What follows belongs to an exercise in optimizing a design on an open flow for small area; a production flow would make more cautious choices. RTL that was checked went through simulation tests only; none was proved equivalent to the original. Not every run is shown, and edits may drop behaviour that the tests do not exercise. Function not checked in runs 2 and 10: the RTL went through the layout flow alone. In runs 8 to 14 the design's own scripts or RTL, not TritonCTS, make the clock network. The clock port is modelled as an ideal driver, which makes a skipped or thinned clock tree look cheaper than it is; a real chip needs a root buffer or a tree.

<file path="flow/run.sh">
#!/bin/bash
# synth_recipe.tcl (not shown) runs the flow's synth.tcl, then flattens the netlist and writes it again
# the make line also repeats each setting of config.mk as NAME=value (left out here)
make -C /OpenROAD-flow-scripts/flow DESIGN_CONFIG=/design/flow/config.mk WORK_HOME=/design/flow/orfs CLKGATE_MAP_FILE= SYNTH_SCRIPT=/design/flow/synth_recipe.tcl finish
</file>
<file path="flow/config.mk">
export PLATFORM = sky130hd
export DESIGN_NAME = basys3_uart_alu
export DESIGN_NICKNAME = basys3_uart_alu
export VERILOG_FILES = /design/flow/design.v
export SDC_FILE = /design/flow/constraint.sdc
export NUM_CORES = 4
export LEC_CHECK = 0
export CAP_MARGIN = 20
export CORE_MARGIN = 2
export CORE_UTILIZATION = 40
export SLEW_MARGIN = 20
</file>
<file path="flow/constraint.sdc">
create_clock -name core_clock -period 10.0 [get_ports {clk100mhz}]
set_input_delay 2.0000 -clock core_clock [delete_from_list [all_inputs] [get_ports {clk100mhz}]]
set_output_delay 2.0000 -clock core_clock [all_outputs]
set_load 0.01 [all_outputs]
</file>
<file path="flow/design.v">
`timescale 1ns/1ps
`default_nettype none
module myALU #(
    parameter integer DATA_WIDTH   = 8,   
    parameter integer OPCODE_WIDTH = 6    
)(
    input  wire                   clk,     
    input  wire                   reset,   
    input  wire                   e1,      
    input  wire                   e2,      
    input  wire                   e3,      
    input  wire [DATA_WIDTH-1:0]  data,    
    output reg  [DATA_WIDTH-1:0]  result,  
    output wire                   zero,    
    output reg                    carry,   
    output reg                    overflow,  
    output wire                   neg      
);
    reg [DATA_WIDTH-1:0] A, B;
    reg [OPCODE_WIDTH-1:0] Op;
    localparam [OPCODE_WIDTH-1:0] OP_ADD = 6'b100000;  
    localparam [OPCODE_WIDTH-1:0] OP_SUB = 6'b100010;  
    localparam [OPCODE_WIDTH-1:0] OP_AND = 6'b100100;  
    localparam [OPCODE_WIDTH-1:0] OP_OR  = 6'b100101;  
    localparam [OPCODE_WIDTH-1:0] OP_XOR = 6'b100110;  
    localparam [OPCODE_WIDTH-1:0] OP_NOR = 6'b100111;  
    localparam [OPCODE_WIDTH-1:0] OP_SRL = 6'b000010;  
    localparam [OPCODE_WIDTH-1:0] OP_SRA = 6'b000011;  
    localparam integer SHAMT_WIDTH = 3; 
    wire [2:0] shamt = B[SHAMT_WIDTH-1:0];  
    reg [8:0] add9, sub9;
    always @(posedge clk) begin
        if (reset) begin
            A  <= 8'h00;
            B  <= 8'h00;
            Op <= OP_ADD;  
        end 
        else begin
            if (e1) A  <= data;                     
            if (e2) B  <= data;                     
            if (e3) Op <= data[OPCODE_WIDTH-1:0];   
        end
    end
    always @* begin
        result   = {DATA_WIDTH{1'b0}};
        carry    = 1'b0;
        overflow = 1'b0;
        add9     = 9'd0;
        sub9     = 9'd0;
        case (Op)
            OP_ADD: begin
                add9   = {1'b0, A} + {1'b0, B};    
                result = add9[DATA_WIDTH-1:0];     
                carry  = add9[DATA_WIDTH];         
                overflow = (~A[DATA_WIDTH-1] & ~B[DATA_WIDTH-1] &  result[DATA_WIDTH-1]) |
                           ( A[DATA_WIDTH-1] &  B[DATA_WIDTH-1] & ~result[DATA_WIDTH-1]);  
            end
            OP_SUB: begin
                sub9   = {1'b0, A} + {1'b0, ~B} + 9'd1;  
                result = sub9[DATA_WIDTH-1:0];
                carry  = sub9[DATA_WIDTH];  
                overflow = (~A[DATA_WIDTH-1] &  B[DATA_WIDTH-1] &  result[DATA_WIDTH-1]) |
                           ( A[DATA_WIDTH-1] & ~B[DATA_WIDTH-1] & ~result[DATA_WIDTH-1]);
            end
            OP_AND: result = A & B;              
            OP_OR : result = A | B;              
            OP_XOR: result = A ^ B;              
            OP_NOR: result = ~(A | B);           
            OP_SRL: result = A >>  shamt;        
            OP_SRA: result = $signed(A) >>> shamt;  
            default: result = {DATA_WIDTH{1'b0}};  
        endcase
    end
    assign zero = (result == {DATA_WIDTH{1'b0}});  
    assign neg  = result[DATA_WIDTH-1];            
endmodule
`timescale 1ns/1ps
`default_nettype none
module uart_baudgen #(
  parameter integer CLK_FREQ_HZ = 50_000_000,
  parameter integer BAUD        = 115200
)(
  input  wire clk,
  input  wire rst,
  output reg  tick16     
);
  localparam integer DIV_CALC = (CLK_FREQ_HZ / (BAUD * 16));
  localparam integer DIV      = (DIV_CALC < 1) ? 1 : DIV_CALC;
  localparam integer CNT_W = (DIV <= 1) ? 1 : $clog2(DIV);
  reg [CNT_W-1:0] cnt;
  always @(posedge clk or posedge rst) begin
    if (rst) begin
      cnt    <= 0;
      tick16 <= 1'b0;
    end else begin
      if (cnt == DIV-1) begin
        cnt    <= 0;
        tick16 <= 1'b1;
      end else begin
        cnt    <= cnt + 1'b1;
        tick16 <= 1'b0;
      end
    end
  end
endmodule
`default_nettype wire
`timescale 1ns/1ps
`default_nettype none
module uart_tx #(
  parameter integer DATA_BITS = 8
)(
  input  wire clk,
  input  wire rst,
  input  wire tick16,          
  input  wire start,           
  input  wire [DATA_BITS-1:0] data,
  output reg  tx,              
  output reg  busy             
);
  reg [3:0] sub;        
  wire bit_tick = tick16 && (sub == 4'd15);
  localparam [1:0] S_IDLE=0, S_START=1, S_DATA=2, S_STOP=3;
  reg [1:0] state;
  reg [DATA_BITS-1:0] shreg;
  reg [$clog2(DATA_BITS):0] bitcnt;
  always @(posedge clk or posedge rst) begin
    if (rst) begin
      tx     <= 1'b1;    
      busy   <= 1'b0;
      state  <= S_IDLE;
      sub    <= 4'd0;
      shreg  <= {DATA_BITS{1'b0}};
      bitcnt <= 0;
    end else begin
      if (tick16) sub <= sub + 4'd1;
      case (state)
        S_IDLE: begin
          tx   <= 1'b1;
          busy <= 1'b0;
          sub  <= 4'd0;
          if (start) begin
            busy   <= 1'b1;
            shreg  <= data;
            bitcnt <= 0;
            state  <= S_START;
            tx     <= 1'b0;  
          end
        end
        S_START: begin
          if (bit_tick) begin
            state <= S_DATA;
            tx    <= shreg[0];         
          end
        end
        S_DATA: begin
          if (bit_tick) begin
            shreg <= {1'b0, shreg[DATA_BITS-1:1]};
            bitcnt <= bitcnt + 1'b1;
            if (bitcnt == DATA_BITS-1) begin
              state <= S_STOP;
              tx    <= 1'b1;           
            end else begin
              tx    <= shreg[1];       
            end
          end
        end
        S_STOP: begin
          if (bit_tick) begin
            state <= S_IDLE;           
            tx    <= 1'b1;
            busy  <= 1'b0;
          end
        end
      endcase
    end
  end
endmodule
`default_nettype wire
`timescale 1ns/1ps
`default_nettype none
module uart_rx #(
  parameter integer DATA_BITS = 8
)(
  input  wire clk,
  input  wire rst,
  input  wire tick16,          
  input  wire rx,              
  output reg  [DATA_BITS-1:0] data,
  output reg  data_valid,      
  output reg  framing_error    
);
  localparam [1:0] S_IDLE=0, S_START=1, S_DATA=2, S_STOP=3;
  reg [1:0] state;
  reg [3:0] sub;  
  reg [$clog2(DATA_BITS):0] bitcnt;
  reg [DATA_BITS-1:0] shreg;
  reg rx_q1, rx_q2;
  always @(posedge clk) begin
    rx_q1 <= rx;
    rx_q2 <= rx_q1;
  end
  always @(posedge clk or posedge rst) begin
    if (rst) begin
      state         <= S_IDLE;
      sub           <= 4'd0;
      bitcnt        <= 0;
      shreg         <= {DATA_BITS{1'b0}};
      data          <= {DATA_BITS{1'b0}};
      data_valid    <= 1'b0;
      framing_error <= 1'b0;
    end else begin
      data_valid    <= 1'b0;  
      if (tick16) begin
        case (state)
          S_IDLE: begin
            framing_error <= 1'b0;
            if (rx_q2 == 1'b0) begin       
              state <= S_START;
              sub   <= 4'd0;
            end
          end
          S_START: begin
            sub <= sub + 4'd1;
            if (sub == 4'd7) begin         
              if (rx_q2 == 1'b0) begin
                sub    <= 4'd0;
                bitcnt <= 0;
                state  <= S_DATA;          
              end else begin
                state <= S_IDLE;           
              end
            end
          end
          S_DATA: begin
            sub <= sub + 4'd1;
            if (sub == 4'd15) begin        
              sub         <= 4'd0;
              shreg       <= {rx_q2, shreg[DATA_BITS-1:1]};  
              bitcnt      <= bitcnt + 1'b1;
              if (bitcnt == DATA_BITS-1) begin
                state <= S_STOP;
              end
            end
          end
          S_STOP: begin
            sub <= sub + 4'd1;
            if (sub == 4'd15) begin        
              sub <= 4'd0;
              data <= shreg;
              data_valid <= 1'b1;
              framing_error <= (rx_q2 != 1'b1);
              state <= S_IDLE;
            end
          end
        endcase
      end
    end
  end
endmodule
`default_nettype wire
`timescale 1ns/1ps
`default_nettype none
module uart #(
  parameter integer CLK_FREQ_HZ = 50_000_000,
  parameter integer BAUD        = 115200
)(
  input  wire clk,
  input  wire rst,
  input  wire        tx_start,
  input  wire [7:0]  tx_data,
  output wire        tx_busy,
  output wire        txd,
  input  wire        rxd,
  output wire [7:0]  rx_data,
  output wire        rx_valid,
  output wire        rx_ferr
);
  wire tick16;
  uart_baudgen #(
    .CLK_FREQ_HZ(CLK_FREQ_HZ),
    .BAUD(BAUD)
  ) u_baud (
    .clk(clk), .rst(rst),
    .tick16(tick16)
  );
  uart_tx #(.DATA_BITS(8)) u_tx (
    .clk(clk), .rst(rst),
    .tick16(tick16),
    .start(tx_start),
    .data(tx_data),
    .tx(txd),
    .busy(tx_busy)
  );
  uart_rx #(.DATA_BITS(8)) u_rx (
    .clk(clk), .rst(rst),
    .tick16(tick16),
    .rx(rxd),
    .data(rx_data),
    .data_valid(rx_valid),
    .framing_error(rx_ferr)
  );
endmodule
`default_nettype wire
`timescale 1ns/1ps
`default_nettype none
module basys3_uart_alu (
  input  wire clk100mhz,
  input  wire btn_reset,    
  input  wire uart_rxd,
  output wire uart_txd
);
  reg [1:0] rst_sync;
  always @(posedge clk100mhz or posedge btn_reset) begin
    if (btn_reset) rst_sync <= 2'b11;
    else           rst_sync <= {rst_sync[0], 1'b0};
  end
  wire rst = rst_sync[1];
  localparam integer CLK_FREQ_HZ = 100_000_000;
  localparam integer BAUD        = 115200;
  reg        tx_start;
  reg  [7:0] tx_data;
  wire       tx_busy;
  wire       txd;
  wire [7:0] rx_data;
  wire       rx_valid;
  wire       rx_ferr;
  uart #(
    .CLK_FREQ_HZ(CLK_FREQ_HZ),
    .BAUD(BAUD)
  ) u_uart (
    .clk     (clk100mhz),
    .rst     (rst),
    .tx_start(tx_start),
    .tx_data (tx_data),
    .tx_busy (tx_busy),
    .txd     (txd),
    .rxd     (uart_rxd),
    .rx_data (rx_data),
    .rx_valid(rx_valid),
    .rx_ferr (rx_ferr)
  );
  assign uart_txd = txd;
  reg        e1, e2, e3;
  reg  [7:0] data_bus;
  wire [7:0] alu_result;
  wire       alu_zero, alu_neg, alu_carry, alu_overflow;
  myALU u_alu (
    .clk      (clk100mhz),
    .reset    (rst),
    .e1       (e1),
    .e2       (e2),
    .e3       (e3),
    .data     (data_bus),
    .result   (alu_result),
    .zero     (alu_zero),
    .carry    (alu_carry),
    .overflow (alu_overflow),
    .neg      (alu_neg)
  );
  wire [7:0] flags_byte = {4'b0000, alu_overflow, alu_carry, alu_neg, alu_zero};
  localparam [7:0] HDR_IN  = 8'hAA;
  localparam [7:0] HDR_OUT = 8'h55;
  reg [7:0] op_reg, a_reg, b_reg;
  localparam [4:0]
    S_IDLE         = 5'd0,
    S_GET_OP       = 5'd1,
    S_GET_A        = 5'd2,
    S_GET_B        = 5'd3,
    S_LOAD_A       = 5'd4,
    S_LOAD_B       = 5'd5,
    S_LOAD_O       = 5'd6,
    S_SH_LOAD      = 5'd7,
    S_SH_WAITBUSY  = 5'd8,
    S_SH_WAITIDLE  = 5'd9,
    S_SR_LOAD      = 5'd10,
    S_SR_WAITBUSY  = 5'd11,
    S_SR_WAITIDLE  = 5'd12,
    S_SF_LOAD      = 5'd13,
    S_SF_WAITBUSY  = 5'd14,
    S_SF_WAITIDLE  = 5'd15;
  reg [4:0] st;
  always @(posedge clk100mhz or posedge rst) begin
    if (rst) begin
      st       <= S_IDLE;
      op_reg   <= 8'h00;
      a_reg    <= 8'h00;
      b_reg    <= 8'h00;
      data_bus <= 8'h00;
      e1       <= 1'b0;
      e2       <= 1'b0;
      e3       <= 1'b0;
      tx_start <= 1'b0;
      tx_data  <= 8'h00;
    end else begin
      e1 <= 1'b0; e2 <= 1'b0; e3 <= 1'b0;
      tx_start <= 1'b0;
      case (st)
        S_IDLE: begin
          if (rx_valid && !rx_ferr && rx_data == HDR_IN) st <= S_GET_OP;
        end
        S_GET_OP: if (rx_valid && !rx_ferr) begin
          if (rx_data == HDR_IN) st <= S_GET_OP;   
          else begin op_reg <= rx_data; st <= S_GET_A; end
        end
        S_GET_A: if (rx_valid && !rx_ferr) begin
          if (rx_data == HDR_IN) st <= S_GET_OP;
          else begin a_reg <= rx_data; st <= S_GET_B; end
        end
        S_GET_B: if (rx_valid && !rx_ferr) begin
          if (rx_data == HDR_IN) st <= S_GET_OP;
          else begin b_reg <= rx_data; st <= S_LOAD_A; end
        end
        S_LOAD_A: begin data_bus <= a_reg; e1 <= 1'b1; st <= S_LOAD_B; end
        S_LOAD_B: begin data_bus <= b_reg; e2 <= 1'b1; st <= S_LOAD_O; end
        S_LOAD_O: begin data_bus <= op_reg; e3 <= 1'b1; st <= S_SH_LOAD; end
        S_SH_LOAD:     begin if (!tx_busy) begin tx_data <= HDR_OUT; tx_start <= 1'b1; st <= S_SH_WAITBUSY; end end
        S_SH_WAITBUSY: begin if ( tx_busy) begin                     st <= S_SH_WAITIDLE; end end
        S_SH_WAITIDLE: begin if (!tx_busy) begin                               st <= S_SR_LOAD;    end end
        S_SR_LOAD:     begin if (!tx_busy) begin tx_data <= alu_result; tx_start <= 1'b1; st <= S_SR_WAITBUSY; end end
        S_SR_WAITBUSY: begin if ( tx_busy) begin                                   st <= S_SR_WAITIDLE; end end
        S_SR_WAITIDLE: begin if (!tx_busy) begin                                   st <= S_SF_LOAD;     end end
        S_SF_LOAD:     begin if (!tx_busy) begin tx_data <= flags_byte; tx_start <= 1'b1; st <= S_SF_WAITBUSY; end end
        S_SF_WAITBUSY: begin if ( tx_busy) begin                                   st <= S_SF_WAITIDLE; end end
        S_SF_WAITIDLE: begin if (!tx_busy) begin                                   st <= S_IDLE;        end end
        default: st <= S_IDLE;
      endcase
    end
  end
endmodule
`default_nettype wire
</file>
Fig. 1: run 1, power grid
Scale: 3 px per um. Pins as bars on the die edge. Tap cells in grey.
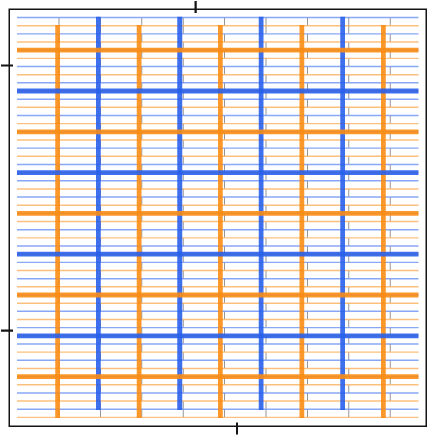
[orange] VSS
[blue] VDD
met4 straps: 9
rows: 49
signal pins: 4
tap cells: 229
met5 straps: 9

Fig. 2: run 1, M3 wires
Scale: 4 px per um.
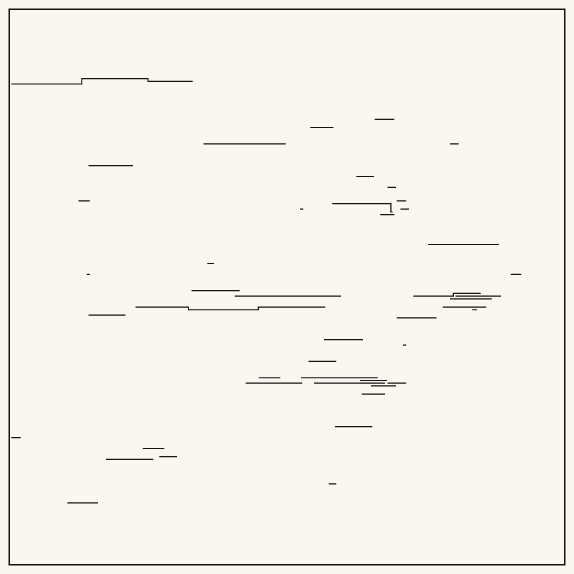
share of all routed wire: 2.9%
main direction: horizontal

Fig. 3: run 1, cell outlines without signal wires
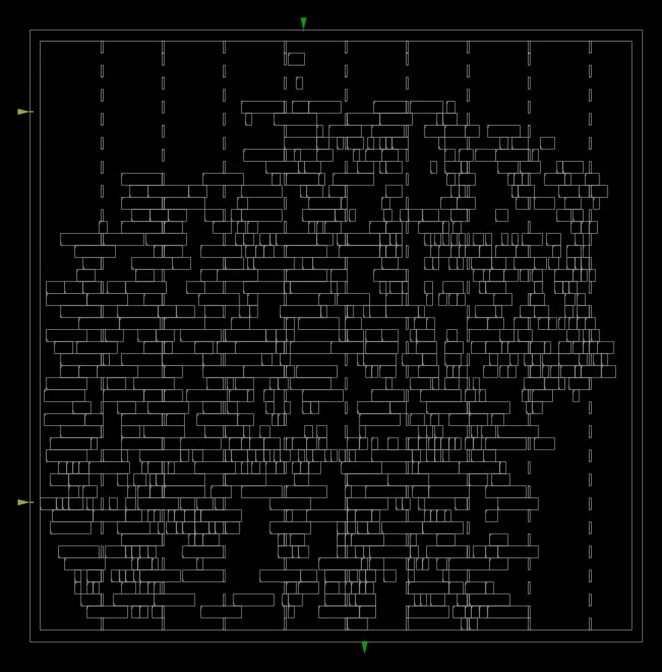
Seq cells: 129
Non-Filler Instances: 961

Fig. 4: run 1, nets reached from selected ports
Scale: 3 px per um.
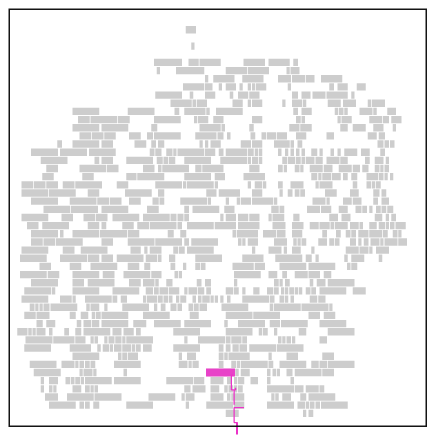
[magenta] uart_txd | bits: 1 | direction: output | end cells: 1 | buffers: 1 | wire: 22.1 um

==> impl_metrics.json, run 1 <==
{
  "drt_iter0_drc": 437,
  "drc_errors": 0,
  "reg2reg_from": "u_alu.B[1]",
  "path_buf_inv": 1,
  "worst_setup_path_end_kind": "register",
  "nClkBuffers": 24,
  "finalSetupViolations": 0,
  "path_cells": "inv_1 -> ha_1 -> o21ba_2 -> or4_1 -> nand4b_1 -> o21ai_2 -> xnor2_1 -> a221o_1 -> o41a_1 -> a211oi_2",
  "n_all_inverters": 38,
  "wl_met3_um": 433,
  "syn_avg_cell_area_sq_um": 9.86,
  "cp-endpoint": "tx_data[0]",
  "vias": 5274,
  "status": "no timing/DRC/antenna violations",
  "min_from": "u_uart.u_rx.rx_q1",
  "startpoint_type": "register",
  "vias_per_cell": 5.49,
  "die-area_sq_um": 19200,
  "synth_edf_count": 0,
  "met3_usage": 0.0326,
  "multi_input_area_sq_um": 3770,
  "tap-cell-count": 229,
  "top_layer_used": "met4",
  "die_h_um": 139,
  "grt-busiest-layer": "met2",
  "fp.coreArea_sq_um": 17800,
  "hold_path_class": "reg -> reg",
  "fin_tns_setup_ps": 0,
  "synthMostInstantiatedCell": "dfrtp_1",
  "fmax_mhz": 280,
  "post-place-cells": 929,
  "ctsHoldBuffers": 0,
  "globalplace.congestion": 0.889,
  "sh_seq_area": 0.394,
  "wl_met2_um": 7120,
  "io_buffers": 3,
  "cts_tree": "done",
  "synth_top_flop_cell": "dfrtp_1",
  "grt_use_met2": 0.264
}
run 1: layout by cell type, fill, tap and decap left out, types with 4 or more instances in the layout:
master,count
a21oi_1,38
a22o_1,4
a31oi_1,7
and3_1,5
clkbuf_1,6
clkbuf_16,18
clkinv_2,8
dfrtp_1,102
dfxtp_1,24
ha_1,36
inv_1,35
mux2_2,52
mux2i_1,40
nand2_1,62
nand2b_1,6
nand3_1,18
nand3b_1,7
nand4_1,6
nor2_1,69
nor2b_1,5
nor3_1,13
o211ai_1,4
o21ai_0,33
o21ai_1,5
o221a_2,5
o22ai_1,16
or3_1,7
xnor2_1,17
xor2_1,10
run 1: per-stage QoR:
stage,cell area [sq um]
detailed placement,7370
finish,7890
CTS,7880
floorplan,7240
global placement,7370
global route,7890
run 1: worst min-delay path by stage:
stage | to | depth (start not counted)
floorplan | u_uart.u_rx.rx_q2 | 0
global placement | u_uart.u_rx.rx_q2 | 0
detailed placement | u_uart.u_rx.rx_q2 | 0
CTS | u_uart.u_rx.rx_q2 | 0
global route | u_uart.u_rx.rx_q2 | 0
finish | u_uart.u_rx.rx_q2 | 0
## Run 2: what changed since run 1
==> flow/design.v (replaced) <==
`timescale 1ns/1ps
`default_nettype none
module basys3_uart_alu (
  input  wire clk100mhz,
  input  wire btn_reset,    
  input  wire uart_rxd,
  output wire uart_txd
);
  wire clk = clk100mhz;
  wire rx  = uart_rxd;
  localparam [2:0] P_HDR = 3'd0, P_OP = 3'd1, P_A = 3'd2, P_B = 3'd3,
                   P_T0  = 3'd4, P_T1 = 3'd5, P_T2 = 3'd6;
  reg [2:0] ph;
  reg       busy;       
  reg [3:0] bc;         
  reg [9:0] t;          
  reg [7:0] A;          
  reg [5:0] op;
  reg       m;          
  reg       c;          
  reg       v;          
  wire tick  = &t;
  wire last  = (bc == 4'd9);
  wire data  = (bc != 4'd0) && !last;
  wire txph  = ph[2];
  always @(posedge clk) begin
    if (!busy)     t <= 10'd592;            
    else if (tick) t <= 10'd160;            
    else           t <= t + 10'd1;
  end
  always @(posedge clk or posedge btn_reset) begin
    if (btn_reset) begin
      ph   <= P_HDR;
      busy <= 1'b0;
      bc   <= 4'd0;
    end else begin
      if (!busy) begin
        if (!rx) busy <= 1'b1;
      end else if (tick) begin
        if (last) begin
          bc <= 4'd0;
          case (ph)
            P_T0: ph <= P_T1;
            P_T1: ph <= P_T2;
            P_T2: begin ph <= P_HDR; busy <= 1'b0; end
            default: begin
              busy <= 1'b0;
              if (rx) begin
                if (m)              ph <= P_OP;
                else if (ph == P_OP) ph <= P_A;
                else if (ph == P_A)  ph <= P_B;
                else if (ph == P_B) begin ph <= P_T0; busy <= 1'b1; end
              end
            end
          endcase
        end else begin
          bc <= bc + 4'd1;
        end
      end
    end
  end
  wire hi   = op[5] & ~op[4] & ~op[3];
  wire is_add = hi & ~op[2] & ~op[1] & ~op[0];
  wire is_sub = hi & ~op[2] &  op[1] & ~op[0];
  wire is_log = hi &  op[2];
  wire is_sh  = ~op[5] & ~op[4] & ~op[3] & ~op[2] & op[1];
  wire is_sra = is_sh & op[0];
  wire arith  = is_add | is_sub;
  wire a0 = A[0];
  wire bb = rx ^ is_sub;
  wire sum  = a0 ^ bb ^ c;
  wire cout = arith & ((a0 & bb) | (a0 & c) | (bb & c));
  reg  r;
  always @* begin
    r = 1'b0;
    if (arith) r = sum;
    else if (is_log) begin
      case (op[1:0])
        2'b00: r = a0 & rx;
        2'b01: r = a0 | rx;
        2'b10: r = a0 ^ rx;
        2'b11: r = ~(a0 | rx);
      endcase
    end
  end
  wire sh_win = (bc == 4'd1) ? tick :
                (bc == 4'd2) ? &t[9:1] :
                (bc == 4'd3) ? &t[9:2] : 1'b0;
  always @(posedge clk) begin
    if (!busy) begin
      m <= 1'b1;
      c <= is_sub;
    end
    if (busy && tick && data) begin
      m <= m & (rx ^ bc[0]);
      case (ph)
        P_OP: if (bc <= 4'd6) op <= {rx, op[5:1]};
        P_A:  A <= {rx, A[7:1]};
        P_B:  if (!is_sh) begin
                A <= {r, A[7:1]};
                c <= cout;
                if (bc == 4'd8) v <= c ^ cout;
              end
        P_T1: A <= {A[0], A[7:1]};
        default: ;
      endcase
    end
    if (busy && ph == P_B) begin
      if (is_sh && sh_win && rx) A <= {is_sra & A[7], A[7:1]};
      if (is_sh && tick && bc == 4'd8) v <= 1'b0;
    end
  end
  reg tbit;
  always @* begin
    case (ph)
      P_T0: tbit = bc[0];
      P_T1: tbit = A[0];
      default: case (bc)            
        4'd1: tbit = ~|A;
        4'd2: tbit = A[7];
        4'd3: tbit = c;
        4'd4: tbit = v;
        default: tbit = 1'b0;
      endcase
    endcase
  end
  assign uart_txd = !(busy && txph) ? 1'b1 :
                    (bc == 4'd0)    ? 1'b0 :
                    last            ? 1'b1 : tbit;
endmodule
`default_nettype wire
Fig. 5: run 2, cell outlines without signal wires
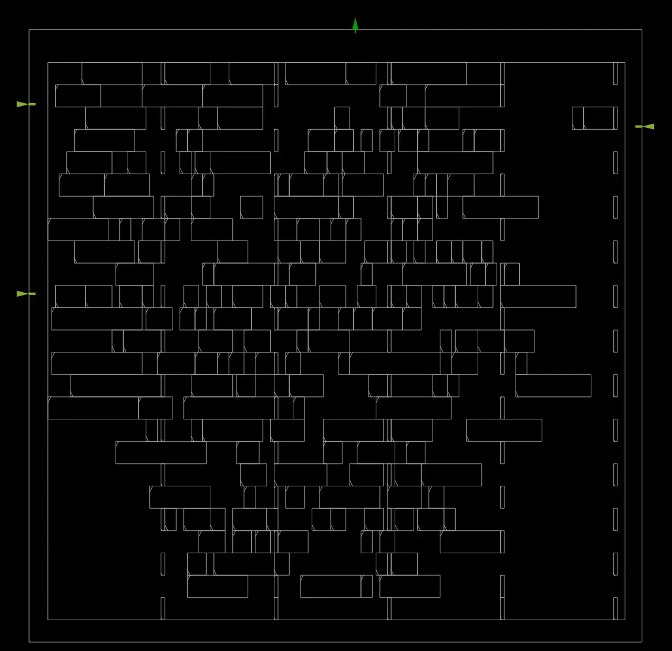
Non-Filler Instances: 275
# Taps: 67
utilization after layout: 0.450
fill count: 467
Seq/total area: 0.376

Fig. 6: run 2, nets reached from selected ports
Scale: 6 px per um.
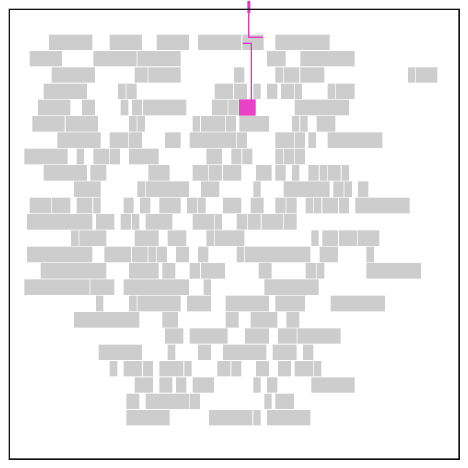
[magenta] uart_txd | bits: 1 | direction: output | end cells: 1 | buffers: 1 | wire: 17.8 um

==> run 2 against run 1 <==
- clock skew shrank 6.2 ps
- synthesized cell count shrank 72%
- sequential share of layout area shrank 1.8 points
- cell count shrank 71%
- global-route usage shrank 0.31 points
- synthesized area shrank 72%
- still clean
- worst hold slack gained 150 ps
- routed wire length shrank 75%
- via count shrank 72%
==> impl_metrics.json, run 2 <==
{
  "stdcell_area_sq_um": 2150,
  "reg_top3": "t (10), A (8), op (6)",
  "multi_input_area_sq_um": 1120,
  "hold_path_class": "reg -> reg",
  "ioPinCount": 4,
  "slew_headroom": 0.278,
  "synth_edf_count": 7,
  "grt_usage": 0.162,
  "fin_tns_setup_ps": 0,
  "hold_path_depth": 0,
  "drt-pass1-iter-count": 4,
  "signal_buffers": 3,
  "globalplace.congestion": 0.835,
  "drc_errors": 0,
  "path_cells": "nor2b_1 -> nand2_1 -> o21ai_0 -> a221oi_1 -> o31ai_1 -> clkdlybuf4s50_1",
  "post-place-cells": 267,
  "min_from": "op[3]",
  "whs_endpoint": "op[2]",
  "synth_top_flop_cell": "dfxtp_1",
  "worst_pin_slew_ps": 1080,
  "io_buffers": 3,
  "nFlopsAndLatches": 35,
  "placed_area_sq_um": 2070,
  "fin_skew_ps": 6.29,
  "die_h_um": 74.7,
  "initial_core_util": 0.418,
  "critPathKind": "reg -> out",
  "final_common_cell": "nand2_1",
  "n_all_inverters": 7,
  "synthTopCellsByArea": "dfxtp_1 20%, edfxtp_1 11%, dfrtp_1 10%",
  "mostFrequentLayoutCells": "23 x nand2_1, 20 x dfxtp_1, 12 x nor2_1, 12 x o21ai_0, 10 x nand3_1",
  "ctsHoldBuffers": 0,
  "largest_class": "multi-input combinational cells",
  "multi_input_cells": 155,
  "status": "no timing/DRC/antenna violations",
  "reg2reg_from": "t[1]",
  "drtAntennaViolNets": 0,
  "worst_setup_path_end_kind": "output pin",
  "fmax_mhz": 234,
  "nClkBuffers": 7,
  "top_register": "t",
  "cts_tree": "done",
  "path_clk_slew_ps": 70,
  "startpoint_type": "register",
  "synthMostInstantiatedCell": "nand2_1",
  "vias_per_cell": 5.41,
  "syn_avg_cell_area_sq_um": 9.77,
  "drt_iter0_drc": 142,
  "vias": 1487,
  "fp.coreArea_sq_um": 4790,
  "die-area_sq_um": 5590,
  "cts_max_level": 2,
  "finalSetupViolations": 0,
  "path_buf_inv": 1
}
Fig. 7: run 2, M3 wires
Scale: 10 px per um.
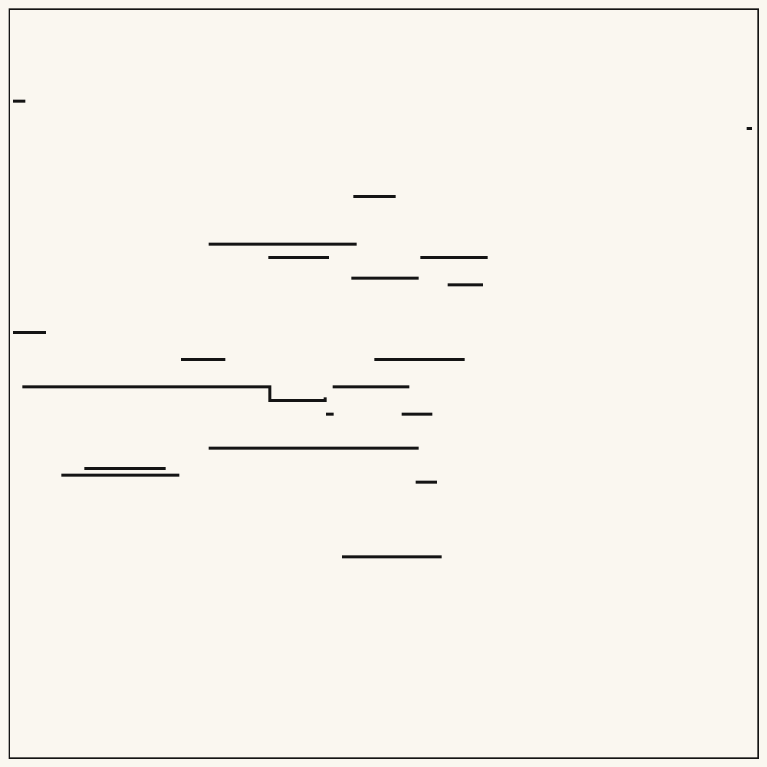
share of all routed wire: 4.0%
wire length on this layer: 151 um
main direction: horizontal
longest straight run: 24.6 um

run 2: worst max-delay path by stage:
stage / start / endpoint / slack, ps / cells past startpoint
after global placement: uart_rxd / A[0] / 5970 / 6
after global routing: ph[1] / uart_txd / 5530 / 6
final: ph[2] / uart_txd / 5720 / 6
after CTS: ph[2] / uart_txd / 5710 / 6
after detailed placement: uart_rxd / A[3] / 5920 / 6
after floorplan: bc[1] / uart_txd / 6740 / 5
run 2: logic make-up (layout without fill, tap and decap cells):
group                      Yosys count  count (layout)  synth area share
buffers and inverters               15              18            0.0344
adders and majority gates            4               4            0.0288
xor gates and xnor gates            13              13            0.0569
muxes                               11              11            0.0737
AOI/OAI and AO/OA                   43              43             0.143
and+or+nand+nor                     84              84             0.258
DFF                                 35              35             0.405
run 2: layer usage:
layer,global-route usage,part of all wire,vias to the layer above
met2,0.228,0.44,33
met4,0.0754,0.018,0
met5,0,0,-
met1,0.229,0.51,700
li1,-,-,747
met3,0.0482,0.039,7
## Run 3: what changed since run 2
--- a/flow/design.v
+++ b/flow/design.v
@@ -20,32 +20,31 @@
   reg       c;          
   reg       v;          
-  wire tick  = &t;
-  wire last  = (bc == 4'd9);
-  wire data  = (bc != 4'd0) && !last;
-  wire txph  = ph[2];
-  always @(posedge clk) begin
-    if (!busy)     t <= 10'd592;            
-    else if (tick) t <= 10'd160;            
-    else           t <= t + 10'd1;
-  end
+  wire hit  = (t[8:0] == 9'h161);
+  wire tick = busy & hit;
+  always @(posedge clk)
+    t <= {t[8:0], busy & (~(t[9] ^ t[6]) ^ hit)};
+  wire w4 = (t[9:2] == 8'b10011011);
+  wire w2 = w4 & t[1];
+  wire last = bc[3] & bc[0];               
+  wire data = (bc != 4'd0) && !last;
+  wire txph = ph[2];
   always @(posedge clk or posedge btn_reset) begin
     if (btn_reset) begin
       ph   <= P_HDR;
       busy <= 1'b0;
-      bc   <= 4'd0;
     end else begin
       if (!busy) begin
         if (!rx) busy <= 1'b1;
       end else if (tick) begin
-        if (last) begin
-          bc <= 4'd0;
+        if (ph == P_T2) begin
+          if (bc == 4'd8) begin ph <= P_HDR; busy <= 1'b0; end   
+        end else if (last) begin
           case (ph)
             P_T0: ph <= P_T1;
             P_T1: ph <= P_T2;
-            P_T2: begin ph <= P_HDR; busy <= 1'b0; end
             default: begin
               busy <= 1'b0;
               if (rx) begin
-                if (m)              ph <= P_OP;
+                if (m)               ph <= P_OP;
                 else if (ph == P_OP) ph <= P_A;
                 else if (ph == P_A)  ph <= P_B;
@@ -54,11 +53,13 @@
             end
           endcase
-        end else begin
-          bc <= bc + 4'd1;
         end
       end
     end
   end
-  wire hi   = op[5] & ~op[4] & ~op[3];
+  always @(posedge clk) begin
+    if (!busy || (tick && last)) bc <= 4'd0;
+    else if (tick)               bc <= bc + 4'd1;
+  end
+  wire hi     = op[5] & ~op[4] & ~op[3];
   wire is_add = hi & ~op[2] & ~op[1] & ~op[0];
   wire is_sub = hi & ~op[2] &  op[1] & ~op[0];
@@ -67,6 +68,6 @@
   wire is_sra = is_sh & op[0];
   wire arith  = is_add | is_sub;
-  wire a0 = A[0];
-  wire bb = rx ^ is_sub;
+  wire a0   = A[0];
+  wire bb   = rx ^ is_sub;
   wire sum  = a0 ^ bb ^ c;
   wire cout = arith & ((a0 & bb) | (a0 & c) | (bb & c));
@@ -85,6 +86,6 @@
   end
   wire sh_win = (bc == 4'd1) ? tick :
-                (bc == 4'd2) ? &t[9:1] :
-                (bc == 4'd3) ? &t[9:2] : 1'b0;
+                (bc == 4'd2) ? w2 :
+                (bc == 4'd3) ? w4 : 1'b0;
   always @(posedge clk) begin
     if (!busy) begin
@@ -92,22 +93,19 @@
       c <= is_sub;
     end
-    if (busy && tick && data) begin
+    if (tick && data) begin
       m <= m & (rx ^ bc[0]);
       case (ph)
         P_OP: if (bc <= 4'd6) op <= {rx, op[5:1]};
         P_A:  A <= {rx, A[7:1]};
-        P_B:  if (!is_sh) begin
-                A <= {r, A[7:1]};
-                c <= cout;
-                if (bc == 4'd8) v <= c ^ cout;
-              end
+        P_B: begin
+          if (!is_sh) A <= {r, A[7:1]};
+          c <= cout;
+          if (bc == 4'd8) v <= c ^ cout;
+        end
         P_T1: A <= {A[0], A[7:1]};
         default: ;
       endcase
     end
-    if (busy && ph == P_B) begin
-      if (is_sh && sh_win && rx) A <= {is_sra & A[7], A[7:1]};
-      if (is_sh && tick && bc == 4'd8) v <= 1'b0;
-    end
+    if (busy && ph == P_B && is_sh && sh_win && rx) A <= {is_sra & A[7], A[7:1]};
   end
   reg tbit;
Fig. 8: run 3, sequential cells coloured by netlist name
Scale: 6 px per um. Other sequential cells in the stronger grey, the rest of the logic in the fainter grey.
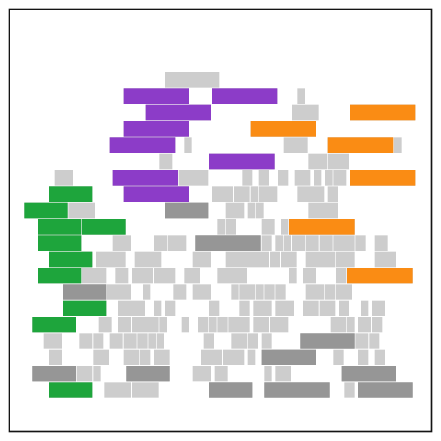
[orange] op | placed flops: 6
[green] t | placed flops: 10 | where: west
[purple] A | placed flops: 8
not coloured: 11

Fig. 9: run 3, power grid
Scale: 6 px per um. Pins as bars on the die edge. Tap cells in grey.
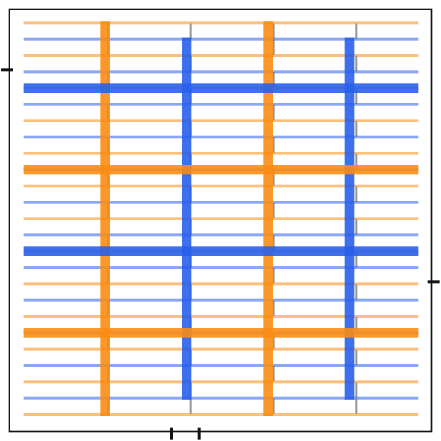
[orange] VSS
[blue] VDD
met5 straps: 4
signal pins: 4

==> run 3 against run 2 <==
- still clean on timing, DRC and antenna
- synthesized area fell by 13%
- cell count fell by 19%
- non-clock buffer count did not move
- fmax fell by 6.7%
- sequential share of layout area rose by 8.3 points
- critical path type unchanged
==> impl_metrics.json, run 3 <==
{
  "status": "no timing/DRC/antenna violations",
  "top_layer_used": "met4",
  "worst_setup_path_end_kind": "output pin",
  "fin_tns_setup_ps": 0,
  "drc_errors": 0,
  "synth_compound_area_frac": 0.157,
  "fin_skew_ps": 4.14,
  "stdcell_area_sq_um": 1920,
  "grt-busiest-layer": "met1",
  "critPathKind": "reg -> out",
  "met3_usage": 0.0491,
  "die_h_um": 70.1,
  "muxShareOfSynthArea": 0.0243,
  "synth_edf_count": 16,
  "fin_cells": 223,
  "vias": 1275,
  "worst_pin_slew_ps": 938,
  "initial_core_util": 0.407,
  "path_buf_inv": 2,
  "wl_met2_um": 1570,
  "final_common_cell": "edfxtp_1",
  "io_buffers": 3,
  "fmax_mhz": 218,
  "path_cells": "inv_1 -> ha_1 -> a221o_1 -> a31oi_1 -> a2111oi_0 -> o21ai_0 -> nand3_1 -> clkdlybuf4s50_1",
  "die-area_sq_um": 4920
}
Fig. 10: run 3, M3 wires
Scale: 10 px per um.
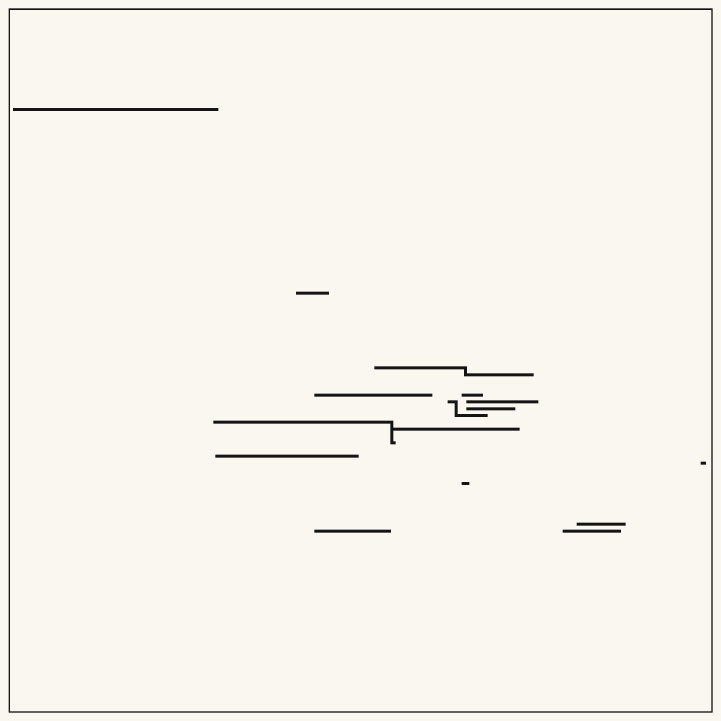
share of all routed wire: 3.8%
nets with wire on the layer: 12
wire length on this layer: 134 um

==> run 3: changes by cell type in the layout (fill, tap and decap cells not counted), sizes merged, moves of 4 or more <==
cell	change
or3	-4
dfxtp	-5
a21oi	-4
xor2	-5
dfrtp	-4
nor2	-4
nand3	-4
nor4	-5
edfxtp	+9
mux2	-7
nand2	-12
==> run 3: final cells by class <==
class	instances	area, sq um	share of cell area
Multi-Input combinational cell	117	801	0.417
Timing Repair Buffer	3	30.0	0.0157
Inverter	8	30.0	0.0157
Sequential cell	35	881	0.459
Clock inverter	2	17.5	0.00913
Tap cell	52	65.1	0.0339
Clock buffer	6	93.8	0.0489
==> run 3: path summary, 6_finish.rpt <==
path | endpoint | slack, ps | cells after the start
worst max-delay path | uart_txd | 5410 | 8
worst min-delay path | t[8] | 350 | 0
worst max register to register | A[5] | 7350 | 7
worst min register to register | t[8] | 350 | 0
max in group asynchronous | ph[0] | 7960 | 2
min in group asynchronous | busy | 1890 | 2
## Run 4: what changed since run 3
==> flow/flow/run.sh (new file) <==
#!/bin/bash
# Own layout flow: the standard layout, with an area-oriented ABC script
# in synthesis (registers are mapped before ABC, so they are the standard ones).
set -euo pipefail
W=$(pwd)
F=$W/flow
sed "s#SYNTH_SCRIPT=[^ ]*#SYNTH_SCRIPT=$F/synth.tcl#" standard.sh > my_standard.sh
bash my_standard.sh > make.log 2>&1 || { tail -50 make.log; exit 1; }
tail -5 make.log
==> flow/flow/area.abc (new file) <==
strash
dc2
dch -f
map -a
strash
dch -f
map -a
==> flow/flow/synth.tcl (new file) <==
# The standard flow's synthesis script, with ABC run on an area script of our own.
set ::own_abc_script [file join [file dirname [file normalize [info script]]] area.abc]
proc abc {args} {
  set i [lsearch -exact $args -script]
  if {$i >= 0} {
    set args [lreplace $args $i [expr {$i + 1}] -script $::own_abc_script]
  }
  yosys abc {*}$args
}
source [file join [file dirname [file dirname [file normalize [info script]]]] synth_recipe.tcl]
==> flow/standard.sh (new file) <==
#!/bin/bash
# synth_recipe.tcl (not shown) runs the flow's synth.tcl, then flattens the netlist and writes it again
# the make line also repeats each setting of config.mk as NAME=value (left out here)
make -C /OpenROAD-flow-scripts/flow DESIGN_CONFIG=/design/flow/config.mk WORK_HOME=/design/flow/orfs CLKGATE_MAP_FILE= SYNTH_SCRIPT=/design/flow/synth_recipe.tcl "${@:-finish}"
removed: flow/run.sh
Fig. 11: run 4, cell outlines without signal wires
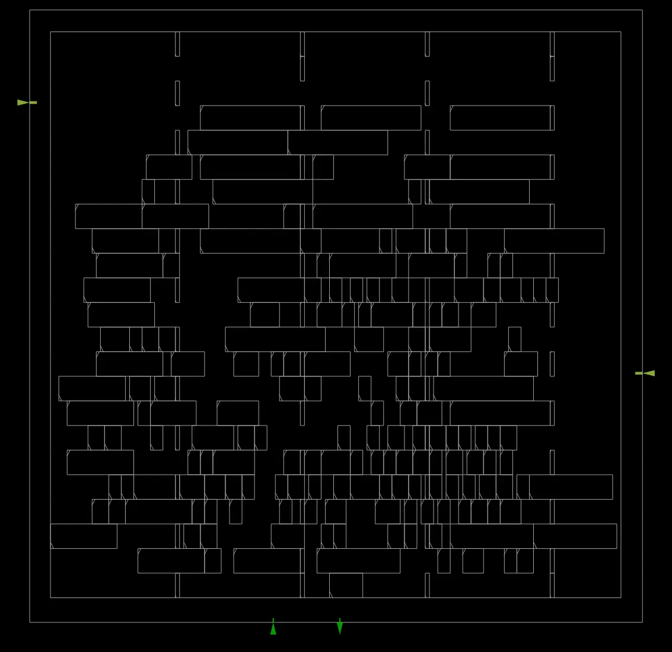
utilization after layout: 0.456
Core Area: 3940 sq um
Seq cells: 35
placement row count: 23
Seq/total area: 0.490

Fig. 12: run 4, power grid
Scale: 6 px per um. Pins as bars on the die edge. Tap cells in grey.
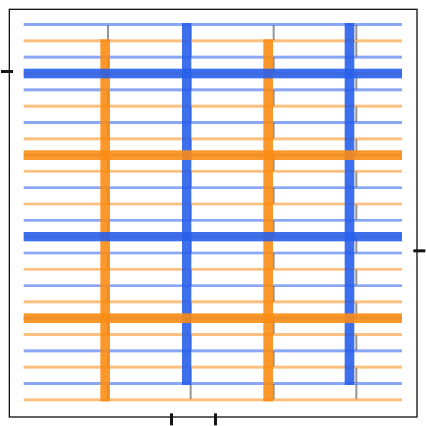
[blue] VDD
[orange] VSS
met5 straps: 4
signal pins: 4
tap cells: 50
met1 rails: 24

==> run 4 against run 3 <==
- register-to-register slack better by 140 ps
- critical path depth is 1 lower
- still clean
- utilization up 0.91 points
- clock skew up 9.8 ps
- synthesized area down 7.2%
- via count down 0.39%
- synthesized cell count increased by 5.4%
- critical path type unchanged
- worst hold slack better by 8.3 ps
- worst setup slack gained 160 ps
- critical endpoint unchanged
==> impl_metrics.json, run 4 <==
{
  "multi_input_area_sq_um": 641,
  "fmax_mhz": 226,
  "wl_met2_um": 1430,
  "fin_cells": 237,
  "met3_usage": 0.0467,
  "top_layer_used": "met4",
  "worst_setup_path_end_kind": "output pin",
  "status": "no timing/DRC/antenna violations",
  "fin_tns_setup_ps": 0,
  "ff2ff_setup_slack_ps": 7490,
  "die-area_sq_um": 4580,
  "critPathKind": "reg -> out",
  "initial_core_util": 0.412,
  "io_buffers": 3,
  "vias": 1270,
  "drc_errors": 0,
  "worst_pin_slew_ps": 810,
  "synth_edf_count": 16,
  "register_area_sq_um": 881,
  "path_buf_inv": 2
}
Fig. 13: run 4, sequential cells coloured by netlist name
Scale: 6 px per um. Other sequential cells in the stronger grey, the rest of the logic in the fainter grey.
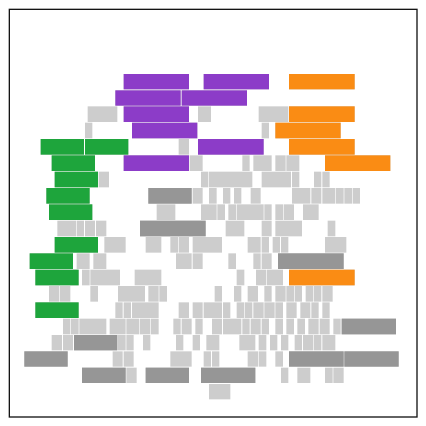
[purple] A | placed flops: 8
[green] t | placed flops: 10 | where: west
[orange] op | placed flops: 6
not coloured: 11

[run 4: area by class of cell]
cell class	instances	share of cell area
timing repair buffer	3	0.0167
inverter	27	0.0564
multi-input combinational	114	0.357
clock inverter	2	0.00487
clock buffer	6	0.0404
tap	50	0.0348
sequential	35	0.490
[run 4: kinds of logic after synthesis]
group	Yosys count	share of synthesized area
adder cells (fa/ha/maj)	7	0.0586
AO/OA/AOI/OAI	38	0.140
flip-flops	35	0.543
buffers and inverters	27	0.0625
XOR/XNOR	4	0.0216
AND/OR/NAND/NOR	65	0.174
[run 4: path summary, 6_finish.rpt]
check / startpoint / end / depth (start not counted)
min in group asynchronous: btn_reset / busy / 2
worst min-delay path: t[5] / t[6] / 0
worst max-delay path: bc[0] / uart_txd / 7
worst min register to register: t[5] / t[6] / 0
max in group asynchronous: btn_reset / ph[0] / 2
worst max register to register: op[4] / A[7] / 9
[run 4: worst reg2reg max path: stages, from the launching register on]
cell,delay (ps)
edfxtp_1,420
nor2_1,130
clkinv_1,80
nor3_1,350
clkinv_1,180
nor2_1,140
xor2_1,190
fa_1,420
o21ai_0,180
o221ai_1,140
## Run 5: what changed since run 4
==> flow/flow/run.sh (replaced) <==
#!/bin/bash
# Own layout flow: the standard layout (standard.sh) with our synthesis
# script (synth.tcl) and small port buffers. Make's full output goes to make.log.
set -euo pipefail
W=$(pwd)
F=$W/flow
sed -e "s#SYNTH_SCRIPT=[^ ]*#SYNTH_SCRIPT=$F/synth.tcl BUFFER_PORTS_ARGS=-buffer_cell\\\\ sky130_fd_sc_hd__buf_1#" standard.sh > own_standard.sh
bash own_standard.sh > make.log 2>&1 || { tail -50 make.log; exit 1; }
tail -5 make.log
==> flow/flow/abc1.script (new file) <==
strash
dc2
dch -f
map -a
strash
dch -f
map -a
==> flow/flow/abc2.script (new file) <==
strash
dc2
dch -f
map -a
==> flow/flow/abc3.script (new file) <==
strash
dc2
dch -f
map -a
strash
dc2
dch -f
map -a
strash
dch -f
map -a
==> flow/flow/abc4.script (new file) <==
strash
&get -n
&dch -f
&nf -R 1000
&put
==> flow/flow/abc5.script (new file) <==
strash
dch
map -a
==> flow/flow/abc6.script (new file) <==
strash
dc2
dch -f
map -a
strash
balance -l
rewrite -l
refactor -l
balance -l
rewrite -l
rewrite -z -l
balance -l
refactor -z -l
rewrite -z -l
balance -l
dch -f
map -a
==> flow/flow/synth.tcl (replaced) <==
# The standard flow's synthesis script (synth_recipe.tcl in the work folder), with two changes
# to the combinational logic only; flip-flops are mapped before either applies:
#  - no extract_fa: half and full adders are left to ABC instead of fixed cells;
#  - ABC runs a generic pass first, then each area script abc*.script beside this
#    file, and the smallest mapped result is kept.
set ::own_dir [file dirname [file normalize [info script]]]
proc extract_fa {args} { puts "own flow: extract_fa skipped" }
proc abc {args} {
  set si [lsearch -exact $args -script]
  set lib [lindex $args [expr {[lsearch -exact $args -liberty] + 1}]]
  set stat $::env(LOG_DIR)/own_abc_stat.txt
  yosys design -save own_pre
  set best -1
  foreach k [lsort [glob $::own_dir/abc*.script]] {
    yosys design -load own_pre
    yosys abc -fast
    yosys abc {*}[lreplace $args $si [expr {$si + 1}] -script $k]
    yosys tee -q -o $stat stat -liberty $lib
    set fh [open $stat r]; set txt [read $fh]; close $fh
    regexp {Chip area for module[^:]*:\s*([0-9.]+)} $txt -> area
    puts "own flow: $k area $area"
    if {$best < 0 || $area < $best} {
      set best $area
      yosys design -save own_best
    }
  }
  yosys design -load own_best
  puts "own flow: kept area $best"
}
source [file join [file dirname $::own_dir] synth_recipe.tcl]
removed: flow/flow/area.abc
Fig. 14: run 5, M3 wires
Scale: 10 px per um.
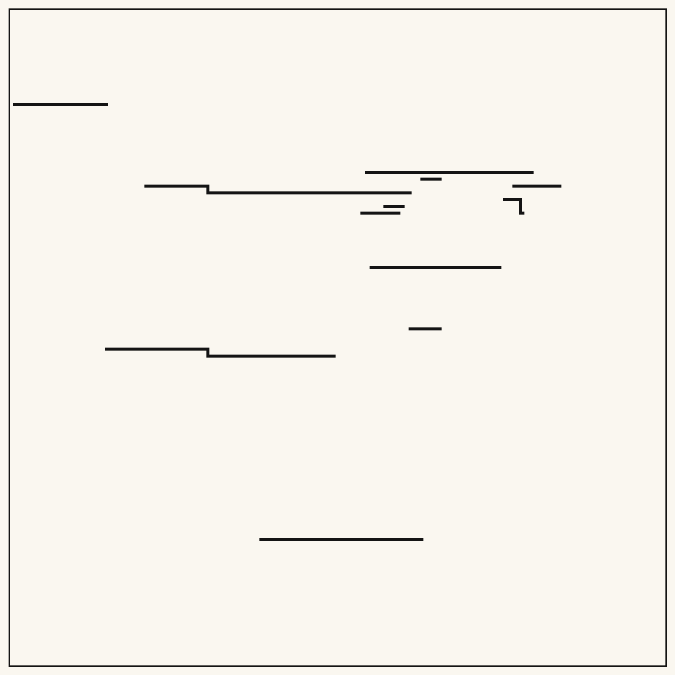
longest straight run: 20.2 um
nets with wire on the layer: 9
share of all routed wire: 4.0%
main direction: horizontal

Fig. 15: run 5, nets reached from selected ports
Scale: 8 px per um.
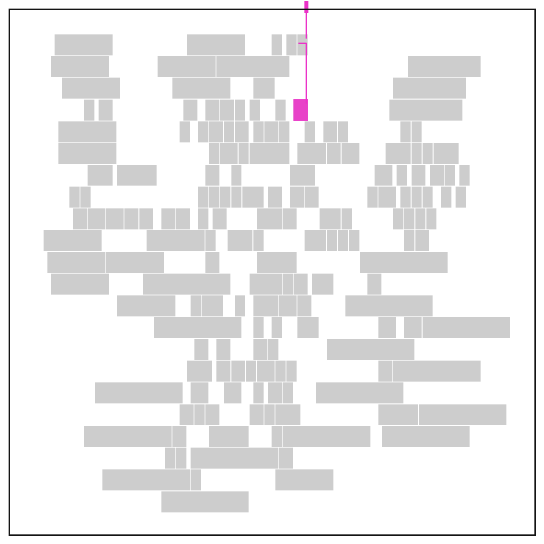
[magenta] uart_txd | bits: 1 | direction: output | end cells: 1 | buffers: 1 | wire: 11.7 um

==> run 5 against run 4 <==
- still clean
- cell count decreased by 5.9%
- utilization increased by 0.36 points
- via count decreased by 6.1%
==> impl_metrics.json, run 5 <==
{
  "worst_pin_slew_ps": 772,
  "hold_path_depth": 0,
  "ff2ff_setup_slack_ps": 6980,
  "top_layer_used": "met4",
  "register_area_sq_um": 881,
  "status": "no timing/DRC/antenna violations",
  "initial_core_util": 0.414,
  "drc_errors": 0,
  "wl_met3_um": 123,
  "wl_met2_um": 1520,
  "fin_tns_setup_ps": 0,
  "reg2reg_from": "ph[0]",
  "whs_endpoint": "t[8]",
  "fin_cells": 223,
  "worst_setup_path_end_kind": "output pin",
  "multi_input_area_sq_um": 552,
  "ctsHoldBuffers": 0,
  "wl_per_cell_um": 13.9,
  "rows": 22,
  "fp.coreArea_sq_um": 3660,
  "worstReg2RegEnd": "A[2]",
  "io_buffers": 3,
  "min_from": "t[7]",
  "r2r_cells": 7,
  "vias": 1192,
  "cp-endpoint": "uart_txd",
  "synth_edf_count": 16,
  "critPathKind": "reg -> out",
  "cp-startpoint": "ph[2]"
}
Fig. 16: run 5, sequential cells coloured by netlist name
Scale: 6 px per um. Other sequential cells in the stronger grey, the rest of the logic in the fainter grey.
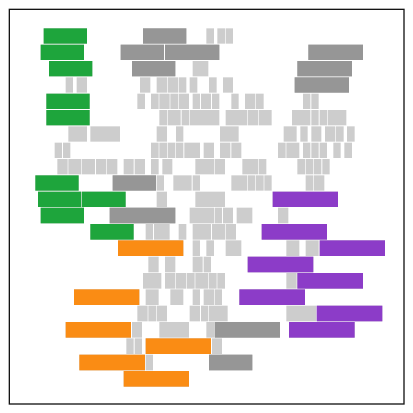
[orange] op | placed flops: 6
[purple] A | placed flops: 8
[green] t | placed flops: 10
not coloured: 11

[run 5: routing by layer]
layer,global-route usage,vias up
met2,0.272,20
met3,0.0565,5
met4,0.0703,0
li1,-,606
met5,0,-
met1,0.202,561
[run 5: logic make-up (layout without fill, tap and decap cells)]
family / Yosys count / in the layout / share of synthesized area
AOI/OAI and AO/OA: 39 / 39 / 0.159
DFF: 35 / 35 / 0.581
buffers and inverters: 22 / 34 / 0.0545
xor gates and xnor gates: 4 / 4 / 0.0231
and+or+nand+nor: 63 / 63 / 0.182
[run 5: cell type report]
| cell class | instances | share of cell area |
|---|---|---|
| inverters | 22 | 0.0491 |
| clock buffers | 5 | 0.0409 |
| multi-input cells | 106 | 0.328 |
| well taps | 48 | 0.0357 |
| repair buffers | 4 | 0.0112 |
| clock inverters | 3 | 0.0112 |
| flip-flops and latches | 35 | 0.524 |
[run 5: critical path: stages (launching register included)]
cell	delay, ps
dfrtp_1	450
clkinv_1	150
nor2_1	160
clkinv_1	160
nor2_1	240
nand2_1	120
a32o_1	260
nand3_1	60
buf_1	150
## Run 6: what changed since run 5
--- a/flow/config.mk
+++ b/flow/config.mk
@@ -9,3 +9,6 @@
 export CORE_MARGIN = 2
 export CORE_UTILIZATION = 40
+export CTS_BUF_LIST = sky130_fd_sc_hd__clkbuf_8
+export CTS_CLUSTER_DIAMETER = 500
+export CTS_CLUSTER_SIZE = 50
 export SLEW_MARGIN = 20
Fig. 17: run 6, cell outlines without signal wires
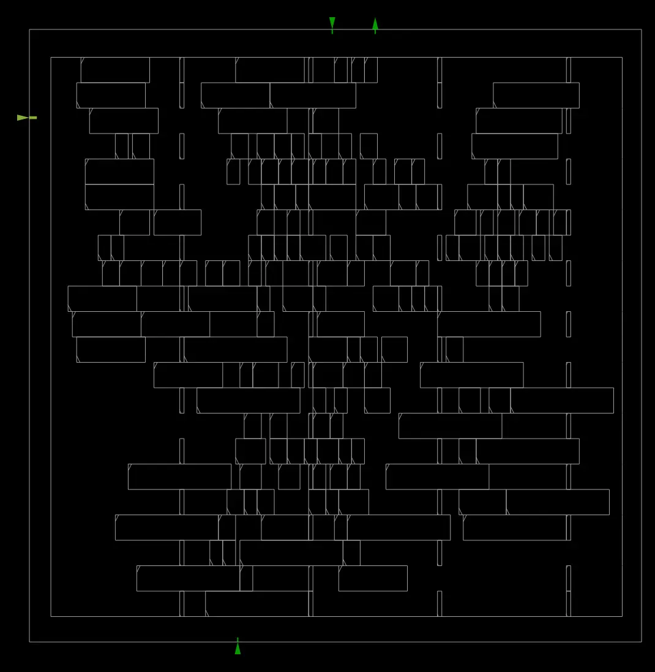
Non-Filler Instances: 223
fill count: 356
placement row count: 22
utilization after layout: 0.459

==> run 6 against run 5 <==
- still clean on timing, DRC and antenna
- cell area stayed put
- worst hold slack is the same
- global-route usage is the same
- via count stayed put
- cell count stayed put
- flip-flop and latch count unchanged
- utilization is the same
- sequential share of layout area unchanged
- die area is the same
- first-iteration DRC count did not move
- critical path type unchanged
==> impl_metrics.json, run 6 <==
{
  "finalSetupViolations": 0,
  "cp-startpoint": "ph[2]",
  "cts_tree": "done",
  "fp.coreArea_sq_um": 3660,
  "globalplace.congestion": 0.911,
  "cp_slowest_cell": "dfrtp_1",
  "synth_edf_count": 16,
  "drtAntennaViolNets": 0,
  "reg2reg_from": "ph[0]",
  "post-cts-setup-buffers": 0,
  "worst_pin_slew_ps": 772,
  "startpoint_type": "register",
  "initial_core_util": 0.414,
  "hold_path_depth": 0,
  "vias_per_cell": 5.35,
  "r2r_cells": 7,
  "whs_endpoint": "t[8]",
  "path_cells": "clkinv_1 -> nor2_1 -> clkinv_1 -> nor2_1 -> nand2_1 -> a32o_1 -> nand3_1 -> buf_1",
  "cp_num_cells": 8,
  "critPathKind": "reg -> out",
  "worstReg2RegEnd": "A[2]",
  "min_from": "t[7]",
  "top_register": "t",
  "path_delay_family": "simple AND/OR/NAND/NOR gates",
  "wl_um": 3100,
  "ctsHoldBuffers": 0,
  "synth-async-reset-ratio": 0.114,
  "wl_per_cell_um": 13.9,
  "rsz0062_at_grt": "false",
  "drc_errors": 0,
  "slowest_delay_ps": 450,
  "worst_setup_path_end_kind": "output pin",
  "drt_iter0_drc": 66,
  "path_buf_inv": 3,
  "status": "no timing/DRC/antenna violations",
  "io_buffers": 3,
  "cp-endpoint": "uart_txd"
}
Fig. 18: run 6, power grid
Scale: 6 px per um. Pins as bars on the die edge. Tap cells in grey.
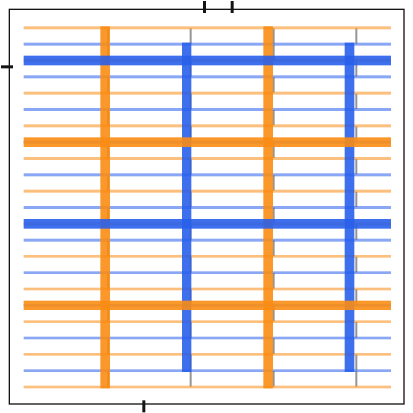
[blue] VDD
[orange] VSS
signal pins: 4
met1 rails: 23

[run 6: kinds of logic after synthesis]
| group | Yosys count | synth area share |
|---|---|---|
| AOI/OAI and AO/OA | 39 | 0.159 |
| buffers and inverters | 22 | 0.0545 |
| and+or+nand+nor | 63 | 0.182 |
| xor gates and xnor gates | 4 | 0.0231 |
| DFF | 35 | 0.581 |
[run 6: worst reg2reg max path, delay by kind of cell, from the launching register on]
family	cells	cell delay [ps]
AOI/OAI and AO/OA	2	1130
buffers and inverters	3	430
DFF	1	390
and+or+nand+nor	2	710
[run 6: final cells by class]
type                    count  area, sq um  area share
clock buffers               5         68.8      0.0409
clock inverters             3         18.8      0.0112
inverters                  22         82.6      0.0491
multi-input cells         106          552       0.328
flip-flops and latches     35          881       0.524
well taps                  48         60.1      0.0357
repair buffers              4         18.8      0.0112
[run 6: routing by layer]
layer | GRT usage | part of all wire
met5 | 0 | 0
met4 | 0.0703 | 0.019
met3 | 0.0565 | 0.040
met2 | 0.272 | 0.49
met1 | 0.202 | 0.45
## Run 7: what changed since run 6
--- a/flow/config.mk
+++ b/flow/config.mk
@@ -9,5 +9,5 @@
 export CORE_MARGIN = 2
 export CORE_UTILIZATION = 40
-export CTS_BUF_LIST = sky130_fd_sc_hd__clkbuf_8
+export CTS_BUF_LIST = sky130_fd_sc_hd__clkbuf_16
 export CTS_CLUSTER_DIAMETER = 500
 export CTS_CLUSTER_SIZE = 50
Fig. 19: run 7, sequential cells coloured by netlist name
Scale: 6 px per um. Other sequential cells in the stronger grey, the rest of the logic in the fainter grey.
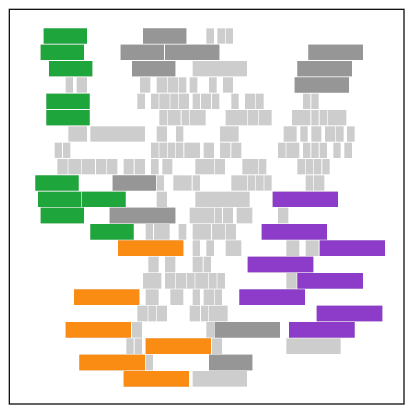
[orange] op | placed flops: 6
[purple] A | placed flops: 8
[green] t | placed flops: 10

Fig. 20: run 7, M3 wires
Scale: 10 px per um.
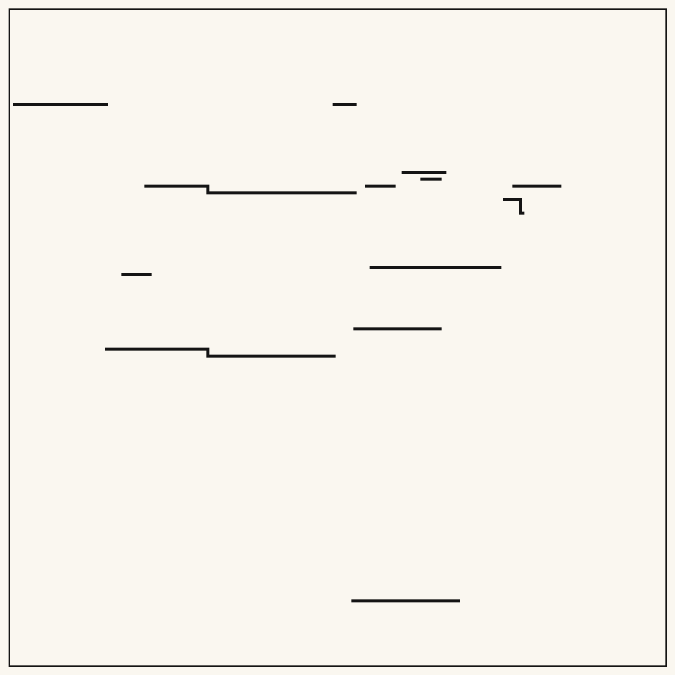
longest straight run: 14.7 um
wire length on this layer: 108 um
main direction: horizontal
share of all routed wire: 3.4%

==> run 7 against run 6 <==
- critical endpoint unchanged
- clock-buffer cell count did not move
- worst setup slack gained 6.5 ps
- clock skew up 1.1 ps
- worst hold slack worse by 2.2 ps
- cell area up 3.3%
- synthesized area unchanged
- routed wire length increased by 1.2%
- non-clock buffer count stayed put
- flip-flop and latch count unchanged
==> impl_metrics.json, run 7 <==
{
  "status": "no timing/DRC/antenna violations",
  "initial_core_util": 0.414,
  "slowest_delay_ps": 450,
  "critPathKind": "reg -> out",
  "wl_per_cell_um": 14.1,
  "wl_met1_um": 1420,
  "fin_cells": 223,
  "synth_top_family_by_area": "simple AND/OR/NAND/NOR gates",
  "startpoint_type": "register",
  "met3_usage": 0.0514,
  "synth_edf_count": 16,
  "rsz0062_at_grt": "false",
  "vias_per_cell": 5.40,
  "dp_slack_ps": 5890,
  "min_from": "t[7]",
  "top_register": "t",
  "top_layer_used": "met4",
  "rows": 22,
  "path_delay_family": "simple AND/OR/NAND/NOR gates",
  "ctsHoldBuffers": 0,
  "worst_setup_path_end_kind": "output pin",
  "die-area_sq_um": 4300,
  "reg2reg_from": "ph[0]",
  "synth-xor-area-share": 0.0231,
  "required_ps": 8000,
  "utilization": 0.475,
  "globalplace.congestion": 0.911,
  "io_buffers": 3,
  "cts_tree": "done",
  "drt_iter0_drc": 97,
  "post-cts-setup-buffers": 0,
  "worst_pin_slew_ps": 758,
  "path_cells": "clkinv_1 -> nor2_1 -> clkinv_1 -> nor2_1 -> nand2_1 -> a32o_1 -> nand3_1 -> buf_1",
  "period_minus_slack_ps": 4040,
  "insertedDiodeCount": 0,
  "wl_um": 3140,
  "synth-simple-area-share": 0.182,
  "synthTopCellsByCount": "22 x clkinv_1, 22 x nor2_1, 18 x nand2_1",
  "met1_usage": 0.207,
  "synth_compound_area_frac": 0.159,
  "synth-async-reset-ratio": 0.114,
  "drtAntennaViolNets": 0,
  "drc_errors": 0,
  "grt_use_met2": 0.273,
  "synth_fa_ha_area_frac": 0,
  "worstReg2RegEnd": "A[2]",
  "hold_path_depth": 0,
  "finalSetupViolations": 0,
  "r2r_cells": 7,
  "whs_endpoint": "t[8]"
}
Fig. 21: run 7, cell outlines without signal wires
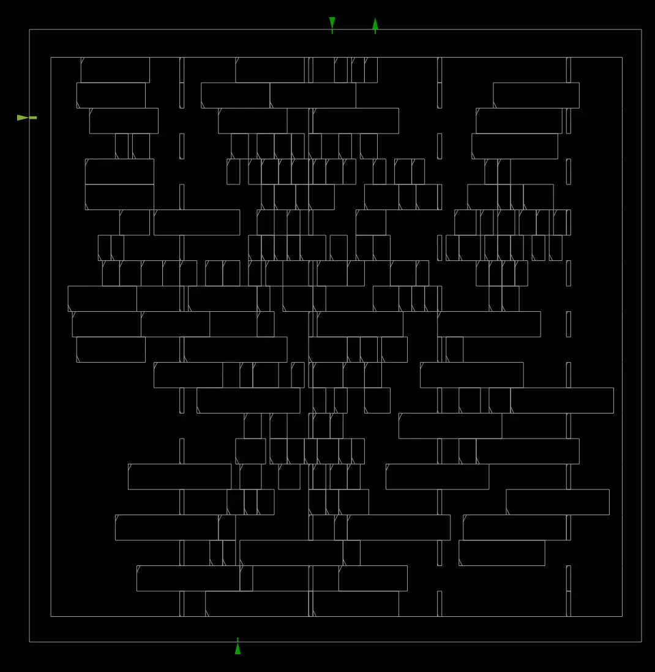
Core Area: 3660 sq um
fill count: 352
# Taps: 48

==> run 7: cell count changes in the layout (fill, tap and decap cells not counted) <==
cell / previous run / this run
clkbuf_8: 5 / 0
clkbuf_16: 0 / 5
==> run 7: area by class of cell <==
class	count	area [sq um]
Fill cell	352	1920
Sequential cell	35	881
Multi-Input combinational cell	106	552
Clock buffer	5	125
Inverter	22	82.6
Tap cell	48	60.1
Clock inverter	3	18.8
Timing Repair Buffer	4	18.8
==> run 7: how the worst max path moves through the flow <==
stage,from,to,slack [ps],cells after the start
floorplan,uart_rxd,A[0],6510,4
global placement,uart_rxd,A[0],6050,5
detailed placement,uart_rxd,A[0],5890,5
CTS,ph[2],uart_txd,5970,8
global route,ph[2],uart_txd,5700,8
finish,ph[2],uart_txd,5960,8
## Run 8: what changed since run 7
==> flow/flow/run.sh (replaced) <==
#!/bin/bash
# Own layout flow: the standard layout (standard.sh) with
#  - our synthesis script (synth.tcl: no extract_fa, area-oriented ABC),
#  - buf_1 cells as the port buffers,
#  - a clock tree of one buffer (one_buf.tcl, run in place of TritonCTS).
# Make's full output goes to make.log; each step's log is under orfs/logs.
set -euo pipefail
W=$(pwd)
F=$W/flow
CLOCK_BUF=$(cat $F/clock_buf.txt)
sed -e "s#SYNTH_SCRIPT=[^ ]*#SYNTH_SCRIPT=$F/synth.tcl BUFFER_PORTS_ARGS=-buffer_cell\\\\ sky130_fd_sc_hd__buf_1 PRE_CTS_TCL=$F/one_buf.tcl OWN_CLOCK_PORT=clk100mhz OWN_CLOCK_BUF=$CLOCK_BUF#" standard.sh > own_standard.sh
bash own_standard.sh > make.log 2>&1 || { tail -50 make.log; exit 1; }
tail -5 make.log
==> flow/flow/clock_buf.txt (new file) <==
sky130_fd_sc_hd__clkbuf_16
==> flow/flow/one_buf.tcl (new file) <==
# Clock tree of one buffer: the clock port drives a single clock buffer placed
# at the centre of the flip-flops, which drives every flip-flop clock pin.
proc clock_tree_synthesis {args} {
  set block [ord::get_db_block]
  set n 0; set sx 0; set sy 0
  foreach inst [$block getInsts] {
    if {[[$inst getMaster] isSequential]} {
      set loc [$inst getLocation]
      set sx [expr {$sx + [lindex $loc 0]}]
      set sy [expr {$sy + [lindex $loc 1]}]
      incr n
    }
  }
  set dbu [$block getDbUnitsPerMicron]
  set x [expr {double($sx) / $n / $dbu}]
  set y [expr {double($sy) / $n / $dbu}]
  set clk_net [[[$block findBTerm $::env(OWN_CLOCK_PORT)] getNet] getName]
  puts "own flow: one $::env(OWN_CLOCK_BUF) for $n flip-flops at $x $y on $clk_net"
  insert_buffer -buffer_cell $::env(OWN_CLOCK_BUF) -net $clk_net -buffer_name clkbuf_root \
    -net_name clknet_root -location [list $x $y]
  set_propagated_clock [all_clocks]
}
--- a/flow/config.mk
+++ b/flow/config.mk
@@ -9,6 +9,3 @@
 export CORE_MARGIN = 2
 export CORE_UTILIZATION = 40
-export CTS_BUF_LIST = sky130_fd_sc_hd__clkbuf_16
-export CTS_CLUSTER_DIAMETER = 500
-export CTS_CLUSTER_SIZE = 50
 export SLEW_MARGIN = 20
Fig. 22: run 8, nets reached from selected ports
Scale: 8 px per um.
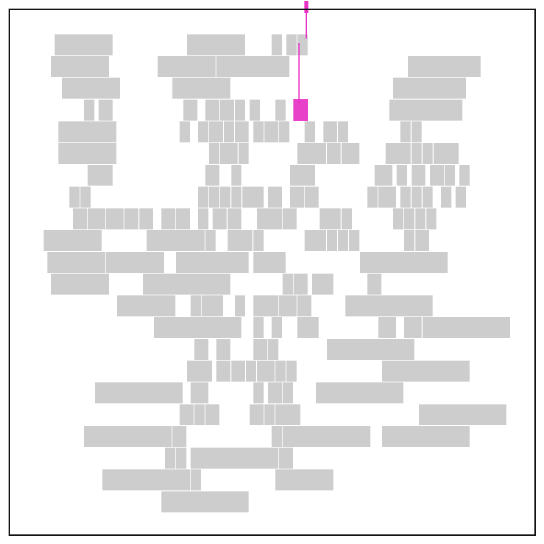
[magenta] uart_txd | bits: 1 | direction: output | end cells: 1 | buffers: 1 | wire: 10.7 um

Fig. 23: run 8, M3 wires
Scale: 10 px per um.
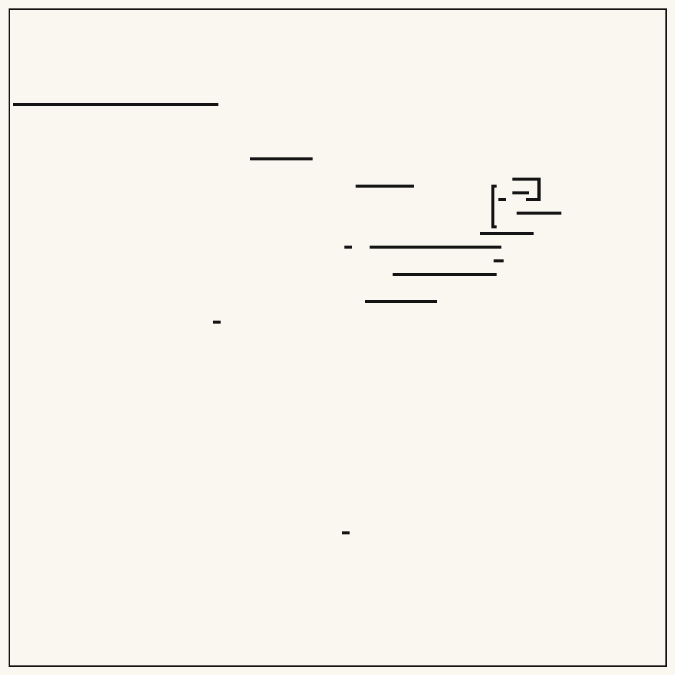
share of all routed wire: 2.8%
wire length on this layer: 84.1 um
nets with wire on the layer: 13
longest straight run: 20.2 um

==> run 8 against run 7 <==
- still clean
- global-route usage shrank 2.3 points
- worst setup slack better by 80 ps
- clock skew increased by 0.52 ps
- worst hold slack improved by 9.6 ps
- sequential share of layout area grew 3.7 points
- register-to-register slack is essentially flat
- critical path depth unchanged
- cell count is 3.1% lower
- die area unchanged
- flip-flop and latch count unchanged
==> impl_metrics.json, run 8 <==
{
  "synth-xor-area-share": 0.0231,
  "synth_compound_area_frac": 0.159,
  "nFlopsAndLatches": 35,
  "wl_um": 3040,
  "reg2reg_from": "ph[0]",
  "worst_pin_slew_ps": 739,
  "whs_endpoint": "t[8]",
  "wl_per_cell_um": 14.1,
  "register_area_sq_um": 881,
  "grt_use_met2": 0.259,
  "top_register": "t",
  "dp_slack_ps": 5890,
  "initial_core_util": 0.414,
  "min_from": "t[7]",
  "r2r_cells": 7,
  "status": "no timing/DRC/antenna violations",
  "met1_usage": 0.210,
  "ctsHoldBuffers": 0,
  "startpoint_type": "register",
  "utilization": 0.442,
  "n_all_inverters": 22,
  "multi_input_cells": 106,
  "met3_usage": 0.00514
}
Fig. 24: run 8, sequential cells coloured by netlist name
Scale: 6 px per um. Other sequential cells in the stronger grey, the rest of the logic in the fainter grey.
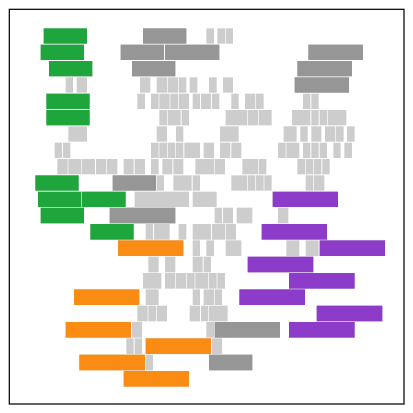
[green] t | placed flops: 10
[orange] op | placed flops: 6
[purple] A | placed flops: 8

==> run 8: cell counts after synthesis <==
No cell type changed its count.
==> run 8: cells by family (layout without fill, tap and decap cells) <==
family                 count (synthesis)  count (layout)
AO/OA/AOI/OAI                         39              39
XOR/XNOR                               4               4
buffers and inverters                 22              27
flip-flops                            35              35
AND/OR/NAND/NOR                       63              63
==> run 8: worst max path at each step <==
| stage | from | end | slack [ps] | cells after the start |
|---|---|---|---|---|
| floorplan | uart_rxd | A[0] | 6510 | 4 |
| global placement | uart_rxd | A[0] | 6050 | 5 |
| detailed placement | uart_rxd | A[0] | 5890 | 5 |
| CTS | ph[2] | uart_txd | 6040 | 8 |
| global route | ph[2] | uart_txd | 5770 | 8 |
| finish | ph[2] | uart_txd | 6040 | 8 |
==> run 8: worst max-delay path, delay by kind of cell (launching register included) <==
kind                   cells  cell delay (ps)
flip-flops                 1              470
AO/OA/AOI/OAI              1              260
buffers and inverters      3              470
AND/OR/NAND/NOR            4              580
## Run 9: what changed since run 8
--- a/flow/config.mk
+++ b/flow/config.mk
@@ -8,4 +8,4 @@
 export CAP_MARGIN = 20
 export CORE_MARGIN = 2
-export CORE_UTILIZATION = 40
+export CORE_UTILIZATION = 70
 export SLEW_MARGIN = 20
Fig. 25: run 9, power grid
Scale: 8 px per um. Pins as bars on the die edge. Tap cells in grey.
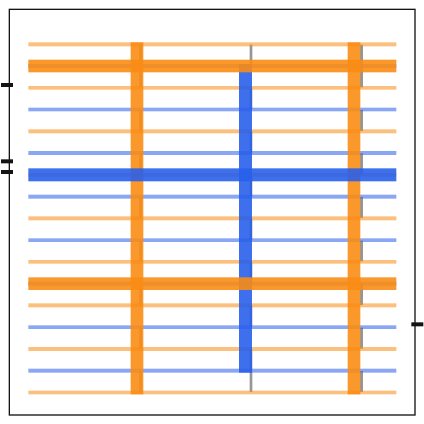
[blue] VDD
[orange] VSS
met1 rails: 17
met4 straps: 3

Fig. 26: run 9, M3 wires
Scale: 12 px per um.
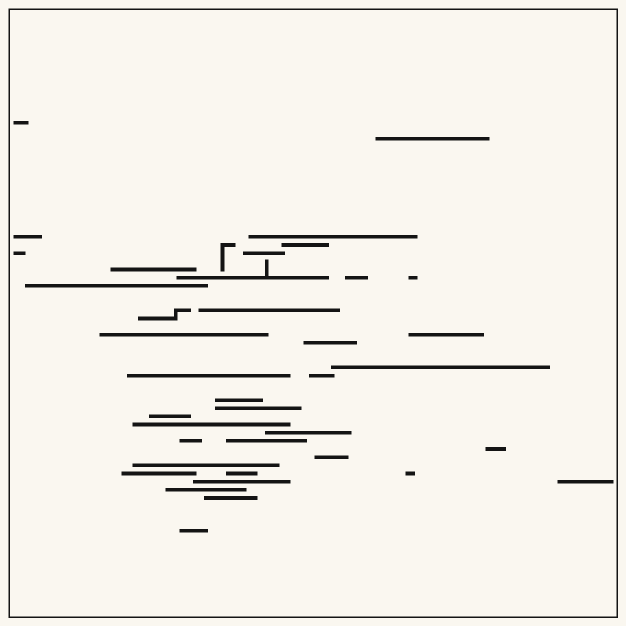
wire length on this layer: 238 um
share of all routed wire: 7.6%

==> run 9 against run 8 <==
- still clean
- flip-flop and latch count unchanged
- global-route usage rose by 12 points
- clock skew about the same
- cell count fell by 10%
- sequential share of layout area is 0.94 points higher
- synthesized area unchanged
- critical path type unchanged
==> impl_metrics.json, run 9 <==
{
  "status": "no timing/DRC/antenna violations",
  "whs_endpoint": "t[5]",
  "synth_compound_area_frac": 0.159,
  "synth-xor-area-share": 0.0231,
  "wl_um": 3150,
  "wl_per_cell_um": 16.2,
  "reg2reg_from": "ph[1]",
  "required_ps": 8000,
  "path_buf_inv": 3,
  "path_delay_family": "simple AND/OR/NAND/NOR gates",
  "antenna_found_initial": 0,
  "utilization": 0.795,
  "grt_first_pass_wirelength_um": 5240,
  "fin_crit_sh": 0.402,
  "dp_slack_ps": 5980,
  "worst_pin_slew_ps": 744,
  "initial_core_util": 0.757,
  "top_register": "t",
  "r2r_cells": 7,
  "worstReg2RegEnd": "A[2]",
  "rsz0062_at_grt": "false",
  "cp_num_cells": 8,
  "startpoint_type": "register",
  "ctsHoldBuffers": 0,
  "min_from": "t[4]"
}
Fig. 27: run 9, nets reached from selected ports
Scale: 10 px per um.
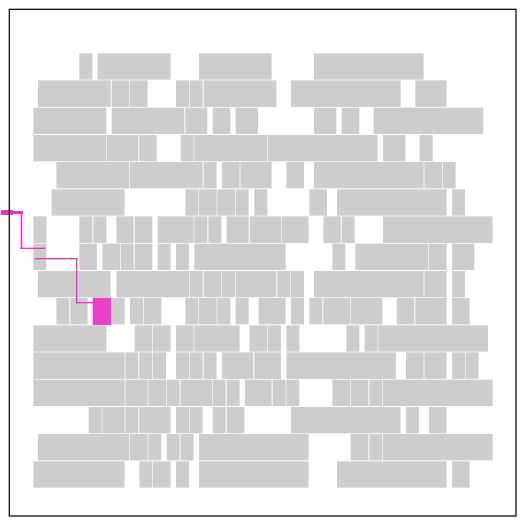
[magenta] uart_txd | bits: 1 | direction: output | end cells: 1 | buffers: 1 | wire: 17.4 um

==> run 9: cell families (layout without fill, tap and decap cells) <==
kind of cell | after synthesis | count (layout)
XOR/XNOR | 4 | 4
AND/OR/NAND/NOR | 63 | 63
buffers and inverters | 22 | 26
AO/OA/AOI/OAI | 39 | 39
flip-flops | 35 | 35
==> run 9: worst max-delay path by stage <==
| stage | to | start | slack [ps] |
|---|---|---|---|
| 4_1_cts | uart_txd | ph[2] | 6030 |
| 3_3_place_gp | A[0] | uart_rxd | 6070 |
| 3_5_place_dp | A[4] | uart_rxd | 5980 |
| 6_report | uart_txd | ph[2] | 5980 |
| 5_1_grt | uart_txd | ph[2] | 5800 |
| 2_1_floorplan | A[0] | uart_rxd | 6510 |
==> run 9: per-layer routing <==
layer | GRT usage | part of all wire | up-vias
met2 | 0.463 | 0.48 | 70
met4 | 0.0360 | 0.016 | 0
met3 | 0.00893 | 0.076 | 8
li1 | - | - | 590
met1 | 0.379 | 0.43 | 582
met5 | 0 | 0 | -
==> run 9: area by class of cell, without the clock buffers <==
class	count	area, sq um	share of cell area
sequential	35	881	0.553
multi-input combinational	106	558	0.351
inverter	22	82.6	0.0519
tap	27	33.8	0.0212
timing repair buffer	3	11.3	0.00708
--- run 10 (changed files replaced; the others as in run 9) ---
removed: flow/flow/clock_buf.txt
removed: flow/flow/one_buf.tcl
==> flow/design.v <==
`timescale 1ns/1ps
`default_nettype none
module basys3_uart_alu (
  input  wire clk100mhz,
  input  wire btn_reset,    
  input  wire uart_rxd,
  output wire uart_txd
);
  wire clk = clk100mhz;
  wire rx  = uart_rxd;
  localparam [2:0] P_HDR = 3'd0, P_OP = 3'd1, P_A = 3'd2, P_B = 3'd3,
                   P_T0  = 3'd4, P_T1 = 3'd5, P_T2 = 3'd6;
  reg [2:0] ph;
  reg       busy;       
  reg [3:0] bc;         
  reg [9:0] t;          
  reg [7:0] A;          
  reg [3:0] q;          
  reg       m;          
  reg       c;          
  wire tick = (t[8:0] == 9'h161);
  always @(posedge clk)
    t <= {t[8:0], busy & (~(t[9] ^ t[6]) ^ tick)};
  wire w4 = (t[9:2] == 8'b10011011);
  wire w2 = w4 & t[1];
  wire last = bc[3] & bc[0];               
  wire data = (bc != 4'd0) && !last;
  wire txph = ph[2];
  always @(posedge clk or posedge btn_reset) begin
    if (btn_reset) begin
      ph   <= P_HDR;
      busy <= 1'b0;
    end else begin
      if (!busy) begin
        if (!rx) busy <= 1'b1;
      end else if (tick) begin
        if (ph == P_T2) begin
          if (bc == 4'd8) begin ph <= P_HDR; busy <= 1'b0; end   
        end else if (last) begin
          case (ph)
            P_T0: ph <= P_T1;
            P_T1: ph <= P_T2;
            default: begin
              busy <= 1'b0;
              if (rx) begin
                if (m)               ph <= P_OP;
                else if (ph == P_OP) ph <= P_A;
                else if (ph == P_A)  ph <= P_B;
                else if (ph == P_B) begin ph <= P_T0; busy <= 1'b1; end
              end
            end
          endcase
        end
      end
    end
  end
  always @(posedge clk) begin
    if (!busy || (tick && last)) bc <= 4'd0;
    else if (tick)               bc <= bc + 4'd1;
  end
  wire op_lo  = ~A[4] & ~A[3];
  wire q_ari  = op_lo & A[5] & ~A[2] & ~A[0];
  wire q_log  = op_lo & A[5] &  A[2];
  wire q_sh   = op_lo & ~A[5] & ~A[2] & A[1];
  wire [3:0] q_new = {q_log | q_sh, q_ari | q_sh, A[1:0]};
  wire arith  = ~q[3] &  q[2];
  wire is_sub = arith & q[1];
  wire is_log =  q[3] & ~q[2];
  wire is_sh  =  q[3] &  q[2];
  wire is_sra = is_sh & q[0];
  wire a0   = A[0];
  wire bb   = rx ^ is_sub;
  wire sum  = a0 ^ bb ^ c;
  wire cout = arith & ((a0 & bb) | (a0 & c) | (bb & c));
  reg  r;
  always @* begin
    r = 1'b0;
    if (arith) r = sum;
    else if (is_log) begin
      case (q[1:0])
        2'b00: r = a0 & rx;
        2'b01: r = a0 | rx;
        2'b10: r = a0 ^ rx;
        2'b11: r = ~(a0 | rx);
      endcase
    end
  end
  wire sh_win = (bc == 4'd1) ? tick :
                (bc == 4'd2) ? w2 :
                (bc == 4'd3) ? w4 : 1'b0;
  reg fl;
  always @* begin
    case (bc)
      4'd1: fl = ~|A;
      4'd2: fl = A[6];
      4'd3: fl = c;
      4'd4: fl = q[0];
      default: fl = 1'b0;
    endcase
  end
  always @(posedge clk) begin
    if (!busy) begin
      m <= 1'b1;
      c <= is_sub;
    end
    if (tick && data) begin
      m <= m & (rx ^ bc[0]);
      case (ph)
        P_HDR, P_OP, P_A: A <= {rx, A[7:1]};
        P_B: begin
          if (!is_sh) A <= {r, A[7:1]};
          c <= cout;
          if (bc == 4'd8) q[0] <= c ^ cout;    
        end
        P_T1, P_T2: A <= {fl, A[7:1]};
        default: ;
      endcase
    end
    if (tick && last && ph == P_OP) q <= q_new;
    if (ph == P_B && is_sh && sh_win && rx) A <= {is_sra & A[7], A[7:1]};
  end
  assign uart_txd = !txph         ? 1'b1 :
                    (ph == P_T0)  ? bc[0] :
                    (bc == 4'd0)  ? 1'b0 :
                    last | A[0];
endmodule
`default_nettype wire
==> flow/flow/run.sh <==
#!/bin/bash
# Own layout flow: the standard layout (standard.sh) with
#  - our synthesis script (synth.tcl: no extract_fa, area-oriented ABC),
#  - buf_1 cells as the port buffers,
#  - a one-level clock tree of two buffers (clock_bufs.tcl, in place of TritonCTS).
# Make's full output goes to make.log; each step's log is under orfs/logs.
set -euo pipefail
W=$(pwd)
F=$W/flow

sed -e "s#SYNTH_SCRIPT=[^ ]*#SYNTH_SCRIPT=$F/synth.tcl BUFFER_PORTS_ARGS=-buffer_cell\\\\ sky130_fd_sc_hd__buf_1 PRE_CTS_TCL=$F/clock_bufs.tcl OWN_CLOCK_PORT=clk100mhz OWN_CLOCK_BUF=sky130_fd_sc_hd__clkbuf_8 OWN_CLOCK_GROUPS=2#" standard.sh > own_standard.sh
bash own_standard.sh > make.log 2>&1 || { tail -50 make.log; exit 1; }
tail -5 make.log
==> flow/flow/clock_bufs.tcl <==
# A clock tree of one level, run in place of TritonCTS: the flip-flops are split
# into OWN_CLOCK_GROUPS groups by position (sorted along x, equal sizes), and
# each group gets one OWN_CLOCK_BUF buffer at its centre, driven by the clock port.
proc clock_tree_synthesis {args} {
  set block [ord::get_db_block]
  set port_net [[$block findBTerm $::env(OWN_CLOCK_PORT)] getNet]
  set sinks {}
  foreach p [get_pins -of_objects [get_nets [$port_net getName]]] {
    set it [sta::sta_to_db_pin $p]
    if {$it == "NULL"} { continue }
    if {[$it getIoType] != "INPUT"} { continue }
    set loc [[$it getInst] getLocation]
    lappend sinks [list [lindex $loc 0] [lindex $loc 1] $p]
  }
  set sinks [lsort -integer -index 0 $sinks]
  set n [llength $sinks]
  set k $::env(OWN_CLOCK_GROUPS)
  set dbu [$block getDbUnitsPerMicron]
  for {set g 0} {$g < $k} {incr g} {
    set lo [expr {($g * $n) / $k}]
    set hi [expr {(($g + 1) * $n) / $k - 1}]
    set pins {}; set sx 0.0; set sy 0.0
    foreach s [lrange $sinks $lo $hi] {
      lappend pins [lindex $s 2]
      set sx [expr {$sx + [lindex $s 0]}]
      set sy [expr {$sy + [lindex $s 1]}]
    }
    set m [llength $pins]
    set x [expr {$sx / $m / $dbu}]
    set y [expr {$sy / $m / $dbu}]
    puts "own flow: clock buffer $g ($::env(OWN_CLOCK_BUF)) for $m flip-flops at $x $y"
    insert_buffer -buffer_cell $::env(OWN_CLOCK_BUF) -net [$port_net getName] \
      -load_pins $pins -buffer_name clkbuf_$g -net_name clknet_$g -location [list $x $y]
  }
  set_propagated_clock [all_clocks]
}
Fig. 28: run 10, sequential cells coloured by netlist name
Scale: 8 px per um. Other sequential cells in the stronger grey, the rest of the logic in the fainter grey.
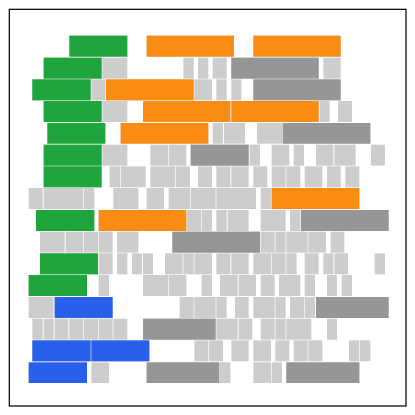
[blue] bc | placed flops: 4 | where: south-west
[green] t | placed flops: 10
[orange] A | placed flops: 8

Fig. 29: run 10, nets reached from selected ports
Scale: 10 px per um.
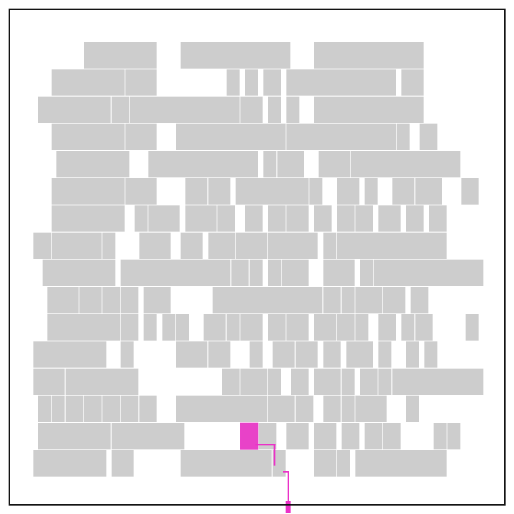
[magenta] uart_txd | bits: 1 | direction: output | end cells: 1 | buffers: 1 | wire: 7.20 um

==> run 10 against run 9 <==
- critical path depth fell by 1
- global-route usage down 2.0 points
- utilization decreased by 2.2 points
- register-to-register slack improved by 770 ps
- still clean on timing, DRC and antenna
- cell count is 5.7% lower
==> impl_metrics.json, run 10 <==
{
  "cp.arrival_ps": 3540,
  "startpoint_type": "input pin",
  "min_from": "t[4]",
  "path_delay_family": "compound AO/OA/AOI/OAI gates",
  "tap-cell-count": 27,
  "top_layer_used": "met4",
  "ctsHoldBuffers": 0,
  "cp_num_cells": 7,
  "multi_input_area_share": 0.426,
  "register_area_sq_um": 791,
  "whs_endpoint": "t[5]",
  "r2r_cells": 5,
  "worst_pin_slew_ps": 1010,
  "path_buf_inv": 1,
  "largest_class": "registers",
  "worstReg2RegEnd": "q[0]",
  "multi_input_area_sq_um": 646,
  "synth_compound_area_frac": 0.169,
  "wl_um": 2840,
  "cp-startpoint": "uart_rxd",
  "critPathKind": "in -> reg",
  "status": "no timing/DRC/antenna violations",
  "sh_seq_area": 0.521,
  "rsz0062_at_grt": "false",
  "top_register": "t",
  "required_ps": 9910,
  "cp_slowest_cell": "buf_1",
  "initial_core_util": 0.736,
  "wl_met1_um": 1190,
  "grt_first_pass_wirelength_um": 4790,
  "synth-xor-area-share": 0.0243,
  "n_all_inverters": 2,
  "wl_per_cell_um": 15.5,
  "path_cells": "buf_1 -> xor2_1 -> or3_1 -> a31oi_1 -> o22ai_1 -> a311oi_1 -> a21oi_1",
  "yosys_warnings": 1,
  "wl_met2_um": 1430,
  "nFlopsAndLatches": 32,
  "wl_met3_um": 195
}
Fig. 30: run 10, power grid
Scale: 8 px per um. Pins as bars on the die edge. Tap cells in grey.
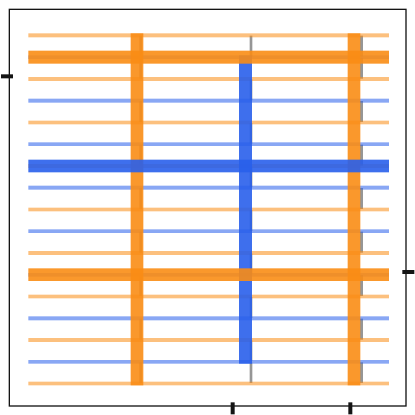
[blue] VDD
[orange] VSS
tap cells: 27
rows: 16
met4 straps: 3

==> run 10: cell count changes in the layout (fill, tap and decap cells not counted), sizes merged, moves of 2 or more <==
cell / previous run / this run
nor3: 8 / 4
a21oi: 10 / 14
nor2b: 0 / 3
and4: 0 / 2
nand4b: 0 / 3
clkinv: 22 / 2
edfxtp: 16 / 13
nor2: 22 / 15
a21o: 0 / 3
o221ai: 2 / 0
nand2b: 0 / 5
and3: 0 / 3
==> run 10: stage by stage <==
stage | utilization | instances | setup WS (ps)
3_5_place_dp | 0.759 | 181 | 6250
6_report | 0.773 | 183 | 6370
4_1_cts | 0.773 | 183 | 6380
5_1_grt | 0.773 | 183 | 6230
2_1_floorplan | - | 151 | 6720
3_3_place_gp | 0.759 | 181 | 6380
==> run 10: cell families after synthesis <==
| family | count (synthesis) |
|---|---|
| and+or+nand+nor | 71 |
| DFF | 32 |
| AOI/OAI and AO/OA | 42 |
| buffers and inverters | 2 |
| xor gates and xnor gates | 4 |
==> run 10: per-layer routing <==
layer | global-route usage | vias up
met5 | 0 | -
met4 | 0.0231 | 0
met3 | 0.0245 | 4
met2 | 0.439 | 41
met1 | 0.331 | 568
li1 | - | 577
## Run 11: what changed since run 10
==> flow/design.v (replaced) <==
`timescale 1ns/1ps
`default_nettype none
module basys3_uart_alu (
  input  wire clk100mhz,
  input  wire btn_reset,    
  input  wire uart_rxd,
  output wire uart_txd
);
  wire clk = clk100mhz;
  wire rx  = uart_rxd;
  reg       tx;
  reg [1:0] p;
  reg       busy;       
  reg [3:0] bc;         
  reg [9:0] t;          
  reg [7:0] A;          
  reg [3:0] q;          
  reg       m;          
  reg       c;          
  wire tick = (t[8:0] == 9'h161);
  always @(posedge clk)
    t <= {t[8:0], busy & (~(t[9] ^ t[6]) ^ tick)};
  wire w4 = (t[9:2] == 8'b10011011);
  wire w2 = w4 & t[1];
  wire last = bc[3] & bc[0];               
  wire data = (bc != 4'd0) && !last;       
  wire fe   = tick & last;                 
  always @(posedge clk or posedge btn_reset) begin
    if (btn_reset) begin
      tx   <= 1'b0;
      p    <= 2'd0;
      busy <= 1'b0;
    end else if (!busy) begin
      if (!rx) busy <= 1'b1;
    end else if (fe) begin
      if (tx) begin
        p <= {p[1] & p[0], p[1] & ~p[0]};
        if (p == 2'd1) begin tx <= 1'b0; busy <= 1'b0; end
      end else begin
        busy <= 1'b0;
        if (rx) begin                           
          p <= {~m & (p[1] | p[0]), m | p[1]};
          if (!m && p == 2'd3) begin tx <= 1'b1; busy <= 1'b1; end
        end
      end
    end
  end
  always @(posedge clk) begin
    if (!busy || (tick && last)) bc <= 4'd0;
    else if (tick)               bc <= bc + 4'd1;
  end
  wire op_lo  = ~A[4] & ~A[3];
  wire q_ari  = op_lo & A[5] & ~A[2] & ~A[0];
  wire q_log  = op_lo & A[5] &  A[2];
  wire q_sh   = op_lo & ~A[5] & ~A[2] & A[1];
  wire [3:0] q_new = {q_log | q_sh, q_ari | q_sh, A[1:0]};
  wire arith  = ~q[3] &  q[2];
  wire is_sub = arith & q[1];
  wire is_log =  q[3] & ~q[2];
  wire is_sh  =  q[3] &  q[2];
  wire is_sra = is_sh & q[0];
  wire a0   = A[0];
  wire bb   = rx ^ is_sub;
  wire sum  = a0 ^ bb ^ c;
  wire cout = arith & ((a0 & bb) | (a0 & c) | (bb & c));
  reg  r;
  always @* begin
    r = 1'b0;
    if (arith) r = sum;
    else if (is_log) begin
      case (q[1:0])
        2'b00: r = a0 & rx;
        2'b01: r = a0 | rx;
        2'b10: r = a0 ^ rx;
        2'b11: r = ~(a0 | rx);
      endcase
    end
  end
  wire sh_win = (bc == 4'd1) ? tick :
                (bc == 4'd2) ? w2 :
                (bc == 4'd3) ? w4 : 1'b0;
  reg fl;
  always @* begin
    case (bc)
      4'd2: fl = ~|A;
      4'd3: fl = A[6];
      4'd4: fl = c;
      4'd5: fl = q[0];
      default: fl = 1'b0;
    endcase
  end
  always @(posedge clk) begin
    if (!busy) begin
      m <= 1'b1;
      c <= is_sub;
    end
    if (tick && data) m <= m & (rx ^ bc[0]);
    if (tick && data && !tx) begin
      case (p)
        2'd0, 2'd1, 2'd2: A <= {rx, A[7:1]};
        2'd3: begin
          if (!is_sh) A <= {r, A[7:1]};
          c <= cout;
          if (bc == 4'd8) q[0] <= c ^ cout;    
        end
      endcase
    end
    if (tick && tx && p != 2'd3 && bc[3:1] != 3'd0) A <= {fl, A[7:1]};
    if (fe && !tx && p == 2'd1) q <= q_new;
    if (!tx && p == 2'd3 && is_sh && sh_win && rx) A <= {is_sra & A[7], A[7:1]};
  end
  assign uart_txd = !tx ? 1'b1 :
                    (p == 2'd3 || bc[3:1] == 3'd0) ? ~bc[0] : A[0];
endmodule
`default_nettype wire
--- a/flow/config.mk
+++ b/flow/config.mk
@@ -7,5 +7,5 @@
 export LEC_CHECK = 0
 export CAP_MARGIN = 20
-export CORE_MARGIN = 2
-export CORE_UTILIZATION = 70
+export CORE_AREA = 3 3 63 63
+export DIE_AREA = 0 0 66 66
 export SLEW_MARGIN = 20
Fig. 31: run 11, nets reached from selected ports
Scale: 8 px per um.
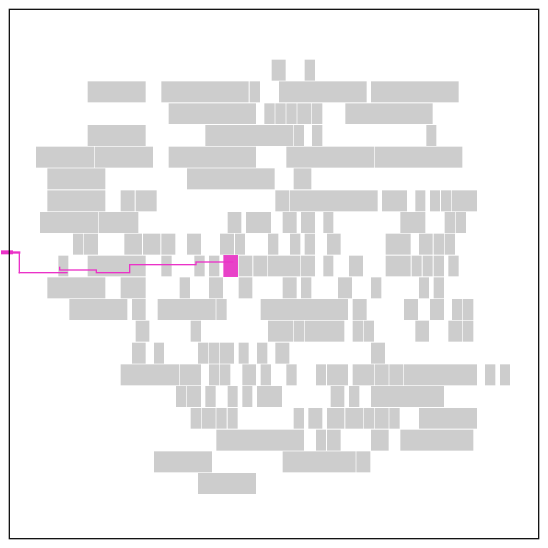
[magenta] uart_txd | bits: 1 | direction: output | end cells: 1 | buffers: 1 | wire: 32.9 um

Fig. 32: run 11, power grid
Scale: 6 px per um. Pins as bars on the die edge. Tap cells in grey.
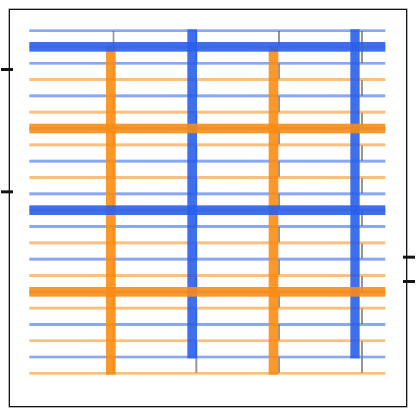
[orange] VSS
[blue] VDD
signal pins: 4
met1 rails: 22
met4 straps: 4

==> run 11 against run 10 <==
- still clean on timing, DRC and antenna
- synthesized cell count grew 6.0%
- global-route usage shrank 11 points
- register-to-register slack lost 320 ps
- critical path type is now reg -> out
- largest cell class unchanged
==> impl_metrics.json, run 11 <==
{
  "critPathKind": "reg -> out",
  "required_ps": 8000,
  "synth_compound_area_frac": 0.163,
  "path_max_fanout": 6,
  "path_cells": "clkinv_1 -> nor2_1 -> a21oi_1 -> clkinv_1 -> a21oi_1 -> o21ai_0 -> buf_1",
  "initial_core_util": 0.415,
  "synthCells": 160,
  "status": "no timing/DRC/antenna violations",
  "utilization": 0.444,
  "path_delay_family": "flip-flops",
  "cp.arrival_ps": 1560,
  "ctsHoldBuffers": 0,
  "multi_input_area_sq_um": 531,
  "worst_pin_slew_ps": 925,
  "fin_ws_ps": 6440,
  "cp-endpoint": "uart_txd",
  "top_register": "t",
  "min_from": "t[4]",
  "rsz0062_at_grt": "false",
  "io_buffers": 3,
  "r2r_cells": 9,
  "fin_cells": 211,
  "whs_endpoint": "t[5]",
  "register_area_sq_um": 791,
  "globalRouteOverflowTotal": 0,
  "cp_num_cells": 7,
  "synth_largest_area_cell": "edfxtp_1",
  "path_buf_inv": 3,
  "dp_slack_ps": 6380,
  "wl_per_cell_um": 13.1,
  "worstReg2RegEnd": "q[0]",
  "cp_slowest_cell": "dfrtp_1"
}
Fig. 33: run 11, sequential cells coloured by netlist name
Scale: 6 px per um. Other sequential cells in the stronger grey, the rest of the logic in the fainter grey.
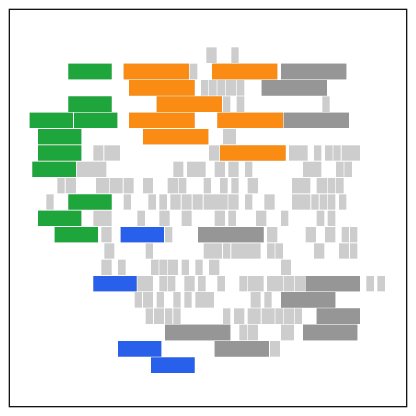
[green] t | placed flops: 10
[blue] bc | placed flops: 4
[orange] A | placed flops: 8 | where: north

run 11: cell type report, without the clock buffers:
| type | instances | share of cell area |
|---|---|---|
| Inverter | 23 | 0.0574 |
| Multi-Input combinational cell | 105 | 0.353 |
| Sequential cell | 32 | 0.526 |
| Tap cell | 46 | 0.0383 |
| Timing Repair Buffer | 3 | 0.00749 |
run 11: kinds of logic after synthesis:
family,Yosys count
AND/OR/NAND/NOR,62
AO/OA/AOI/OAI,39
flip-flops,32
buffers and inverters,23
XOR/XNOR,4
run 11: metal layers:
| metal | share of wire | up-vias | GRT usage |
|---|---|---|---|
| li1 | - | 572 | - |
| met3 | 0.048 | 4 | 0.00850 |
| met1 | 0.47 | 506 | 0.183 |
| met4 | 0.010 | 0 | 0.0152 |
| met5 | 0 | - | 0 |
| met2 | 0.47 | 28 | 0.229 |
run 11: worst register-to-register path: cells and delay by family, from the launching register on:
kind                   cells  cell delay [ps]
and+or+nand+nor            6             1510
buffers and inverters      2              440
DFF                        1              370
AOI/OAI and AO/OA          1               90
## Run 12: what changed since run 11
--- a/flow/design.v
+++ b/flow/design.v
@@ -26,5 +26,5 @@
   wire data = (bc != 4'd0) && !last;       
   wire fe   = tick & last;                 
-  always @(posedge clk or posedge btn_reset) begin
+  always @(posedge clk) begin
     if (btn_reset) begin
       tx   <= 1'b0;
==> flow/flow/synth.tcl (replaced) <==
# The standard flow's synthesis script (synth_recipe.tcl in the work folder), with two changes
# to the combinational logic only; flip-flops are mapped before either applies:
#  - no extract_fa: half and full adders are left to ABC instead of fixed cells;
#  - ABC runs a generic pass first, then each of the area scripts below, and the
#    smallest mapped result is kept. The deepsyn runs are deterministic: a fixed
#    seed (-S) and a stop after J steps without improvement, no time limit.
set ::own_scripts {
  "strash; dc2; dch -f; map -a; strash; dch -f; map -a"
  "strash; dc2; dch -f; map -a"
  "strash; dc2; dch -f; map -a; strash; dc2; dch -f; map -a; strash; dch -f; map -a"
  "strash; &get -n; &dch -f; &nf -R 1000; &put"
  "strash; dch; map -a"
}
foreach s {1 2 3 4 5 6 7 8 9 10 11 12 13 14 15 16} {
  lappend ::own_scripts "strash; &get -n; &deepsyn -J 50 -S $s; &put; dc2; dch -f; map -a; strash; dch -f; map -a"
}
proc extract_fa {args} { puts "own flow: extract_fa skipped" }
proc abc {args} {
  set si [lsearch -exact $args -script]
  set lib [lindex $args [expr {[lsearch -exact $args -liberty] + 1}]]
  set stat $::env(LOG_DIR)/own_abc_stat.txt
  yosys design -save own_pre
  set best -1
  set i 0
  foreach s $::own_scripts {
    incr i
    set f $::env(LOG_DIR)/own_abc_$i.script
    set fh [open $f w]; puts $fh [join [split $s ";"] "\n"]; close $fh
    yosys design -load own_pre
    yosys abc -fast
    yosys abc {*}[lreplace $args $si [expr {$si + 1}] -script $f]
    yosys tee -q -o $stat stat -liberty $lib
    set fh [open $stat r]; set txt [read $fh]; close $fh
    regexp {Chip area for module[^:]*:\s*([0-9.]+)} $txt -> area
    puts "own flow: script $i ($s) area $area"
    if {$best < 0 || $area < $best} {
      set best $area
      yosys design -save own_best
    }
  }
  yosys design -load own_best
  puts "own flow: kept area $best"
}
source [file join [file dirname [file dirname [file normalize [info script]]]] synth_recipe.tcl]
removed: flow/flow/abc1.script
removed: flow/flow/abc2.script
removed: flow/flow/abc3.script
removed: flow/flow/abc4.script
removed: flow/flow/abc5.script
removed: flow/flow/abc6.script
Fig. 34: run 12, sequential cells coloured by netlist name
Scale: 6 px per um. Other sequential cells in the stronger grey, the rest of the logic in the fainter grey.
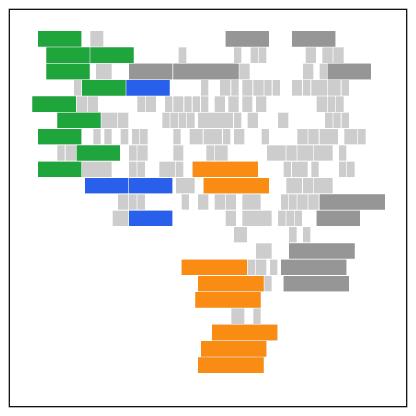
[blue] bc | placed flops: 4
[orange] A | placed flops: 8
[green] t | placed flops: 10 | where: north-west
not coloured: 10

Fig. 35: run 12, cell outlines without signal wires
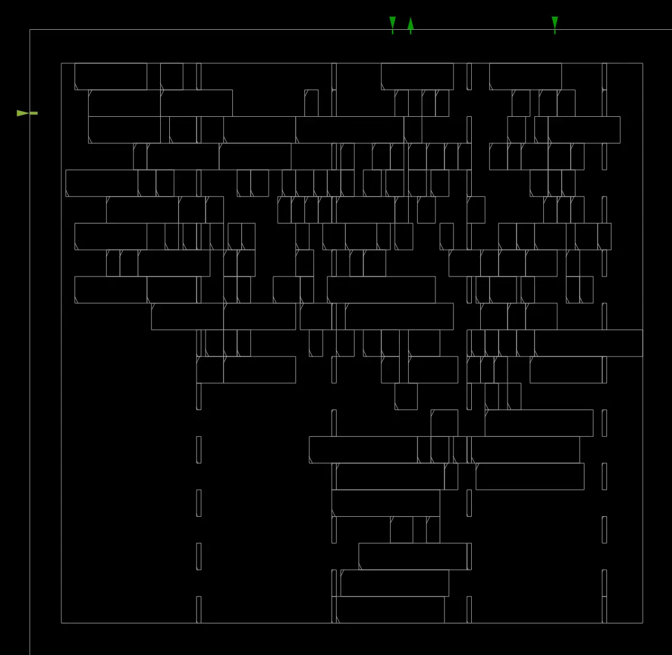
Seq/total area: 0.528
Core Area: 3390 sq um
# Taps: 46

==> run 12 against run 11 <==
- highest routed layer unchanged
- still clean
- critical path depth shrank 1
- die area is the same
- critical endpoint unchanged
- clock skew shrank 3.8 ps
- global-route usage shrank 0.68 points
- first-iteration DRC count shrank 9.5%
- register-to-register slack is essentially flat
- flip-flop and latch count is the same
- routed wire length shrank 9.2%
- critical path type unchanged
- cell count shrank 4.3%
==> impl_metrics.json, run 12 <==
{
  "status": "no timing/DRC/antenna violations",
  "io_buffers": 3,
  "period_minus_slack_ps": 3410,
  "cp_slowest_cell": "dfxtp_1",
  "globalRouteOverflowTotal": 0,
  "fin_cells": 202,
  "multi_input_area_sq_um": 509,
  "hold_path_class": "reg -> reg",
  "grt_pass1_vias": 982,
  "cp.arrival_ps": 1410,
  "synth_compound_area_frac": 0.170,
  "synthCells": 151,
  "rsz0062_at_grt": "false",
  "yosys.area.top_type_share": 0.288,
  "dp_slack_ps": 6430,
  "path_buf_inv": 2,
  "worst_pin_slew_ps": 702,
  "fin_crit_sh": 0.341,
  "wl_per_cell_um": 12.4,
  "register_area_sq_um": 771,
  "placed_area_sq_um": 1420,
  "ctsHoldBuffers": 0,
  "critPathKind": "reg -> out",
  "synthMostInstantiatedCell": "clkinv_1",
  "fin_ws_ps": 6590,
  "utilization": 0.430,
  "path_max_fanout": 5,
  "top_register": "t",
  "wl_um": 2510,
  "vias": 1051,
  "path_cells": "clkinv_1 -> nor2_1 -> nor2_1 -> a21oi_1 -> o21ai_0 -> buf_1",
  "synth_largest_area_cell": "edfxtp_1",
  "final_max_slew_viol_count": 0,
  "slowest_delay_ps": 390,
  "initial_core_util": 0.400,
  "required_ps": 8000
}
Fig. 36: run 12, M3 wires
Scale: 10 px per um.
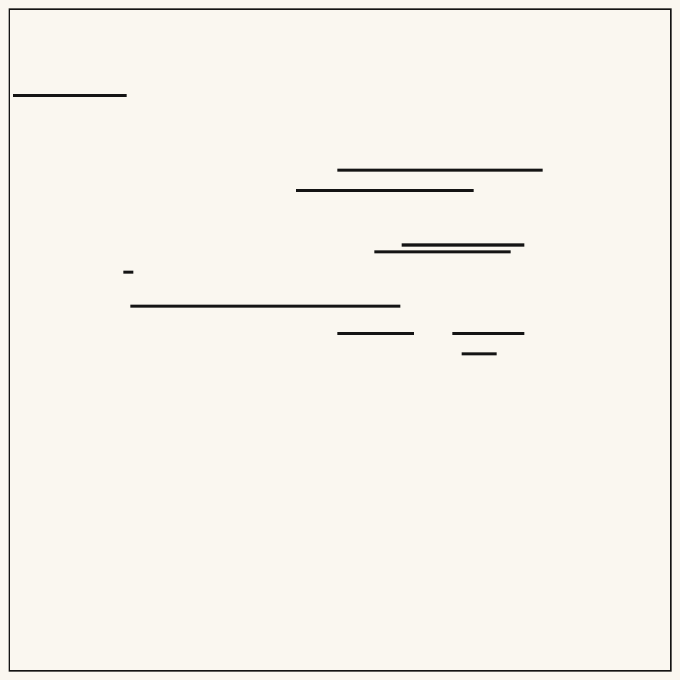
wire length on this layer: 119 um
nets with wire on the layer: 8

-- run 12: path summary, 6_finish.rpt --
path	startpoint	to	slack (ps)	depth (start not counted)
min reg2reg	t[5]	t[6]	360	0
min	t[5]	t[6]	360	0
max reg2reg	t[3]	A[5]	7380	7
max	p[0]	uart_txd	6590	6
-- run 12: routing by layer --
metal,GRT usage,part of all wire,vias to the layer above
met5,0,0,-
met4,0.0102,0.0068,0
met3,0.00850,0.047,2
met2,0.212,0.46,19
met1,0.179,0.48,486
li1,-,-,544
-- run 12: final cells by class, without the clock buffers --
type,count,area share
inverters,22,0.0566
flip-flops and latches,32,0.528
repair buffers,3,0.00772
multi-input cells,97,0.349
well taps,46,0.0395
-- run 12: kinds of logic after synthesis --
kind of cell / Yosys count
DFF: 32
AOI/OAI and AO/OA: 39
and+or+nand+nor: 55
xor gates and xnor gates: 3
buffers and inverters: 22
## Run 13: what changed since run 12
--- a/flow/design.v
+++ b/flow/design.v
@@ -26,5 +26,5 @@
   wire data = (bc != 4'd0) && !last;       
   wire fe   = tick & last;                 
-  always @(posedge clk) begin
+  always @(posedge clk or posedge btn_reset) begin
     if (btn_reset) begin
       tx   <= 1'b0;
Fig. 37: run 13, sequential cells coloured by netlist name
Scale: 6 px per um. Other sequential cells in the stronger grey, the rest of the logic in the fainter grey.
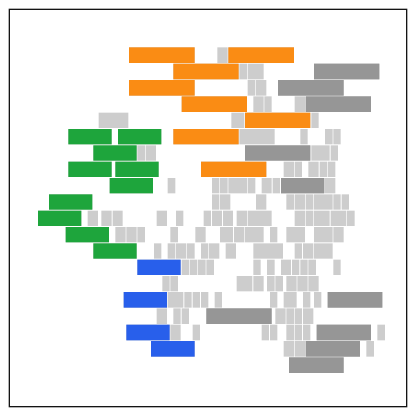
[blue] bc | placed flops: 4
[green] t | placed flops: 10 | where: west
[orange] A | placed flops: 8 | where: north
not coloured: 10

Fig. 38: run 13, power grid
Scale: 6 px per um. Pins as bars on the die edge. Tap cells in grey.
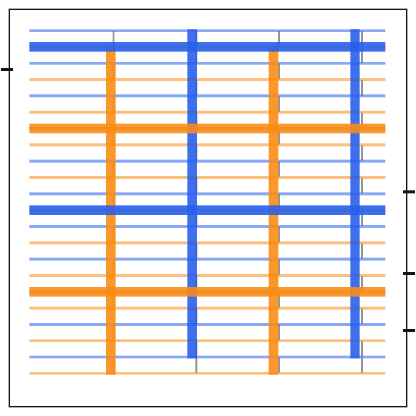
[orange] VSS
[blue] VDD
rows: 21
met1 rails: 22
signal pins: 4
tap cells: 46

==> run 13 against run 12 <==
- critical path type is now in -> reg
- fmax hardly changed
- largest cell class unchanged
- worst setup slack better by 0.74 ps
- clock skew is 7.7 ps higher
- register-to-register slack worse by 60 ps
- utilization is 0.41 points higher
- sequential share of layout area is 0.87 points higher
==> impl_metrics.json, run 13 <==
{
  "critPathKind": "in -> reg",
  "register_area_sq_um": 791,
  "synth_edf_count": 13,
  "worst_pin_slew_ps": 722,
  "ctsHoldBuffers": 0,
  "period_minus_slack_ps": 3410,
  "slowest_delay_ps": 260,
  "path_cells": "buf_1 -> clkinv_1 -> xor2_1 -> clkinv_1 -> nor2_1 -> o21ai_0 -> xor2_1 -> o21ai_0",
  "utilization": 0.434,
  "wl_met2_um": 1150,
  "yosys.area.top_type_share": 0.285,
  "placed_area_sq_um": 1440,
  "reg2reg_from": "t[6]",
  "path_max_fanout": 7,
  "wl_met3_um": 87,
  "whs_endpoint": "t[1]",
  "dp_slack_ps": 6420,
  "min_from": "t[0]",
  "vias": 1053,
  "status": "no timing/DRC/antenna violations",
  "final_max_slew_viol_count": 0,
  "top_register": "t",
  "wl_met1_um": 1180,
  "synth_compound_area_frac": 0.155,
  "fp.coreArea_sq_um": 3390,
  "grt_pass1_vias": 983,
  "top_layer_used": "met4",
  "globalRouteOverflowTotal": 0,
  "hold_path_depth": 0,
  "cp_num_cells": 8,
  "fin_cells": 204,
  "multi_input_area_sq_um": 503,
  "fin_crit_sh": 0.341,
  "cp-startpoint": "uart_rxd",
  "rsz0062_at_grt": "false",
  "path_buf_inv": 3,
  "fin_ws_ps": 6590,
  "wl_um": 2440,
  "wl_per_cell_um": 12.0,
  "worstReg2RegEnd": "q[0]",
  "hold_path_class": "reg -> reg",
  "r2r_cells": 11
}
Fig. 39: run 13, nets reached from selected ports
Scale: 8 px per um.
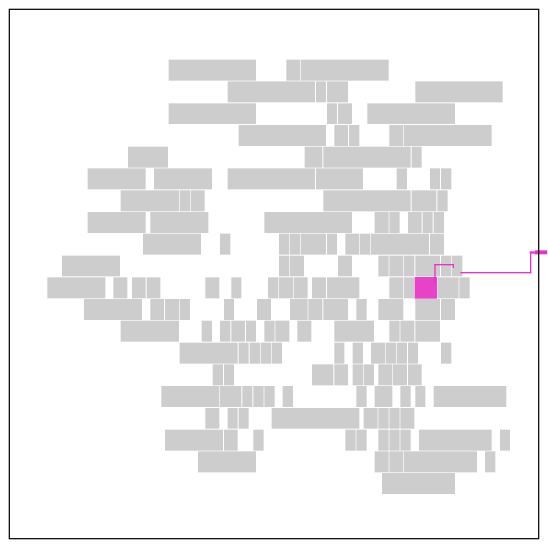
[magenta] uart_txd | bits: 1 | direction: output | end cells: 1 | buffers: 1 | wire: 17.0 um

[run 13: layout make-up, without the clock buffers]
| type | count | share of cell area |
|---|---|---|
| flip-flops and latches | 32 | 0.537 |
| repair buffers | 3 | 0.00765 |
| well taps | 46 | 0.0391 |
| multi-input cells | 99 | 0.342 |
| inverters | 22 | 0.0561 |
[run 13: kinds of logic (layout without fill, tap and decap cells)]
family,count (synthesis),in the layout
AND/OR/NAND/NOR,59,59
XOR/XNOR,4,4
flip-flops,32,32
buffers and inverters,22,27
AO/OA/AOI/OAI,36,36
[run 13: routing by layer]
layer,track usage,vias up
met5,0,-
met2,0.205,16
met1,0.178,492
met4,0.0127,0
met3,0.0102,4
li1,-,541
[run 13: worst max path at each step]
stage / endpoint / slack [ps]
2_1_floorplan: A[0] / 6800
3_3_place_gp: q[0] / 6470
3_5_place_dp: A[4] / 6420
4_1_cts: A[4] / 6560
5_1_grt: q[0] / 6360
6_report: q[0] / 6590
## Run 14: what changed since run 13
--- a/flow/design.v
+++ b/flow/design.v
@@ -26,5 +26,5 @@
   wire data = (bc != 4'd0) && !last;       
   wire fe   = tick & last;                 
-  always @(posedge clk or posedge btn_reset) begin
+  always @(posedge clk) begin
     if (btn_reset) begin
       tx   <= 1'b0;
--- a/flow/config.mk
+++ b/flow/config.mk
@@ -6,6 +6,6 @@
 export NUM_CORES = 4
 export LEC_CHECK = 0
-export CAP_MARGIN = 20
+export CAP_MARGIN = 0
 export CORE_AREA = 3 3 63 63
 export DIE_AREA = 0 0 66 66
-export SLEW_MARGIN = 20
+export SLEW_MARGIN = 0
Fig. 40: run 14, power grid
Scale: 6 px per um. Pins as bars on the die edge. Tap cells in grey.
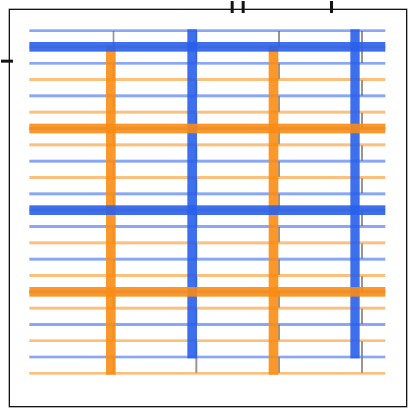
[blue] VDD
[orange] VSS
met1 rails: 22
tap cells: 46
met4 straps: 4

Fig. 41: run 14, nets reached from selected ports
Scale: 8 px per um.
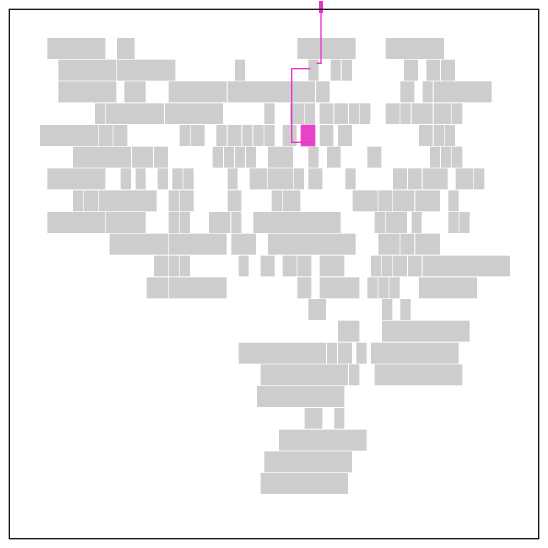
[magenta] uart_txd | bits: 1 | direction: output | end cells: 1 | buffers: 1 | wire: 21.0 um

==> run 14 against run 13 <==
- worst hold slack improved by 2.1 ps
- routed wire length rose by 2.7%
- still clean
- utilization shrank 0.63 points
- die area stayed put
- cell area decreased by 1.4%
- worst setup slack lost 4.7 ps
- clock skew shrank 7.1 ps
- register-to-register slack got worse by 260 ps
- critical path depth down 2
==> impl_metrics.json, run 14 <==
{
  "status": "no timing/DRC/antenna violations",
  "critPathKind": "reg -> out",
  "fin_ws_ps": 6590,
  "wl_um": 2510,
  "grt_pass1_vias": 982,
  "path_max_fanout": 5,
  "globalRouteOverflowTotal": 0,
  "largest_class": "registers",
  "wl_per_cell_um": 12.4,
  "rsz0062_at_grt": "false",
  "tap-cell-count": 46,
  "top_layer_used": "met4",
  "dp_slack_ps": 6430,
  "wl_met3_um": 102,
  "utilization": 0.428,
  "wl_met1_um": 1230,
  "period_minus_slack_ps": 3410,
  "slowest_delay_ps": 390,
  "multi_input_area_sq_um": 502,
  "fin_cells": 202,
  "worst_pin_slew_ps": 1120,
  "multi_input_area_share": 0.346,
  "final_max_slew_viol_count": 0,
  "min_from": "t[5]",
  "cp-startpoint": "p[0]",
  "reg2reg_from": "t[3]",
  "hold_path_class": "reg -> reg",
  "wl_met2_um": 1160,
  "fp.coreArea_sq_um": 3390,
  "yosys.area.top_type_share": 0.288
}
Fig. 42: run 14, cell outlines without signal wires
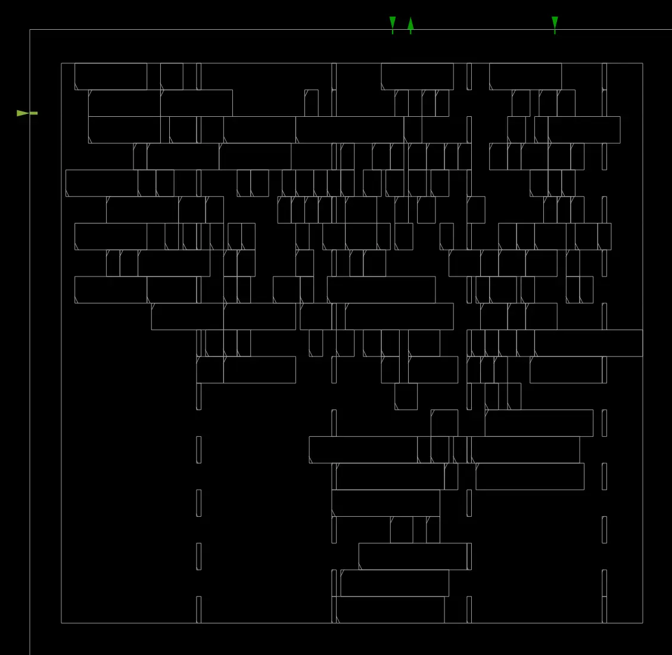
fill count: 333
Seq cells: 32
placement row count: 21
Seq/total area: 0.531

run 14: cell types whose count changed in the layout (fill, tap and decap cells not counted), moves of 2 or more:
cell      change
nand2_1       -2
nand3_1       -3
dfrtp_1       -4
o211ai_1      +3
a21oi_1       +2
dfxtp_1       +4
nor4_1        +3
nor2_1        -4
run 14: cell families (layout without fill, tap and decap cells):
logic type / Yosys count / count (layout) / share of synthesized area
compound gates: 39 / 39 / 0.170
xor+xnor: 3 / 3 / 0.0194
buf+inv: 22 / 27 / 0.0609
flops: 32 / 32 / 0.569
simple gates: 55 / 55 / 0.181
run 14: critical path, delay by kind of cell (launching register included):
kind,cells,cell delay [ps]
flip-flops,1,390
AO/OA/AOI/OAI,2,230
buffers and inverters,2,280
AND/OR/NAND/NOR,2,370
run 14: routing by layer:
layer	track usage	up-vias
li1	-	543
met1	0.179	485
met2	0.212	14
met3	0.00850	2
met4	0.0102	0
met5	0	-
run 14: final timing paths:
| path | endpoint | slack [ps] | cells after the start |
|---|---|---|---|
| hold / removal | t[6] | 360 | 0 |
| setup reg to reg | A[5] | 7060 | 7 |
| hold reg to reg | t[6] | 360 | 0 |
| setup / recovery | uart_txd | 6590 | 6 |

what the ideal ports hide:
Ports are ideal in the flow. The routed layouts listed here were re-timed in OpenROAD.
Step 1 sets driving cells, clkbuf_16 on the clock port and buf_2 on the other inputs (assumed; they add their load-dependent delay and slew).
Step 2 adds t to the input delays and takes it off the output delays; t is the mean of the earliest and latest rising clock arrival at the registers after step 1. Input paths then give back, and output paths get back, about the clock's delay inside the block.
Slacks: ideal ports / drivers / drivers and shift; pairs: ideal ports / drivers.
| run | shift t [ns] | setup slack, ns | clock arrival spread, ns | worst register clock-pin slew, ns |
|---|---|---|---|---|
| run 1 | 0.449 | 6.429 / 6.429 / 6.429 | 0.013 / 0.013 | 0.06 / 0.06 |
| run 2 | 0.309 | 5.722 / 5.696 / 5.901 | 0.007 / 0.006 | 0.07 / 0.07 |
| run 3 | 0.311 | 5.414 / 5.386 / 5.697 | 0.005 / 0.004 | 0.08 / 0.08 |
| run 4 | 0.312 | 5.575 / 5.549 / 5.861 | 0.014 / 0.013 | 0.07 / 0.07 |
| run 5 | 0.314 | 5.951 / 5.923 / 5.880 | 0.004 / 0.004 | 0.07 / 0.07 |
| run 6 | 0.314 | 5.951 / 5.923 / 5.880 | 0.004 / 0.004 | 0.07 / 0.07 |
| run 7 | 0.311 | 5.957 / 5.925 / 5.877 | 0.005 / 0.005 | 0.06 / 0.06 |
| run 8 | 0.203 | 6.037 / 6.009 / 5.920 | 0.005 / 0.005 | 0.12 / 0.12 |
| run 9 | 0.200 | 5.985 / 5.958 / 5.925 | 0.005 / 0.005 | 0.12 / 0.12 |
| run 10 | 0.181 | 6.372 / 6.379 / 6.198 | 0.016 / 0.016 | 0.10 / 0.10 |
| run 11 | 0.186 | 6.441 / 6.407 / 6.394 | 0.011 / 0.010 | 0.10 / 0.10 |
| run 12 | 0.182 | 6.591 / 6.558 / 6.424 | 0.006 / 0.006 | 0.09 / 0.09 |
| run 13 | 0.184 | 6.591 / 6.584 / 6.411 | 0.014 / 0.014 | 0.10 / 0.10 |
| run 14 | 0.182 | 6.587 / 6.554 / 6.415 | 0.007 / 0.006 | 0.10 / 0.10 |
After both steps setup and hold are still met in every run listed. The setup slack of run 13, which loses most, moves by -0.007 ns with the drivers and by -0.180 ns with both steps.
